From an optimization exercise on the open Yosys and OpenROAD flow, aimed at small area; shortcuts taken in it are not production practice.
Where RTL was checked, it was by simulation tests only, not by an equivalence proof against the original.
The series may have gaps, and a smaller design here may also do less where the tests do not look.
For runs 5 and 6, only the layout was checked, not whether the RTL still works.
Power is estimated from default activity; no workload was simulated.

<file path="flow/design.v">
module hc_sr042 #(
    parameter [21:0] S0   = 22'h337507,
    parameter [21:0] S1   = 22'h26ea0e,
    parameter [21:0] S601 = 22'h2431c5,
    parameter [21:0] STM2 = 22'h1cdd41
) (
    input            clk,
    input            rst_n,
    input            echo2,
    output reg       trig2,
    output reg       last,       
    output reg [8:0] dis
);
    reg [21:0] s;
    reg [23:0] acc;
    always @(posedge clk or negedge rst_n)
        if (!rst_n) s <= S0;
        else        s <= {s[20:0], s[21] ^ s[20] ^ last};
    always @(posedge clk or negedge rst_n)
        if (!rst_n) begin
            last  <= 1'b0;
            trig2 <= 1'b0;
        end else begin
            last  <= (s == STM2);
            trig2 <= (s == S1) | (trig2 & (s != S601));
        end
    wire [24:0] cy;
    wire [23:0] sum;
    assign sum[0] = acc[0] ^ echo2;
    assign cy[1]  = acc[0] & echo2;
    assign sum[1] = acc[1] ^ echo2 ^ cy[1];
    assign cy[2]  = (acc[1] & echo2) | (cy[1] & (acc[1] ^ echo2));
    assign sum[2] = acc[2] ^ cy[2];
    assign cy[3]  = acc[2] & cy[2];
    assign sum[3] = acc[3] ^ echo2 ^ cy[3];
    assign cy[4]  = (acc[3] & echo2) | (cy[3] & (acc[3] ^ echo2));
    genvar i;
    generate for (i = 4; i < 24; i = i + 1) begin : inc
        assign sum[i]  = acc[i] ^ cy[i];
        assign cy[i+1] = acc[i] & cy[i];
    end endgenerate
    always @(posedge clk or negedge rst_n)
        if (!rst_n)              acc <= 24'd0;
        else if (!echo2 && last) acc <= 24'd0;
        else                     acc <= sum;
    wire [8:0] d    = acc[23:15];
    wire       ge   = d[8] & d[7] & (d[6] | d[5] | d[4]);    
    wire [8:0] fold = ge ? {2'b00, d[6:4] - 3'd1, d[3:0]} : d;
    always @(posedge clk or negedge rst_n)
        if (!rst_n)           dis <= 9'd0;
        else if (s == STM2)   dis <= fold;
endmodule
module bcd2(
    input  clk,
    input  rst_n,
    output phase_end
);
    reg [4:0] p;
    assign phase_end = (p == 5'b10110);
    always @(posedge clk or negedge rst_n)
        if (!rst_n) p <= 5'b01101;
        else        p <= {p[3:0], p[4] ^ p[2] ^ phase_end};
endmodule
module smg2(
    input            clk,
    input            rst_n,
    input      [8:0] dis,
    input            load,
    output reg [8:0] disp,
    output reg       led0
);
    always @(posedge clk or negedge rst_n)
        if (!rst_n)    disp <= 9'd0;
        else if (load) disp <= dis;
    always @(posedge clk or negedge rst_n)
        if (!rst_n) led0 <= 1'b0;
        else        led0 <= (disp <= 9'd40);
endmodule
module top2(
    input        clk,
    input        rst_n,
    input        echo2,
    output       trig2,
    output       led0,
    output [9:0] hz
);
    wire       last, phase_end;
    wire [8:0] dis;
    wire [8:0] disp;
    reg        wait1, wait2;
    hc_sr042 HC_SR04_inst(
        .clk(clk), .rst_n(rst_n), .echo2(echo2),
        .trig2(trig2), .last(last), .dis(dis));
    bcd2 bin_bcd_inst(
        .clk(clk), .rst_n(rst_n), .phase_end(phase_end));
    always @(posedge clk or negedge rst_n)
        if (!rst_n) begin
            wait1 <= 1'b0;
            wait2 <= 1'b0;
        end else begin
            if (last)           wait1 <= 1'b1;
            else if (phase_end) wait1 <= 1'b0;
            if (phase_end)      wait2 <= wait1;
        end
    smg2 x7seg_msg_inst(
        .clk(clk), .rst_n(rst_n), .dis(dis), .load(phase_end & wait2),
        .disp(disp), .led0(led0));
    assign hz = {1'b0, disp};
endmodule
</file>
<file path="flow/run.sh">
#!/bin/bash
# synth_recipe.tcl (not shown) runs the flow's synth.tcl, then flattens the netlist and writes it again
# the make line also repeats each setting of config.mk as NAME=value (left out here)
make -C /OpenROAD-flow-scripts/flow DESIGN_CONFIG=/design/flow/config.mk WORK_HOME=/design/flow/orfs CLKGATE_MAP_FILE= SYNTH_SCRIPT=/design/flow/synth_recipe.tcl finish
</file>
<file path="flow/config.mk">
export PLATFORM = sky130hd
export DESIGN_NAME = top2
export DESIGN_NICKNAME = top2
export VERILOG_FILES = /design/flow/design.v
export SDC_FILE = /design/flow/constraint.sdc
export NUM_CORES = 4
export LEC_CHECK = 0
export CAP_MARGIN = 20
export CORE_MARGIN = 2
export CORE_UTILIZATION = 40
export SLEW_MARGIN = 20
</file>
<file path="flow/constraint.sdc">
create_clock -name core_clock -period 10.0 [get_ports {clk}]
set_input_delay 2.0000 -clock core_clock [delete_from_list [all_inputs] [get_ports {clk}]]
set_output_delay 2.0000 -clock core_clock [all_outputs]
set_load 0.01 [all_outputs]
</file>
run_1/layer_met1.png
Bar = 20 µm. Supply wires on this layer in gray.
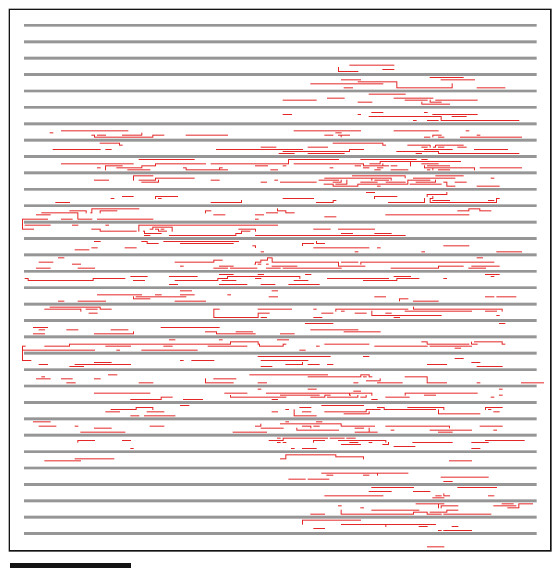
nets with wire on the layer: 229
main direction: horizontal
longest straight run: 26.7 µm
wire length on this layer: 2060 µm
share of all routed wire: 51%

run_1/layer_met2.png
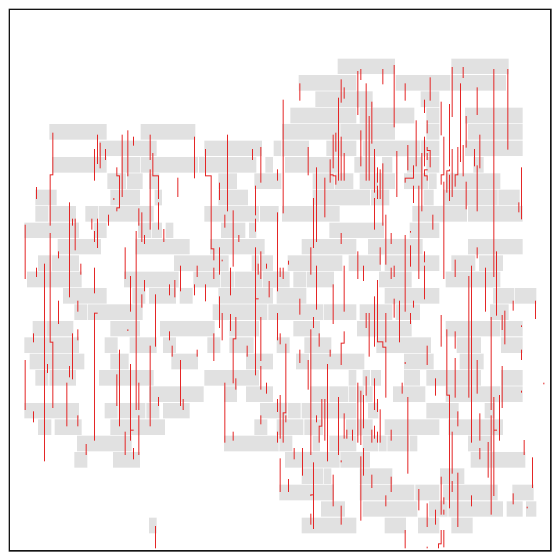
longest straight run: 34.3 µm
nets with wire on the layer: 206
M2 GR Usage: 16.78%
final wirelength: 4028 µm

==> results.yml, run 1 <==
floorplanning:
  io_pins: 15
  die_h_um: 89.59
  num_rows: 31
  core-area_um2: 7176
  initial_core_util_pct: 40.84
  fp.dieArea_um2: 8026
  die_x_um: 89.59
synth:
  ys_types: 37
  yosysSeqAreaShare_pct: 63.83
  ys_ff_latch: 74
  synth_common_cells: "59 x dfrtp_1, 24 x and2_1, 24 x ha_1"
  synth_most_common_cell: "dfrtp_1"
  synth_area_um2: 2930
  synthArstFlopShare_pct: 100.0
  syn_avg_cell_area_um2: 14.87
  synth_area_leader_cell: "dfrtp_1"
  ys.flop_type: "dfrtp_1"
  synthCells: 197
  synth_area_leaders: "dfrtp_1 50%, dfstp_2 13%, ha_1 10%"
  synth_top_area_share_pct: 50.38
  ys_warn_count: 4
  synth.net_count: 226
  synth-edff-count: 0
setup_path:
  reg2reg_depth: 25
  required_ps: 10240
  r2r-start: "HC_SR04_inst.acc[0]"
  crit_type: "in -> reg"
  start_kind: "primary input"
  cp.arrival_ps: 7430
  end_kind: "flip-flop"
  reg2reg_to: "HC_SR04_inst.acc[23]"
  r2r_setup_slack_ps: 4670
  path_max_fanout: 4
clock_tree:
  hold_buffers: 0
  cts_buffers: 9
  clk_pin_slew_ps: 80
  cts_tree: "yes"
  max-clock-path-buffers: 2
  cts.sinks: 74
  htreeDepth: 3
  insertion_delay_ps: 350
  postCtsSetupRepairBufs: 0
  cts_root_buf: "clkbuf_8"
  ctsResizeCount: 0
outcome:
  status: "no timing/DRC/antenna violations"
place:
  gp_congestion: 0.7290
  dpl.hpwl_um: 2590
  portBuffers: 13
timing:
  relSlewSlack_pct: 40.28
  rsz0062_at_grt: "no"
  finalClockSkew_ps: 6.465
  max_slew.worst_pin.slew_ps: 895.8
  final_hold_viol_count: 0
  min_period_ps: 7193
  fin_setup_tns_ps: 0
  max_freq_ghz: 0.1390
  setup_viol: 0
  drv_slew: 0
  post-route-period-util_pct: 71.93
power:
  pwr_density_cell_nw_per_um2: 181.4
  irDropWorstVdd_v: 0.0001328
  power_uw: 610.9
  p_leak_uw: 0.001665
grt:
  grt_pass1_wl_um: 7134
  grt_max_degree: 75
  grt_pass1_vias: 1501
  antenna_found_initial: 0
  gr-usage-all-layers_pct: 12.14
  grt_overflow: 0
min_path:
  hold_start: "HC_SR04_inst.s[16]"
  hp-class: "reg -> reg"
  worstHoldPathCells: 0
  whs_endpoint: "HC_SR04_inst.s[17]"
job:
  cap_violations: 0
detailed_routing:
  met3_length_um: 200
  wl_met1_um: 2059
  vias_per_cell: 4.593
  drt-initial-drc-count: 56
  highest_layer: "met4"
  postRouteAntennaNets: 0
  drc_errors: 0
  drt_pre_antenna_iters: 4
  wl_met2_um: 1691
  wl_per_cell_um: 12.51
  vias: 1479
layout:
  nFillCells: 628
  final_nets: 247
  syn2layout_area_growth_pct: 14.94
  final_layout_size_suffix_gt1_share_pct: 23.32
  diodes: 0
  final_util_pct: 46.94
run_1/layer_met3.png
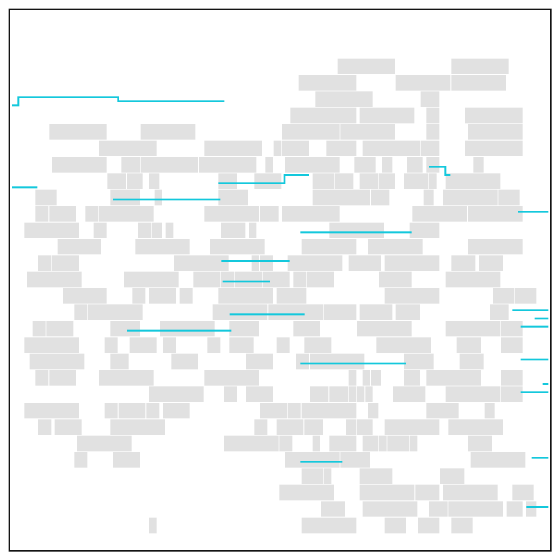
share of all routed wire: 5.0%
nets with wire on the layer: 14
main direction: horizontal
longest straight run: 18.2 µm

run 1: metal layers:
layer / vias up / global-route usage [%]
met5: - / 0
met1: 727 / 16.45
met2: 26 / 16.78
li1: 719 / -
met3: 7 / 6.033
met4: 0 / 4.478
run 1: state kept, by name, summed over array words and instances (netlist names):
| name | flops |
|---|---|
| HC_SR04_inst.trig2 | 1 |
| wait2 | 1 |
| x7seg_msg_inst.disp | 9 |
| HC_SR04_inst.last | 1 |
| HC_SR04_inst.acc | 24 |
| HC_SR04_inst.s | 22 |
| x7seg_msg_inst.led0 | 1 |
| bin_bcd_inst.p | 5 |
| HC_SR04_inst.dis | 9 |
| wait1 | 1 |
run 1: stage by stage:
| step | hold slack, ps | worst slack, ps | std cells | instance area [µm²] |
|---|---|---|---|---|
| after detailed placement | 355.5 | 2389 | 306 | 3161 |
| after CTS | 375.8 | 2770 | 322 | 3368 |
| after floorplan | 347.7 | 3226 | 197 | 2930 |
| after global routing | 380.2 | 2547 | 322 | 3368 |
| final | 373.4 | 2807 | 322 | 3368 |
| after global placement | 351.2 | 2413 | 306 | 3161 |
run 1: layout make-up:
cell class              count  area [µm²]  area share, %
well taps                  99       123.9          3.678
clock inverters             7       83.83          2.489
multi-input cells         112        1007          29.90
flip-flops and latches     74        1871          55.53
repair buffers             14       132.6          3.938
clock buffers               9       123.9          3.678
inverters                   7       26.28         0.7801
run 1: where the power goes:
group / leakage, µW / switching, µW / internal (µW) / total (µW)
combinational: 0.000607 / 20.3 / 24.1 / 44.4
clock: 0.000103 / 119 / 120 / 239
sequential: 0.000954 / 7.13 / 320 / 327
run 1: how the worst max path moves through the flow:
stage / startpoint / end / cells after the start
6_report: echo2 / HC_SR04_inst.acc[23] / 26
5_1_grt: echo2 / HC_SR04_inst.acc[23] / 26
4_1_cts: echo2 / HC_SR04_inst.acc[23] / 26
3_5_place_dp: echo2 / HC_SR04_inst.acc[23] / 26
3_3_place_gp: echo2 / HC_SR04_inst.acc[23] / 26
2_1_floorplan: echo2 / HC_SR04_inst.acc[23] / 25
run 1: critical path: stages:
cell             delay (ps)
clkdlybuf4s50_1         510
ha_1                    260
fa_1                    360
ha_1                    200
fa_1                    360
ha_1                    190
ha_1                    180
ha_1                    180
ha_1                    180
ha_1                    180
ha_1                    180
ha_1                    180
ha_1                    180
ha_1                    180
ha_1                    180
ha_1                    180
ha_1                    180
ha_1                    180
ha_1                    180
ha_1                    190
ha_1                    180
ha_1                    180
ha_1                    170
ha_1                    180
xor2_1                  150
and2_1                  150
run 1: cells in the final DEF (no fill, tap or decap), drive strengths merged, types with 2 or more instances in the layout:
cell type / count
nand3: 3
clkbuf: 9
mux2: 17
nand4: 2
ha: 24
nand2: 8
nor4b: 3
buf: 2
inv: 12
dfstp: 15
fa: 2
nand4b: 2
dfrtp: 59
mux2i: 2
and2: 24
nand2b: 2
o21ai: 5
clkdlybuf4s50: 12
run 1: logic make-up (layout without fill, tap and decap cells):
| family | after synthesis | in the layout | share of synthesized area [%] |
|---|---|---|---|
| DFF | 74 | 74 | 63.83 |
| and+or+nand+nor | 53 | 53 | 11.40 |
| adders and majority gates | 26 | 26 | 11.61 |
| muxes | 19 | 19 | 8.113 |
| AOI/OAI and AO/OA | 11 | 11 | 2.520 |
| buffers and inverters | 11 | 37 | 1.794 |
| xor gates and xnor gates | 2 | 2 | 0.5979 |
| other | 1 | 1 | 0.1280 |
==> inputs of run 2 (changes only) <==
--- a/flow/config.mk
+++ b/flow/config.mk
@@ -10,2 +10,4 @@
 export CORE_UTILIZATION = 40
+export CTS_CLUSTER_DIAMETER = 500
+export CTS_CLUSTER_SIZE = 100
 export SLEW_MARGIN = 20
run_2/layout.png
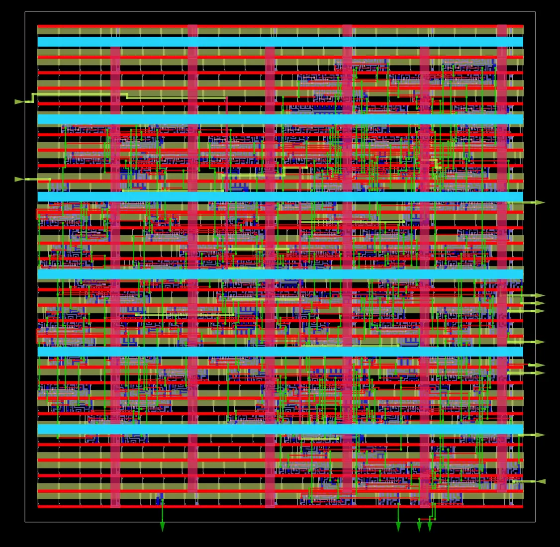
die area: 8026 µm²
design area: 3368 µm²
fin cells: 322
Die H: 89.59 µm
Final Util: 46.94%

run_2/io_fan.png
Bar = 20 µm.
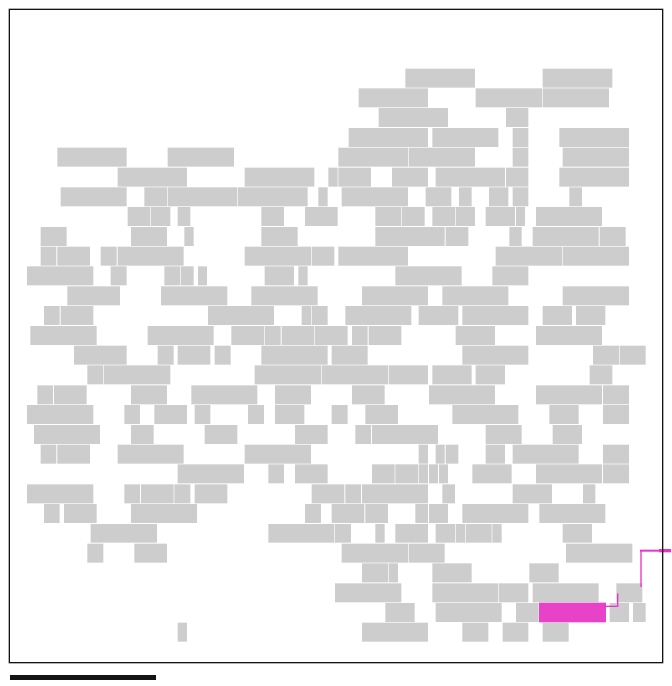
legend:
  magenta:
    port: led0
    bits: 1
    direction: output
    end_cells: 1
    buffers: 1
    wire: 10.9 µm

==> run 2 against run 1 <==
Still clean on timing, DRC and antenna. Count of clock-buffer cells in the layout stayed put. First-iteration DRC count stayed put. Via count is the same. Utilization is the same. Largest cell class unchanged. Largest power group unchanged. Highest routed layer unchanged.
==> results.yml, run 2 <==
clock_tree:
  cts.sinks: 74
  postCtsSetupRepairBufs: 0
  ctsResizeCount: 0
  cts_root_buf: "clkbuf_8"
  htreeDepth: 3
  hold_buffers: 0
  cts_buffers: 9
  insertion_delay_ps: 350
  cts_tree: "yes"
  max-clock-path-buffers: 2
  clk_pin_slew_ps: 80
timing:
  relSlewSlack_pct: 40.28
  rsz0062_at_grt: "no"
  min_period_ps: 7193
  whs_ps: 373.4
  final_hold_viol_count: 0
  fin_ws_ps: 2807
  post-route-period-util_pct: 71.93
  max_freq_ghz: 0.1390
  max_slew.worst_pin.slew_ps: 895.8
  finalClockSkew_ps: 6.465
  fin_setup_tns_ps: 0
  drv_slew: 0
  setup_viol: 0
setup_path:
  crit_type: "in -> reg"
  required_ps: 10240
  start_kind: "primary input"
  crit_slowest_cell: "clkdlybuf4s50_1"
  slowest_delay_ps: 510
  path_max_fanout: 4
  end_kind: "flip-flop"
  critPathMostFrequentCell: "ha_1"
  cp.arrival_ps: 7430
power:
  p_leak_uw: 0.001665
  pwr_density_cell_nw_per_um2: 181.4
  irDropWorstVdd_v: 0.0001328
layout:
  final_cell_mix: "59 x dfrtp_1, 24 x and2_1, 24 x ha_1, 15 x dfstp_2, 12 x clkdlybuf4s50_1"
  final_layout_size_suffix_gt1_share_pct: 23.32
  final_nets: 247
  top_register: "HC_SR04_inst.acc"
  largest_reg_flops: 24
  syn2layout_area_growth_pct: 14.94
  diodes: 0
  final_common_cell: "dfrtp_1"
grt:
  grt_max_degree: 75
  grt_pass1_vias: 1501
  grt_pass1_wl_um: 7134
  grt_overflow: 0
  gr-usage-all-layers_pct: 12.14
  antenna_found_initial: 0
synth:
  synth_area_leaders: "dfrtp_1 50%, dfstp_2 13%, ha_1 10%"
  yosysSeqAreaShare_pct: 63.83
  ys_types: 37
  synth_area_leader_cell: "dfrtp_1"
  synth.net_count: 226
  synth_most_common_cell: "dfrtp_1"
  ys_warn_count: 4
  synthCells: 197
  synth_top_area_share_pct: 50.38
  syn_avg_cell_area_um2: 14.87
  synth_common_cells: "59 x dfrtp_1, 24 x and2_1, 24 x ha_1"
  synthArstFlopShare_pct: 100.0
  synth_area_um2: 2930
  synth-edff-count: 0
  ys_ff_latch: 74
  ys.flop_type: "dfrtp_1"
place:
  place_area_um2: 3161
  dp_slack_ps: 2389
  dpl.hpwl_um: 2590
  portBuffers: 13
  gp_congestion: 0.7290
floorplanning:
  initial_core_util_pct: 40.84
  io_pins: 15
  core-area_um2: 7176
  num_rows: 31
  die_x_um: 89.59
detailed_routing:
  drc_errors: 0
  vias_per_cell: 4.593
  vias: 1479
  wl_per_cell_um: 12.51
  routed_wl_um: 4028
  drt-initial-drc-count: 56
  postRouteAntennaNets: 0
  drt_pre_antenna_iters: 4
job:
  cap_violations: 0
outcome:
  status: "no timing/DRC/antenna violations"
min_path:
  hp-class: "reg -> reg"
## run 2: report_power, final
part	internal (µW)	switching (µW)
combinational	24.1	20.3
clock	120	119
sequential	320	7.13
total	465	146
## run 2: final cells by class
cell class | count | area (µm²)
inverter | 7 | 26.28
fill | 628 | 3807
clock buffer | 9 | 123.9
multi-input combinational | 112 | 1007
sequential | 74 | 1871
timing repair buffer | 14 | 132.6
clock inverter | 7 | 83.83
tap | 99 | 123.9
## run 2: metrics by stage
stage | power [µW] | instances
after floorplan | 365.3 | 197
after global placement | 377.7 | 306
after detailed placement | 379.4 | 306
after CTS | 624.3 | 322
after global routing | 651.2 | 322
final | 610.9 | 322
## run 2: critical path: cells and delay by family
| kind | cells | cell delay (ps) |
|---|---|---|
| xor+xnor | 1 | 150 |
| fa+ha+maj | 23 | 4610 |
| buf+inv | 1 | 510 |
| simple gates | 1 | 150 |
## run 2: cells by family (layout without fill, tap and decap cells)
| kind of cell | count (synthesis) | after routing | share of synthesized area, % |
|---|---|---|---|
| AND/OR/NAND/NOR | 53 | 53 | 11.40 |
| multiplexers | 19 | 19 | 8.113 |
| buffers and inverters | 11 | 37 | 1.794 |
| adder cells (fa/ha/maj) | 26 | 26 | 11.61 |
| XOR/XNOR | 2 | 2 | 0.5979 |
| AO/OA/AOI/OAI | 11 | 11 | 2.520 |
| other | 1 | 1 | 0.1280 |
| flip-flops | 74 | 74 | 63.83 |
## run 2: per-layer routing
layer,wire length (µm),global-route usage [%],vias up
met5,0,0,-
met4,77,4.478,0
met3,200,6.033,7
met2,1691,16.78,26
met1,2059,16.45,727
li1,-,-,719
## run 2: final timing paths
| kind | start | to | slack (ps) | depth (start not counted) |
|---|---|---|---|---|
| worst max-delay path | echo2 | HC_SR04_inst.acc[23] | 2810 | 26 |
| worst min-delay path | HC_SR04_inst.s[16] | HC_SR04_inst.s[17] | 370 | 0 |
| worst max register to register | HC_SR04_inst.acc[0] | HC_SR04_inst.acc[23] | 4670 | 25 |
| worst min register to register | HC_SR04_inst.s[16] | HC_SR04_inst.s[17] | 370 | 0 |
| max in group asynchronous | rst_n | HC_SR04_inst.acc[11] | 7560 | 2 |
| min in group asynchronous | rst_n | x7seg_msg_inst.led0 | 1860 | 2 |
run_2/routing.png
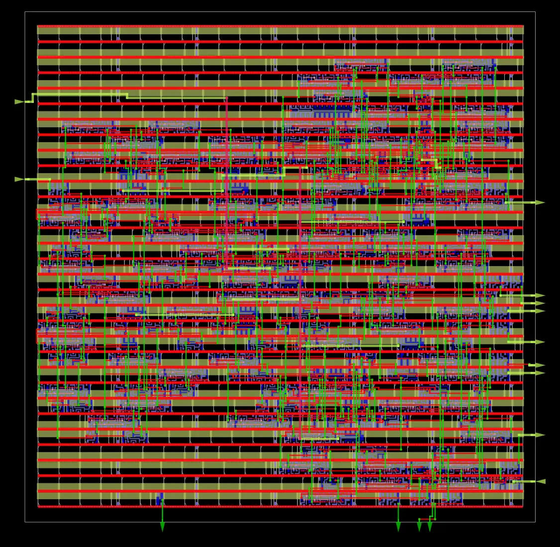

==> inputs of run 3 (changes only) <==
--- a/flow/config.mk
+++ b/flow/config.mk
@@ -10,2 +10,3 @@
 export CORE_UTILIZATION = 40
+export CTS_BUF_LIST = sky130_fd_sc_hd__clkbuf_16
 export CTS_CLUSTER_DIAMETER = 500
run_3/routing.png
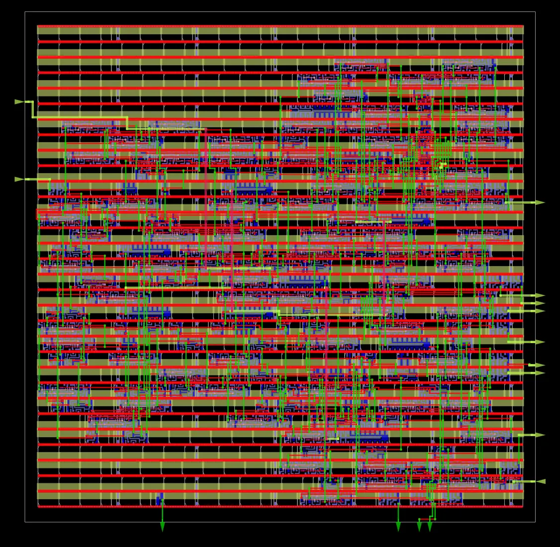
DR WL/cell: 12.65 µm
final wirelength: 4074 µm
max layer used: met4
met3 WL: 139 µm

==> run 3 against run 2 <==
Still clean. Clock skew down 0.94 ps. Sequential cell count unchanged. First-iteration DRC count down 16%. Setup slack worse by 21 ps. Area after synthesis unchanged. Register-to-register slack about the same. Critical path depth unchanged. Design area up 3.0%. Largest power group unchanged. Highest routed layer unchanged.
==> results.yml, run 3 <==
outcome:
  status: "no timing/DRC/antenna violations"
layout:
  final_nets: 247
  largest_reg_flops: 24
  final_common_cell: "dfrtp_1"
  syn2layout_area_growth_pct: 18.40
  final_cell_mix: "59 x dfrtp_1, 24 x and2_1, 24 x ha_1, 15 x dfstp_2, 12 x clkdlybuf4s50_1"
  diodes: 0
  final_area_um2: 3470
  top_register: "HC_SR04_inst.acc"
  final_layout_size_suffix_gt1_share_pct: 23.32
  fin_cells: 322
  nFillCells: 609
place:
  place_area_um2: 3161
  gp_congestion: 0.7290
  dp_slack_ps: 2389
  dpl.hpwl_um: 2590
  portBuffers: 13
  dp.cells: 306
timing:
  fin_setup_tns_ps: 0
  max_slew.worst_pin.slew_ps: 893.1
  post-route-period-util_pct: 72.14
  finalClockSkew_ps: 5.522
  drv_slew: 0
  relSlewSlack_pct: 40.46
  final_hold_viol_count: 0
  min_period_ps: 7214
  fin_ws_ps: 2786
  setup_viol: 0
  max_freq_ghz: 0.1386
  rsz0062_at_grt: "no"
setup_path:
  start_kind: "primary input"
  required_ps: 10220
  crit_slowest_cell: "clkdlybuf4s50_1"
  slowest_delay_ps: 510
  r2r-start: "HC_SR04_inst.acc[0]"
  cp-startpoint: "echo2"
  critPathMostFrequentCell: "ha_1"
  end_kind: "flip-flop"
  cp.arrival_ps: 7430
  crit_type: "in -> reg"
  path_max_fanout: 4
clock_tree:
  hold_buffers: 0
  max-clock-path-buffers: 2
  cts_buffers: 9
  insertion_delay_ps: 330
  ctsResizeCount: 0
  cts_tree: "yes"
  postCtsSetupRepairBufs: 0
  htreeDepth: 3
  clk_pin_slew_ps: 60
  cts.sinks: 74
  cts_root_buf: "clkbuf_16"
grt:
  grt_overflow: 0
  grt_max_degree: 75
  grt_pass1_vias: 1518
  gr-usage-all-layers_pct: 12.12
  antenna_found_initial: 0
  grt_pass1_wl_um: 7196
synth:
  synth_area_leaders: "dfrtp_1 50%, dfstp_2 13%, ha_1 10%"
  synth_area_um2: 2930
  syn_avg_cell_area_um2: 14.87
  synth.net_count: 226
  synth_area_leader_cell: "dfrtp_1"
  ys_warn_count: 4
  synthCells: 197
  ys_types: 37
  synth_common_cells: "59 x dfrtp_1, 24 x and2_1, 24 x ha_1"
  synth-edff-count: 0
  synth_most_common_cell: "dfrtp_1"
  yosysSeqAreaShare_pct: 63.83
  synthArstFlopShare_pct: 100.0
  ys.flop_type: "dfrtp_1"
  synth_top_area_share_pct: 50.38
  ys_ff_latch: 74
min_path:
  hp-class: "reg -> reg"
  hold_start: "bin_bcd_inst.p[1]"
floorplanning:
  io_pins: 15
  initial_core_util_pct: 40.84
  num_rows: 31
  fp.dieArea_um2: 8026
  die_h_um: 89.59
  die_x_um: 89.59
  core-area_um2: 7176
detailed_routing:
  drt-initial-drc-count: 47
  vias: 1495
  drt_pre_antenna_iters: 4
  drc_errors: 0
  postRouteAntennaNets: 0
  vias_per_cell: 4.643
power:
  irDropWorstVdd_v: 0.0001436
  pwr_density_cell_nw_per_um2: 201.7
  p_leak_uw: 0.001711
  power_uw: 699.7
job:
  cap_violations: 0
run_3/layer_met1.png
Bar = 20 µm. Supply wires on this layer in gray.
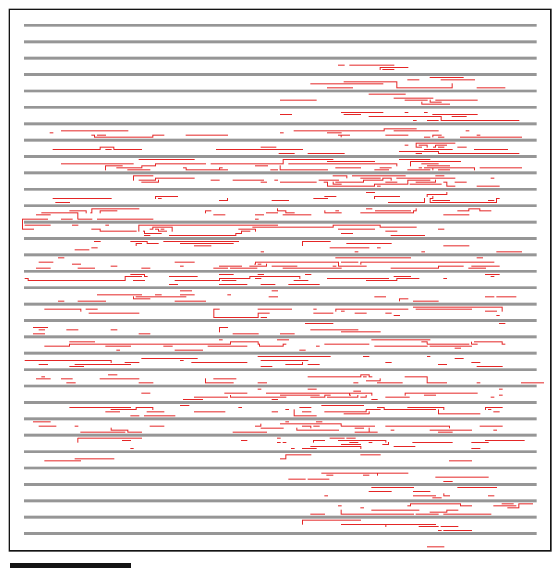
wire length on this layer: 2090 µm
share of all routed wire: 51%
longest straight run: 26.7 µm

[run 3: changes by cell type in the layout (fill, tap and decap cells not counted)]
cell and delta:
clkbuf_16 +9, clkbuf_8 -9
[run 3: final timing paths]
| kind | to | slack [ps] | depth (start not counted) |
|---|---|---|---|
| setup / recovery | HC_SR04_inst.acc[23] | 2790 | 26 |
| hold / removal | bin_bcd_inst.p[2] | 370 | 0 |
| setup reg to reg | HC_SR04_inst.acc[23] | 4680 | 25 |
| hold reg to reg | bin_bcd_inst.p[2] | 370 | 0 |
| max in group asynchronous | HC_SR04_inst.acc[2] | 7540 | 2 |
| min in group asynchronous | x7seg_msg_inst.disp[6] | 1880 | 2 |
[run 3: power by group]
group | total [µW] | internal (µW) | switching (µW)
combinational | 44.4 | 24.1 | 20.3
clock | 327 | 198 | 129
sequential | 328 | 321 | 7.19
total | 700 | 543 | 156
[run 3: logic make-up after synthesis]
kind of cell	after synthesis	share of synthesized area, %
DFF	74	63.83
muxes	19	8.113
adders and majority gates	26	11.61
xor gates and xnor gates	2	0.5979
buffers and inverters	11	1.794
and+or+nand+nor	53	11.40
AOI/OAI and AO/OA	11	2.520
other	1	0.1280
[run 3: metal layers]
layer | vias up | global-route usage (%) | part of all wire (%)
met4 | 0 | 6.106 | 2.2
met2 | 21 | 17.11 | 43
met5 | - | 0 | 0
met1 | 741 | 16.65 | 51
met3 | 10 | 4.113 | 3.4
li1 | 723 | - | -
[run 3: worst max-delay path: cells and delay by family]
family | cells | cell delay (ps)
adders and majority gates | 23 | 4610
xor gates and xnor gates | 1 | 150
and+or+nand+nor | 1 | 150
buffers and inverters | 1 | 510
[run 3: cell type report]
cell class	count	area [µm²]	share of cell area, %
timing repair buffer	14	132.6	3.823
inverter	7	26.28	0.7573
sequential	74	1871	53.91
clock inverter	7	83.83	2.416
tap	99	123.9	3.570
multi-input combinational	112	1007	29.03
clock buffer	9	225.2	6.491
[run 3: per-stage QoR]
stage | hold WS, ps | util (%)
floorplan | 347.7 | -
global placement | 351.2 | 44.05
detailed placement | 355.5 | 44.05
CTS | 370.0 | 48.35
global route | 375.7 | 48.35
finish | 370.1 | 48.35
run_3/io_fan.png
Bar = 20 µm.
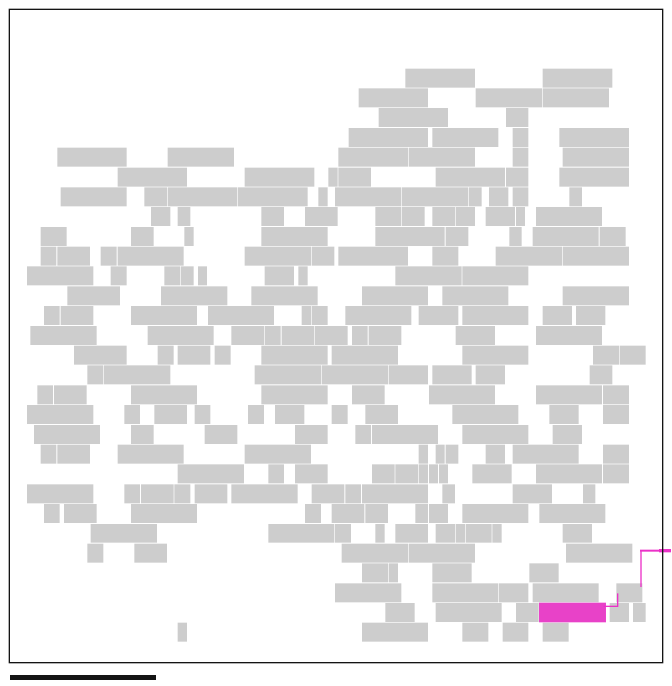

==> inputs of run 4 (changes only) <==
==> flow/flow/run.sh (new file) <==
#!/bin/bash
# Standard ORFS layout with a lighter clock tree (one level of large clock
# buffers, no dummy loads), minimum-size port buffers and a power-recovery
# pass that downsizes cells off the critical paths.
set -uo pipefail
bash standard.sh \
  "CTS_ARGS=-sink_clustering_enable -sink_clustering_size 100 -sink_clustering_max_diameter 500 -dont_use_dummy_load -root_buf sky130_fd_sc_hd__clkbuf_16 -buf_list sky130_fd_sc_hd__clkbuf_16 -repair_clock_nets" \
  "BUFFER_PORTS_ARGS=-buffer_cell sky130_fd_sc_hd__buf_1" \
  RECOVER_POWER=100 \
  finish > standard.log 2>&1
==> flow/standard.sh (new file) <==
#!/bin/bash
# synth_recipe.tcl (not shown) runs the flow's synth.tcl, then flattens the netlist and writes it again
# the make line also repeats each setting of config.mk as NAME=value (left out here)
make -C /OpenROAD-flow-scripts/flow DESIGN_CONFIG=/design/flow/config.mk WORK_HOME=/design/flow/orfs CLKGATE_MAP_FILE= SYNTH_SCRIPT=/design/flow/synth_recipe.tcl "${@:-finish}"
--- a/flow/config.mk
+++ b/flow/config.mk
@@ -10,5 +10,2 @@
 export CORE_UTILIZATION = 40
-export CTS_BUF_LIST = sky130_fd_sc_hd__clkbuf_16
-export CTS_CLUSTER_DIAMETER = 500
-export CTS_CLUSTER_SIZE = 100
 export SLEW_MARGIN = 20
removed: flow/run.sh
run_4/io_fan.png
Bar = 20 µm.
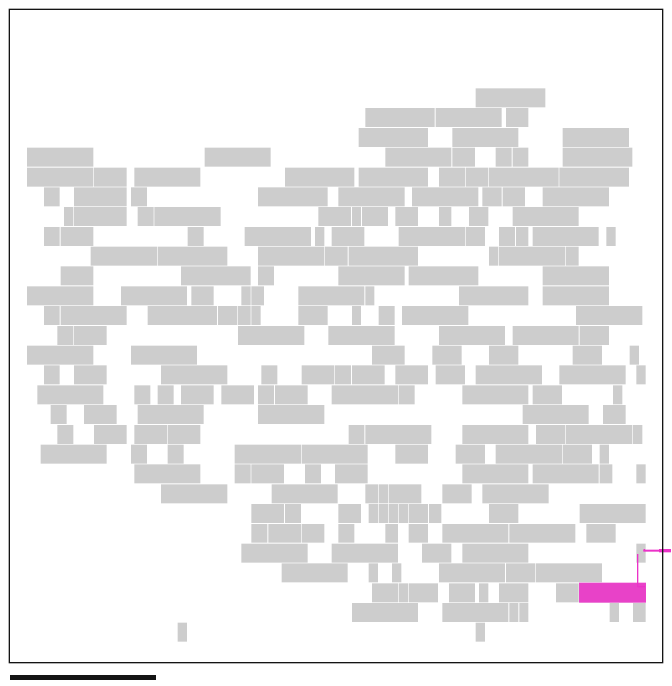
legend:
  magenta:
    port: led0
    bits: 1
    direction: output
    end_cells: 1
    buffers: 1
    wire: 7.50 µm
number of I/O pins: 15
port buffer count: 13

run_4/routing.png
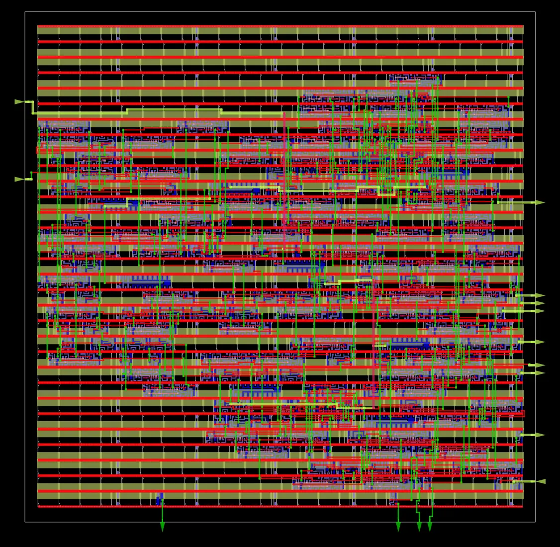
met3 WL: 171 µm
DRT met1 WL: 2139 µm
final wirelength: 3989 µm

==> run 4 against run 3 <==
Now fails the layout checks on max-capacitance violations, max-slew violations. Maximum frequency grew 5.8%. Final cell count shrank 2.2%. Utilization shrank 2.7 points. Sequential share of layout area grew 3.2 points. Clock skew grew 11 ps. Synthesized cell count is the same. Design area shrank 5.6%. Critical endpoint unchanged. Global-route usage shrank 0.056 points. Non-clock buffer count is the same.
==> results.yml, run 4 <==
outcome:
  status: "failed layout checks"
  so_faults: "max-capacitance violations, max-slew violations"
synth:
  synth-compound-area-share_pct: 2.519
  synth.net_count: 226
  synth_area_um2: 2930
  synthArstFlopShare_pct: 100.0
  ys_warn_count: 4
  synth_adder_area_share_pct: 11.61
  syn_avg_cell_area_um2: 14.87
  synth-edff-count: 0
  synth_area_leaders: "dfrtp_1 50%, dfstp_2 13%, ha_1 10%"
  yosysSeqAreaShare_pct: 63.83
  synth_simple_gate_area_share_pct: 11.40
  synth_top_area_share_pct: 50.38
  ys_ff_latch: 74
setup_path:
  critPathMostFrequentCell: "ha_1"
  required_ps: 10200
  crit_type: "in -> reg"
  end_kind: "flip-flop"
  slowest_delay_ps: 360
  reg2reg_depth: 25
layout:
  top_register: "HC_SR04_inst.acc"
  largest_reg_flops: 24
  final_util_pct: 45.67
  final_cell_mix: "59 x dfrtp_1, 24 x ha_1, 16 x and2_0, 14 x dfstp_1, 11 x buf_1"
  diodes: 0
  final_common_cell: "dfrtp_1"
detailed_routing:
  wl_per_cell_um: 12.66
  drt_pre_antenna_iters: 4
  vias: 1443
  vias_per_cell: 4.581
floorplanning:
  die_x_um: 89.59
  core-area_um2: 7176
  initial_core_util_pct: 40.84
clock_tree:
  cts_root_buf: "clkbuf_16"
  hold_buffers: 0
  htreeDepth: 3
timing:
  whs_ps: 365.8
  drv_slew: 75
  rsz0062_at_grt: "no"
  setup_viol: 0
  min_period_ps: 6817
  max_slew.worst_pin.slew_ps: 3777
grt:
  antenna_found_initial: 0
  grt_pass1_wl_um: 7113
  grt_max_degree: 75
place:
  dpl.hpwl_um: 2500
job:
  cap_violations: 1
min_path:
  worstHoldPathCells: 0
power:
  irDropWorstVdd_v: 0.0001154
  seqPwrFrac_pct: 52.3
==> run 4: power by group through the flow <==
| stage | registers (µW) | clock network [µW] | logic [µW] |
|---|---|---|---|
| 2_1_floorplan | 332 | 0 | 33.2 |
| 3_3_place_gp | 334 | 0 | 44.9 |
| 3_5_place_dp | 333 | 0 | 45.8 |
| 4_1_cts | 329 | 267 | 46.9 |
| 5_1_grt | 330 | 279 | 55.7 |
| 6_report | 328 | 257 | 43.0 |
==> run 4: worst paths after layout <==
path	from	end
setup / recovery	echo2	HC_SR04_inst.acc[23]
hold / removal	bin_bcd_inst.p[1]	bin_bcd_inst.p[2]
setup reg to reg	HC_SR04_inst.acc[0]	HC_SR04_inst.acc[23]
hold reg to reg	bin_bcd_inst.p[1]	bin_bcd_inst.p[2]
max in group asynchronous	rst_n	HC_SR04_inst.acc[8]
min in group asynchronous	rst_n	x7seg_msg_inst.led0
==> run 4: cell type report <==
class / count / area [µm²]
tap: 99 / 123.9
sequential: 74 / 1871
timing repair buffer: 14 / 53.80
inverter: 7 / 26.28
fill: 642 / 3899
clock buffer: 9 / 225.2
multi-input combinational: 112 / 977.2
==> run 4: kinds of logic after synthesis <==
kind of cell | count (synthesis)
flip-flops | 74
AND/OR/NAND/NOR | 53
buffers and inverters | 11
XOR/XNOR | 2
adder cells (fa/ha/maj) | 26
other | 1
AO/OA/AOI/OAI | 11
multiplexers | 19
==> run 4: layer usage <==
layer	up-vias	share of wire (%)	global-route usage, %
met4	0	1.2	5.292
met3	5	4.3	5.484
li1	713	-	-
met5	-	0	0
met1	704	54	17.19
met2	21	41	15.71
==> run 4: worst max-delay path: cells and delay by family <==
family | cells | cell delay [ps]
buffers and inverters | 1 | 150
adders and majority gates | 23 | 4580
xor gates and xnor gates | 1 | 150
and+or+nand+nor | 1 | 150
==> run 4: stage by stage <==
stage	total power [µW]	setup slack (ps)	cell area, µm²	std cells
floorplan	365.3	3226	2930	197
global placement	378.6	2851	3085	306
detailed placement	379.3	2807	3085	306
CTS	642.9	3137	3311	315
global route	665.0	2947	3277	315
finish	628.5	3183	3277	315
run_4/layer_met1.png
Bar = 20 µm. Supply wires on this layer in gray.
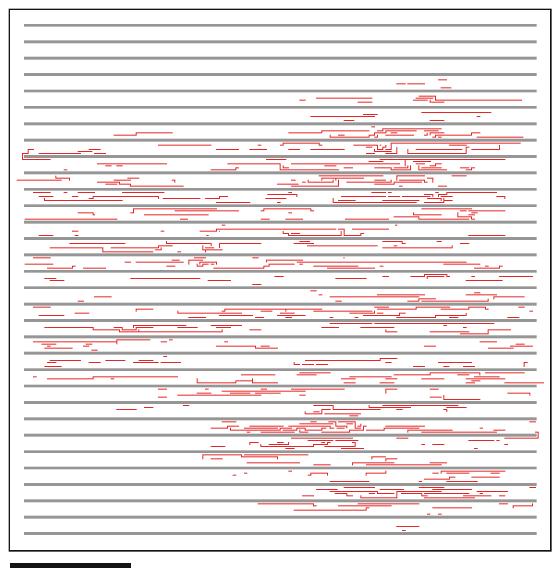

==> inputs of run 5 (changes only) <==
==> flow/design.v (replaced) <==
module hc_sr042 #(parameter T = 2500000, parameter C = 600) (
    input            clk,
    input            rst_n,
    input            echo2,
    output           trig2,
    output           upd_win,    
    output reg [8:0] dis
);
    reg [21:0] cnt;
    reg [23:0] acc;
    wire last = (cnt == T - 1);
    always @(posedge clk or negedge rst_n)
        if (!rst_n)    cnt <= 22'd0;
        else if (last) cnt <= 22'd0;
        else           cnt <= cnt + 22'd1;
    assign trig2   = (cnt >= 2) && (cnt <= C + 1);
    assign upd_win = (cnt >= 19) && (cnt <= 37);
    always @(posedge clk or negedge rst_n)
        if (!rst_n)     acc <= 24'd0;
        else if (echo2) acc <= acc + 24'd11;
        else if (last)  acc <= 24'd0;
    wire [8:0] d    = acc[23:15];
    wire       ge   = d[8] & d[7] & (d[6] | d[5] | d[4]);    
    wire [8:0] fold = ge ? {2'b00, d[6:4] - 3'd1, d[3:0]} : d;
    always @(posedge clk or negedge rst_n)
        if (!rst_n)              dis <= 9'd0;
        else if (cnt == T - 2)   dis <= fold;
endmodule
module bcd2(
    input  clk,
    input  rst_n,
    output phase_end
);
    reg [4:0] ph;
    assign phase_end = (ph == 5'd18);
    always @(posedge clk or negedge rst_n)
        if (!rst_n)         ph <= 5'd0;
        else if (phase_end) ph <= 5'd0;
        else                ph <= ph + 5'd1;
endmodule
module smg2(
    input            clk,
    input            rst_n,
    input      [8:0] dis,
    input            load,
    output reg [8:0] disp,
    output reg       led0
);
    always @(posedge clk or negedge rst_n)
        if (!rst_n)    disp <= 9'd0;
        else if (load) disp <= dis;
    always @(posedge clk or negedge rst_n)
        if (!rst_n) led0 <= 1'b0;
        else        led0 <= (disp <= 9'd40);
endmodule
module top2(
    input        clk,
    input        rst_n,
    input        echo2,
    output       trig2,
    output       led0,
    output [9:0] hz
);
    wire       cap, upd_win, phase_end;
    wire [8:0] dis;
    wire [8:0] disp;
    hc_sr042 #(.T(2500000)) HC_SR04_inst(
        .clk(clk), .rst_n(rst_n), .echo2(echo2),
        .trig2(trig2), .upd_win(upd_win), .dis(dis));
    bcd2 bin_bcd_inst(
        .clk(clk), .rst_n(rst_n), .phase_end(phase_end));
    smg2 x7seg_msg_inst(
        .clk(clk), .rst_n(rst_n), .dis(dis), .load(upd_win & phase_end),
        .disp(disp), .led0(led0));
    assign hz = {1'b0, disp};
endmodule
==> flow/run.sh (new file) <==
#!/bin/bash
# synth_recipe.tcl (not shown) runs the flow's synth.tcl, then flattens the netlist and writes it again
# the make line also repeats each setting of config.mk as NAME=value (left out here)
make -C /OpenROAD-flow-scripts/flow DESIGN_CONFIG=/design/flow/config.mk WORK_HOME=/design/flow/orfs CLKGATE_MAP_FILE= SYNTH_SCRIPT=/design/flow/synth_recipe.tcl finish
removed: flow/flow/run.sh
removed: flow/standard.sh
run_5/layer_met1.png
Bar = 20 µm. Supply wires on this layer in gray.
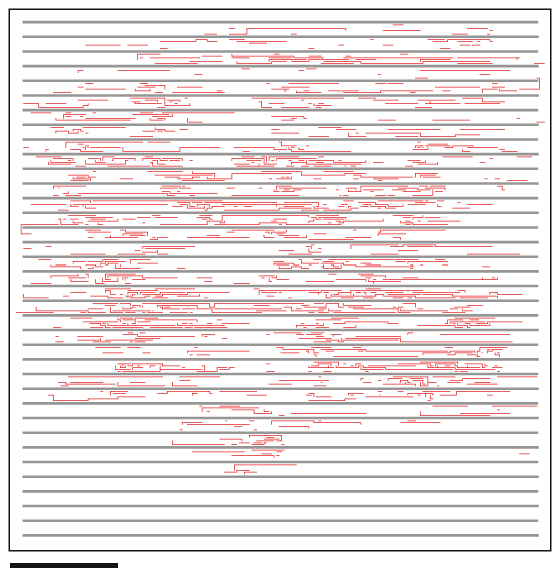
longest straight run: 23.9 µm
nets with wire on the layer: 349
main direction: horizontal
final wirelength: 7547 µm
DR vias: 2768
GR Util met1: 21.92%

==> run 5 against run 4 <==
The run now finishes clean. Design area rose by 26%. Utilization shrank 0.32 points. Clock skew down 7.5 ps. Largest power group unchanged. Critical endpoint is now trig2. Critical path type is now reg -> out. Largest cell class is now multi-input gates.
==> results.yml, run 5 <==
setup_path:
  end_kind: "output pin"
  path_max_fanout: 6
  r2r-start: "bin_bcd_inst.ph[0]"
  cp.arrival_ps: 2530
  reg2reg_to: "x7seg_msg_inst.disp[2]"
  start_kind: "flip-flop"
  cp-startpoint: "HC_SR04_inst.cnt[11]"
  r2r_setup_slack_ps: 7500
  reg2reg_depth: 6
  required_ps: 8000
  crit_type: "reg -> out"
detailed_routing:
  wl_per_cell_um: 15.37
  wl_met1_um: 3630
  postRouteAntennaNets: 0
  wl_met2_um: 3562
  drt-initial-drc-count: 111
  vias_per_cell: 5.637
  drc_errors: 0
  met3_length_um: 266
synth:
  synth_area_leader_cell: "dfrtp_1"
  synthArstFlopShare_pct: 100.0
  synth_most_common_cell: "dfrtp_1"
  synth-edff-count: 0
  synthCells: 363
  synth_area_um2: 3700
  syn_avg_cell_area_um2: 10.19
  synth_area_leaders: "dfrtp_1 47%, mux2_2 4.9%, xnor2_1 3.1%"
  ys_ff_latch: 70
  synth_common_cells: "70 x dfrtp_1, 21 x inv_1, 20 x nand2_1"
  synth_top_area_share_pct: 47.35
  ys_warn_count: 3
  ys.flop_type: "dfrtp_1"
  synth.net_count: 375
place:
  dpl.hpwl_um: 5033
  gp_congestion: 0.8217
  portBuffers: 13
layout:
  largest_reg_flops: 24
  final_common_cell: "dfrtp_1"
  final_nets: 387
  final_layout_size_suffix_gt1_share_pct: 11.05
  diodes: 0
  syn2layout_area_growth_pct: 11.63
  top_register: "HC_SR04_inst.acc"
  final_cell_mix: "70 x dfrtp_1, 21 x inv_1, 20 x nand2_1, 19 x nor2_1"
outcome:
  status: "no timing/DRC/antenna violations"
clock_tree:
  ctsResizeCount: 0
  postCtsSetupRepairBufs: 0
  htreeDepth: 3
  cts.sinks: 70
  max-clock-path-buffers: 2
  cts_tree: "yes"
  insertion_delay_ps: 350
  hold_buffers: 0
  cts_root_buf: "clkbuf_8"
  cts_buffers: 9
  clk_pin_slew_ps: 80
min_path:
  worstHoldPathCells: 1
  hold_start: "x7seg_msg_inst.disp[8]"
  whs_endpoint: "x7seg_msg_inst.led0"
  hp-class: "reg -> reg"
timing:
  post-route-period-util_pct: 45.34
  relSlewSlack_pct: 40.81
  max_freq_ghz: 0.2206
  finalClockSkew_ps: 8.555
  setup_viol: 0
  final_hold_viol_count: 0
  max_slew.worst_pin.slew_ps: 887.8
  rsz0062_at_grt: "no"
  drv_slew: 0
grt:
  grt_max_degree: 71
  antenna_found_initial: 0
  grt_overflow: 0
  grt_pass1_wl_um: 13070
  gr-usage-all-layers_pct: 16.41
floorplanning:
  io_pins: 15
  core-area_um2: 9109
  num_rows: 35
  fp.dieArea_um2: 10040
  initial_core_util_pct: 40.62
  die_h_um: 100.2
job:
  cap_violations: 0
power:
  p_leak_uw: 0.001714
  pwr_density_cell_nw_per_um2: 154.5
  irDropWorstVdd_v: 0.00006120
  power_uw: 638.2
run_5/layer_met3.png
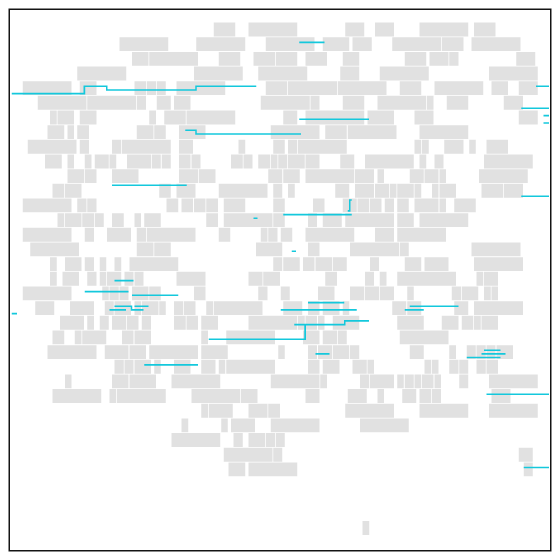
wire length on this layer: 267 µm
share of all routed wire: 3.5%
M3 GR Usage: 4.666%

## run 5: cell count changes in the layout (fill, tap and decap cells not counted), sizes merged, moves of 11 or more
cell / before / now
dfstp: 15 / 0
ha: 24 / 9
inv: 7 / 22
dfrtp: 59 / 70
nor2: 1 / 20
nor3: 1 / 15
nand4: 2 / 14
clkdlybuf4s50: 0 / 12
xnor2: 1 / 13
nand2: 8 / 20
and2: 24 / 5
o211ai: 0 / 12
o21ai: 5 / 18
nand3: 3 / 17
## run 5: how the worst max path moves through the flow
stage | cells past startpoint | slack [ps] | endpoint
after floorplan | 4 | 6670 | trig2
after global placement | 5 | 5860 | trig2
after detailed placement | 4 | 5880 | HC_SR04_inst.acc[13]
after CTS | 5 | 5480 | trig2
after global routing | 5 | 5350 | trig2
final | 5 | 5470 | trig2
## run 5: layout make-up
| cell class | count | area (µm²) |
|---|---|---|
| fillers | 857 | 4979 |
| multi-input cells | 258 | 1803 |
| flip-flops and latches | 70 | 1752 |
| well taps | 111 | 138.9 |
| repair buffers | 14 | 132.6 |
| clock buffers | 9 | 123.9 |
| clock inverters | 7 | 97.59 |
| inverters | 22 | 82.58 |
## run 5: cells by family after synthesis
group | share of synthesized area [%]
compound gates | 13.46
xor+xnor | 4.971
fa+ha+maj | 3.044
buf+inv | 3.923
flops | 47.35
mux | 7.034
other cells | 0.1014
simple gates | 20.12
## run 5: worst max-delay path: stages, from the launching register on
cell             delay [ps]
dfrtp_1                 440
nor3_1                  600
and4b_1                 350
o41ai_1                 100
a21oi_1                 140
clkdlybuf4s50_1         560
## run 5: stage by stage
step / setup slack [ps] / utilization (%) / std cells / hold WS [ps] / area, µm²
floorplan: 6669 / - / 363 / 442.8 / 3700
global placement: 5861 / 42.91 / 475 / 443.5 / 3909
detailed placement: 5881 / 42.91 / 475 / 448.3 / 3909
CTS: 5481 / 45.34 / 491 / 459.0 / 4130
global route: 5347 / 45.34 / 491 / 491.3 / 4130
finish: 5466 / 45.34 / 491 / 457.8 / 4130
## run 5: layer usage
metal  vias up  track usage (%)
li1       1362                -
met1      1346            21.92
met2        51            25.81
met3         9            4.666
met4         0            5.374
met5         -                0
## run 5: report_power, final
part	switching, µW	internal (µW)
clock network	115	141
registers	25.0	300
logic	36.8	20.4
run_5/layer_met2.png
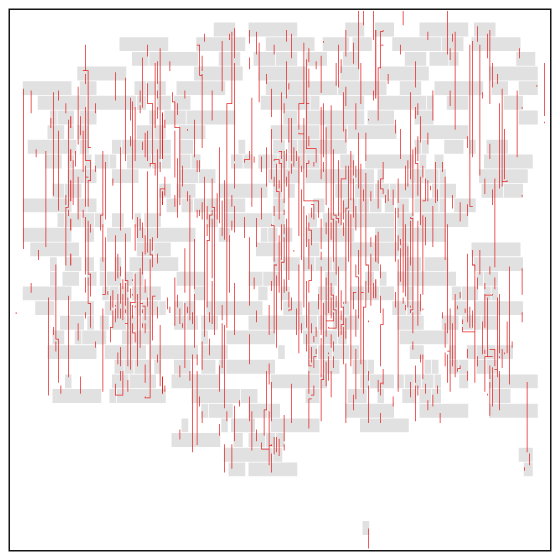

--- run 6 (changed files replaced; the others as in run 5) ---
==> flow/design.v <==
module hc_sr042(input clk,
	input rst_n,
	input en,
	input echo2	,
	output reg trig2,
	output [8:0] dis
    );
reg [23:0]cnt;
reg [31:0] cnt_t;
parameter T=24'd15000000; 
parameter C=10'd600;
always@(posedge clk or negedge rst_n)
begin
	if(!rst_n)
		cnt<=0;
	else if(cnt==T-1)
		cnt<=0;
	else 
		cnt<=cnt+1;
end
always@(posedge clk or negedge rst_n)
begin
	if(!rst_n)
		trig2<=0;
	else if(cnt>=1&&cnt<=C)
		trig2<=1;
	else
		trig2<=0;
end
always@(posedge clk or negedge rst_n)
begin
	if(!rst_n)
		cnt_t<=0;	
	else if(echo2==1)
		cnt_t<=cnt_t+1;
	else if(cnt==T-1)
		cnt_t<=0;
	else 
		cnt_t<=cnt_t;
end
reg [31:0]distance ;
always@(posedge clk or negedge rst_n)
begin
	if(!rst_n)
		distance<=0;
	else if(cnt==T-2'd2)
		distance<=(cnt_t*11)>>15;
end
assign dis=distance;	
endmodule
module bcd2(input               clk,
     input               rst_n,
     input               tran_en,
     input       [15:0]  data_in,
     output   reg        tran_done,
     output      [15:0]  bcd
 );
 parameter       DATA_WIDTH  =   16;
 parameter       SHIFT_WIDTH =   5;
 parameter       SHIFT_DEPTH =   16;
 localparam  IDLE    =   3'b001;
 localparam   SHIFT   =   3'b010;
 localparam   DONE    =   3'b100;
 reg     [2:0]   pre_state;
 reg     [2:0]   next_state;
 reg     [SHIFT_DEPTH-1:0]   shift_cnt;
 reg     [DATA_WIDTH:0]  data_reg;
 reg     [3:0]   thou_reg;
 reg        [3:0]    hund_reg;
 reg        [3:0]    tens_reg;
 reg        [3:0]    unit_reg; 
 reg     [3:0]   thou_out;
 reg        [3:0]    hund_out;
 reg        [3:0]    tens_out;
 reg        [3:0]    unit_out; 
 wire    [3:0]   thou_tmp;
 wire    [3:0]    hund_tmp;
 wire    [3:0]    tens_tmp;
 wire    [3:0]    unit_tmp;
 always  @(posedge clk or negedge rst_n)begin
     if(rst_n == 1'b0)begin
         pre_state <= IDLE;
     end
     else begin
         pre_state <= next_state;
     end
 end
 always  @(*)begin
     case(pre_state)
     IDLE:begin
         if(tran_en == 1'b1)
             next_state = SHIFT;
         else 
             next_state = IDLE;
     end
     SHIFT:begin
         if(shift_cnt == SHIFT_DEPTH + 1)
             next_state = DONE;
         else 
             next_state = SHIFT;
     end
     DONE:begin
         next_state = IDLE;
     end
     default:next_state = IDLE;
     endcase
 end
 always  @(posedge clk or negedge rst_n)begin
     if(rst_n == 1'b0)begin
         thou_reg <= 4'b0; 
         hund_reg <= 4'b0; 
         tens_reg <= 4'b0; 
         unit_reg <= 4'b0; 
         tran_done <= 1'b0;
         shift_cnt <= 'd0; 
         data_reg <= 'd0;
     end
     else begin
         case(next_state)
         IDLE:begin
             thou_reg <= 4'b0; 
             hund_reg <= 4'b0; 
             tens_reg <= 4'b0; 
             unit_reg <= 4'b0; 
             tran_done <= 1'b0;
             shift_cnt <= 'd0; 
             data_reg <= data_in;
         end
         SHIFT:begin
             if(shift_cnt == SHIFT_DEPTH + 1)
                 shift_cnt <= 'd0;
             else begin
                 shift_cnt <= shift_cnt + 1'b1;
                 data_reg <= data_reg << 1;
                 unit_reg <= {unit_tmp[2:0], data_reg[16]};
                 tens_reg <= {tens_tmp[2:0], unit_tmp[3]};
                 hund_reg <= {hund_tmp[2:0], tens_tmp[3]};
                 thou_reg <= {thou_tmp[2:0], hund_tmp[3]};
             end
         end
         DONE:begin
             tran_done <= 1'b1;
         end
         default:begin
             thou_reg <= thou_reg; 
             hund_reg <= hund_reg; 
             tens_reg <= tens_reg; 
             unit_reg <= unit_reg; 
             tran_done <= tran_done;
             shift_cnt <= shift_cnt; 
         end
         endcase
     end
 end
 always  @(posedge clk or negedge rst_n)begin
     if(rst_n == 1'b0)begin
         thou_out <= 'd0;
         hund_out <= 'd0;
         tens_out <= 'd0;
         unit_out <= 'd0; 
     end
     else if(tran_done == 1'b1)begin
         thou_out <= thou_reg;
         hund_out <= hund_reg;
         tens_out <= tens_reg;
         unit_out <= unit_reg;
     end
     else begin
         thou_out <= thou_out;
         hund_out <= hund_out;
         tens_out <= tens_out;
         unit_out <= unit_out;
     end
 end
 assign  thou_tmp = (thou_reg > 4'd4)?  (thou_reg + 2'd3) : thou_reg;
 assign  hund_tmp = (hund_reg > 4'd4)?  (hund_reg + 2'd3) : hund_reg;
 assign  tens_tmp = (tens_reg > 4'd4)?  (tens_reg + 2'd3) : tens_reg; 
 assign  unit_tmp = (unit_reg > 4'd4)?  (unit_reg + 2'd3) : unit_reg; 
 assign bcd = {thou_out,hund_out,tens_out,unit_out};
endmodule
module smg2(input [9:0] x,
	  input clk,
	  input rst_n,
	  output reg led0,
	  output  [9:0]hz
    );
	 assign hz = x[3:0]*1 + x[7:4]*10 + x[9:8]*100;
	 always@(posedge clk or negedge  rst_n)
	 if(!rst_n)
	   led0 <= 0;
	 else if(hz <=40)
	   led0 <= 1;
	  else 
	   led0 <= 0;
endmodule
module top2(
input          clk     ,
		 input          rst_n   ,
		 input          echo2    ,
		 output         trig2,
		 output         led0,
		 output      [9:0]hz
    );   
	wire [8:0]  dis    ;
	wire        tran_en;
    hc_sr042 #(.T(24'd2500000)) HC_SR04_inst(
	          .clk    (clk   ),
	          .rst_n  (rst_n ),
	          .en     (1'b1  ),
	          .echo2	  (echo2	 ),
	          .trig2   (trig2  ),
	          .dis    (dis   )
    );
	reg  [ 8:0] dis_reg;
	wire [ 8:0] dis_wire;
	wire [15:0] bcd;
	always @(posedge clk or negedge rst_n) begin
	   if (!rst_n)
	      dis_reg <= 0;
	   else 
	      dis_reg <= dis;
	end
	assign dis_wire = dis_reg;
	assign tran_en = (dis_reg != dis)? 1'd1:1'd0;
	bcd2 bin_bcd_inst(
              .clk         (clk       ),
              .rst_n       (rst_n     ),
              .tran_en     (1'd1   ),
              .data_in     ({7'd0,dis_wire}),
              .tran_done   (          ),
              .bcd         (bcd       )
 );
    smg2 x7seg_msg_inst(
              .x         (bcd     ),
	          .clk       (clk     ),
	          .rst_n       (rst_n  ),
			  .led0 (led0),
			  .hz(hz)
    );
endmodule
run_6/layer_met2.png
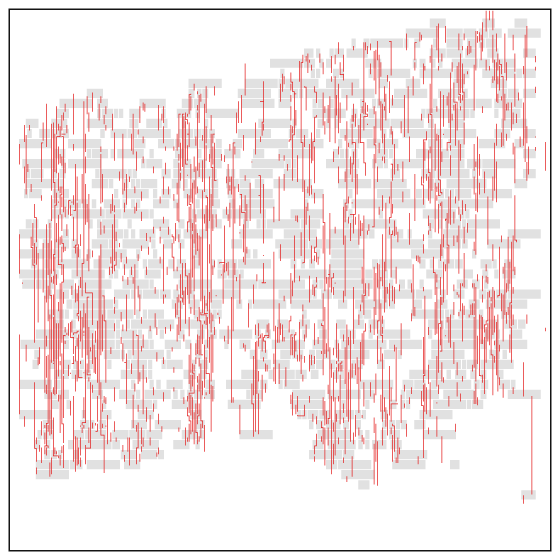
nets with wire on the layer: 761
longest straight run: 51.0 µm
wire length on this layer: 7120 µm
main direction: vertical

==> run 6 against run 5 <==
Area after synthesis up 120%. Sequential power up 63%. Clock power rose to 2.5 times the previous value. Global-route usage down 1.1 points. Via count up 110%. Combinational power up 16%. Critical endpoint is now hz[8].
==> results.yml, run 6 <==
clock_tree:
  ctsResizeCount: 0
  cts_tree: "yes"
  clk_pin_slew_ps: 60
  cts_buffers: 17
  postCtsSetupRepairBufs: 0
  hold_buffers: 0
  insertion_delay_ps: 430
  cts_root_buf: "clkbuf_16"
  max-clock-path-buffers: 2
  htreeDepth: 4
  cts.sinks: 127
synth:
  synth_top_family_by_area: "simple AND/OR/NAND/NOR gates"
  synth-edff-count: 0
  synth_area_um2: 8105
  ys_types: 56
  syn_avg_cell_area_um2: 9.221
  synthArstFlopShare_pct: 100.0
  synth_simple_gate_area_share_pct: 17.47
  yosysSeqAreaShare_pct: 39.23
  ys_warn_count: 5
  synth_common_cells: "126 x dfrtp_1, 110 x inv_1, 94 x nand2_1"
  synth_adder_area_share_pct: 16.33
  ys.flop_type: "dfrtp_1"
  synth_mux_area_share_pct: 3.195
  synth.net_count: 974
  synth_area_leaders: "dfrtp_1 39%, ha_1 11%, fa_1 5.7%"
  yosys.area_share.xor_xnor_pct: 5.403
  ys_ff_latch: 127
  synth_top_area_share_pct: 38.90
  synth_area_leader_cell: "dfrtp_1"
  synth-compound-area-share_pct: 11.78
  synthCells: 879
  synth_most_common_cell: "dfrtp_1"
setup_path:
  path_cells: "ha_1, ha_1, fa_1, xor2_1, ha_1, ha_1, a31o_2, a21oi_1, xnor2_1, clkdlybuf4s50_1"
  cp.arrival_ps: 3740
  start_kind: "flip-flop"
  required_ps: 8000
  slowest_delay_ps: 570
  critPathMostFrequentCell: "ha_1"
  end_kind: "output pin"
  crit_slowest_cell: "clkdlybuf4s50_1"
  path_max_fanout: 3
  crit_type: "reg -> out"
floorplanning:
  die_x_um: 146.4
  io_pins: 15
  initial_core_util_pct: 40.45
  core-area_um2: 20040
  fp.dieArea_um2: 21420
grt:
  gr-usage-all-layers_pct: 15.33
  antenna_found_initial: 0
  grt_pass1_wl_um: 27210
  grt_pass1_vias: 5792
  grt_overflow: 0
timing:
  finalClockSkew_ps: 10.07
  rsz0062_at_grt: "no"
  max_slew.worst_pin.slew_ps: 916.6
  setup_viol: 0
  drv_slew: 0
  min_period_ps: 5736
  max_freq_ghz: 0.1743
  fin_setup_tns_ps: 0
  relSlewSlack_pct: 38.67
  whs_ps: 373.4
  final_hold_viol_count: 0
  post-route-period-util_pct: 57.36
layout:
  syn2layout_area_growth_pct: 12.21
  final_cell_mix: "126 x dfrtp_1, 110 x inv_1, 94 x nand2_1, 69 x ha_1, 63 x nor2_1"
  nFillCells: 1971
  multi_input_area_um2: 4392
  final_layout_size_suffix_gt1_share_pct: 6.098
  seq_area_um2: 3179
  final_nets: 984
  final_common_cell: "dfrtp_1"
  diodes: 0
place:
  gp_congestion: 0.7681
  dpl.hpwl_um: 10740
  portBuffers: 14
power:
  irDropWorstVdd_v: 0.0001043
  p_leak_uw: 0.004469
  pwr_density_cell_nw_per_um2: 136.4
min_path:
  hp-class: "reg -> reg"
job:
  cap_violations: 0
detailed_routing:
  vias_per_cell: 5.049
  drt_pre_antenna_iters: 5
  drc_errors: 0
  vias: 5918
  drt-initial-drc-count: 257
outcome:
  status: "no timing/DRC/antenna violations"
run_6/layout.png
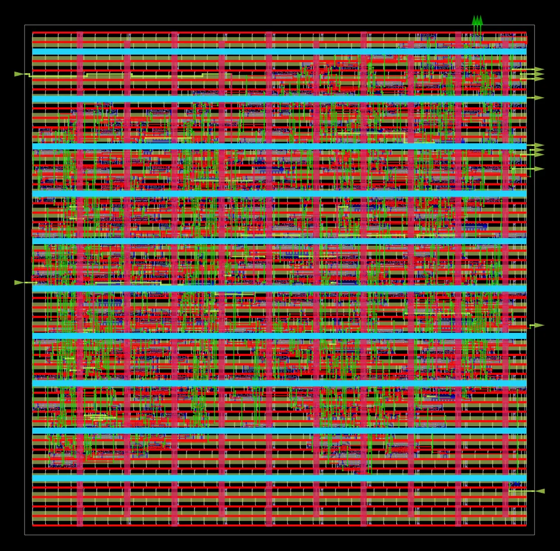
final wirelength: 15190 µm
design area: 9095 µm²
row cnt: 52
Final Util: 45.39%
Die H: 146.4 µm

run 6: cell count changes in the layout (fill, tap and decap cells not counted), moves of 17 or more:
cell and change:
nand2_1 +74, xor2_1 +17, clkbuf_16 +17, o21ai_0 +35
fa_1 +23, dfrtp_1 +56, inv_1 +89, a21oi_1 +44
ha_1 +60, nand3_1 +25, nor2_1 +44
run 6: worst paths after layout:
check / from / end / slack, ps / depth (start not counted)
max: bin_bcd_inst.tens_out[1] / hz[8] / 4260 / 10
min: HC_SR04_inst.distance[3] / dis_reg[3] / 370 / 0
max reg2reg: HC_SR04_inst.cnt_t[6] / HC_SR04_inst.distance[8] / 6610 / 11
min reg2reg: HC_SR04_inst.distance[3] / dis_reg[3] / 370 / 0
max in group asynchronous: rst_n / HC_SR04_inst.cnt_t[11] / 7310 / 2
min in group asynchronous: rst_n / bin_bcd_inst.shift_cnt[12] / 1600 / 1
run 6: worst max-delay path: cells and delay by family, from the launching register on:
kind	cells	cell delay (ps)
buf+inv	1	570
flops	1	420
compound gates	2	410
fa+ha+maj	5	1570
xor+xnor	2	330
run 6: cell type report:
type,instances,area share (%)
clock buffers,17,4.677
clock inverters,15,2.022
inverters,110,4.540
multi-input cells,616,48.29
flip-flops and latches,127,34.96
well taps,270,3.714
repair buffers,17,1.802
run 6: report_power, final:
part	total, µW	switching [µW]	internal, µW
Clock	645	250	396
Sequential	529	9.44	520
Combinational	66.6	39.5	27.2
run 6: kinds of logic (layout without fill, tap and decap cells):
group,after synthesis,count (layout)
compound gates,159,159
xor+xnor,50,50
flops,127,127
buf+inv,136,159
mux,25,25
simple gates,290,290
fa+ha+maj,92,92
run 6: stage by stage:
stage / util, % / cell area, µm² / cells / power, µW
after floorplan: - / 8105 / 879 / 580.9
after global placement: 42.35 / 8486 / 1140 / 605.5
after detailed placement: 42.35 / 8486 / 1140 / 606.6
after CTS: 45.39 / 9095 / 1172 / 1254
after global routing: 45.39 / 9095 / 1172 / 1292
final: 45.39 / 9095 / 1172 / 1241
run 6: per-layer routing:
| metal | share of wire, % | track usage, % | wire length (µm) |
|---|---|---|---|
| met1 | 49 | 19.92 | 7440 |
| met2 | 47 | 25.38 | 7120 |
| met3 | 2.4 | 3.375 | 359 |
| met4 | 1.8 | 5.388 | 270 |
| met5 | 0 | 0 | 0 |

==> layout pictures side by side <==
Top view of the die.
picture 1
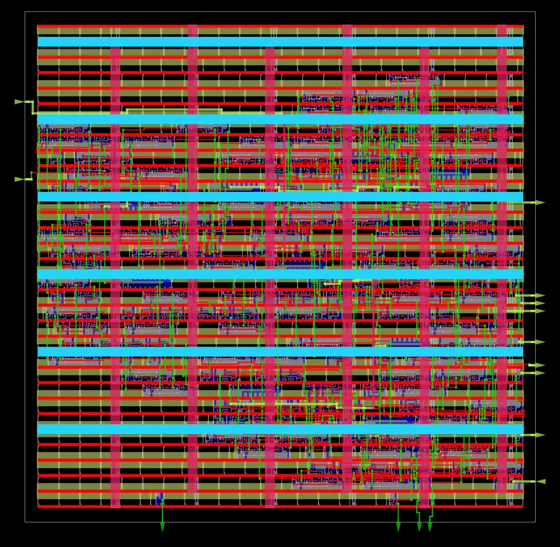
picture 2
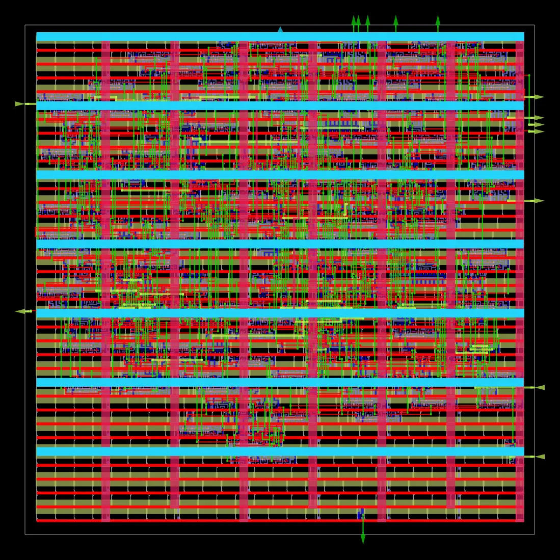
run 5 -> picture 2
run 4 -> picture 1

[separate check: timing with driven ports]
How much do the figures lean on ideal ports? The routed layouts below were timed once more, with nothing changed but the port constraints. Step 1 (the two cells are an assumption about what drives the block):
set clk [get_ports {clk}]
set_driving_cell -lib_cell sky130_fd_sc_hd__clkbuf_16 $clk
set_driving_cell -lib_cell sky130_fd_sc_hd__buf_2 [delete_from_list [all_inputs] $clk]
Step 2 also shifts input and output timing later by t, the mid clock arrival at the registers, as if the neighbouring blocks saw the same clock. a / b / c = ideal ports / drivers / drivers and shift; a / b = the first two.
run	t, ns	setup slack, ns	worst setup path after step 2
run 1	0.372	2.807 / 2.814 / 2.442	input to register
run 2	0.372	2.807 / 2.814 / 2.442	input to register
run 3	0.359	2.786 / 2.799 / 2.440	input to register
run 4	0.353	3.183 / 3.194 / 2.841	input to register
run 5	0.378	5.466 / 5.436 / 5.814	register to output
run 6	0.464	4.264 / 4.223 / 4.686	register to output
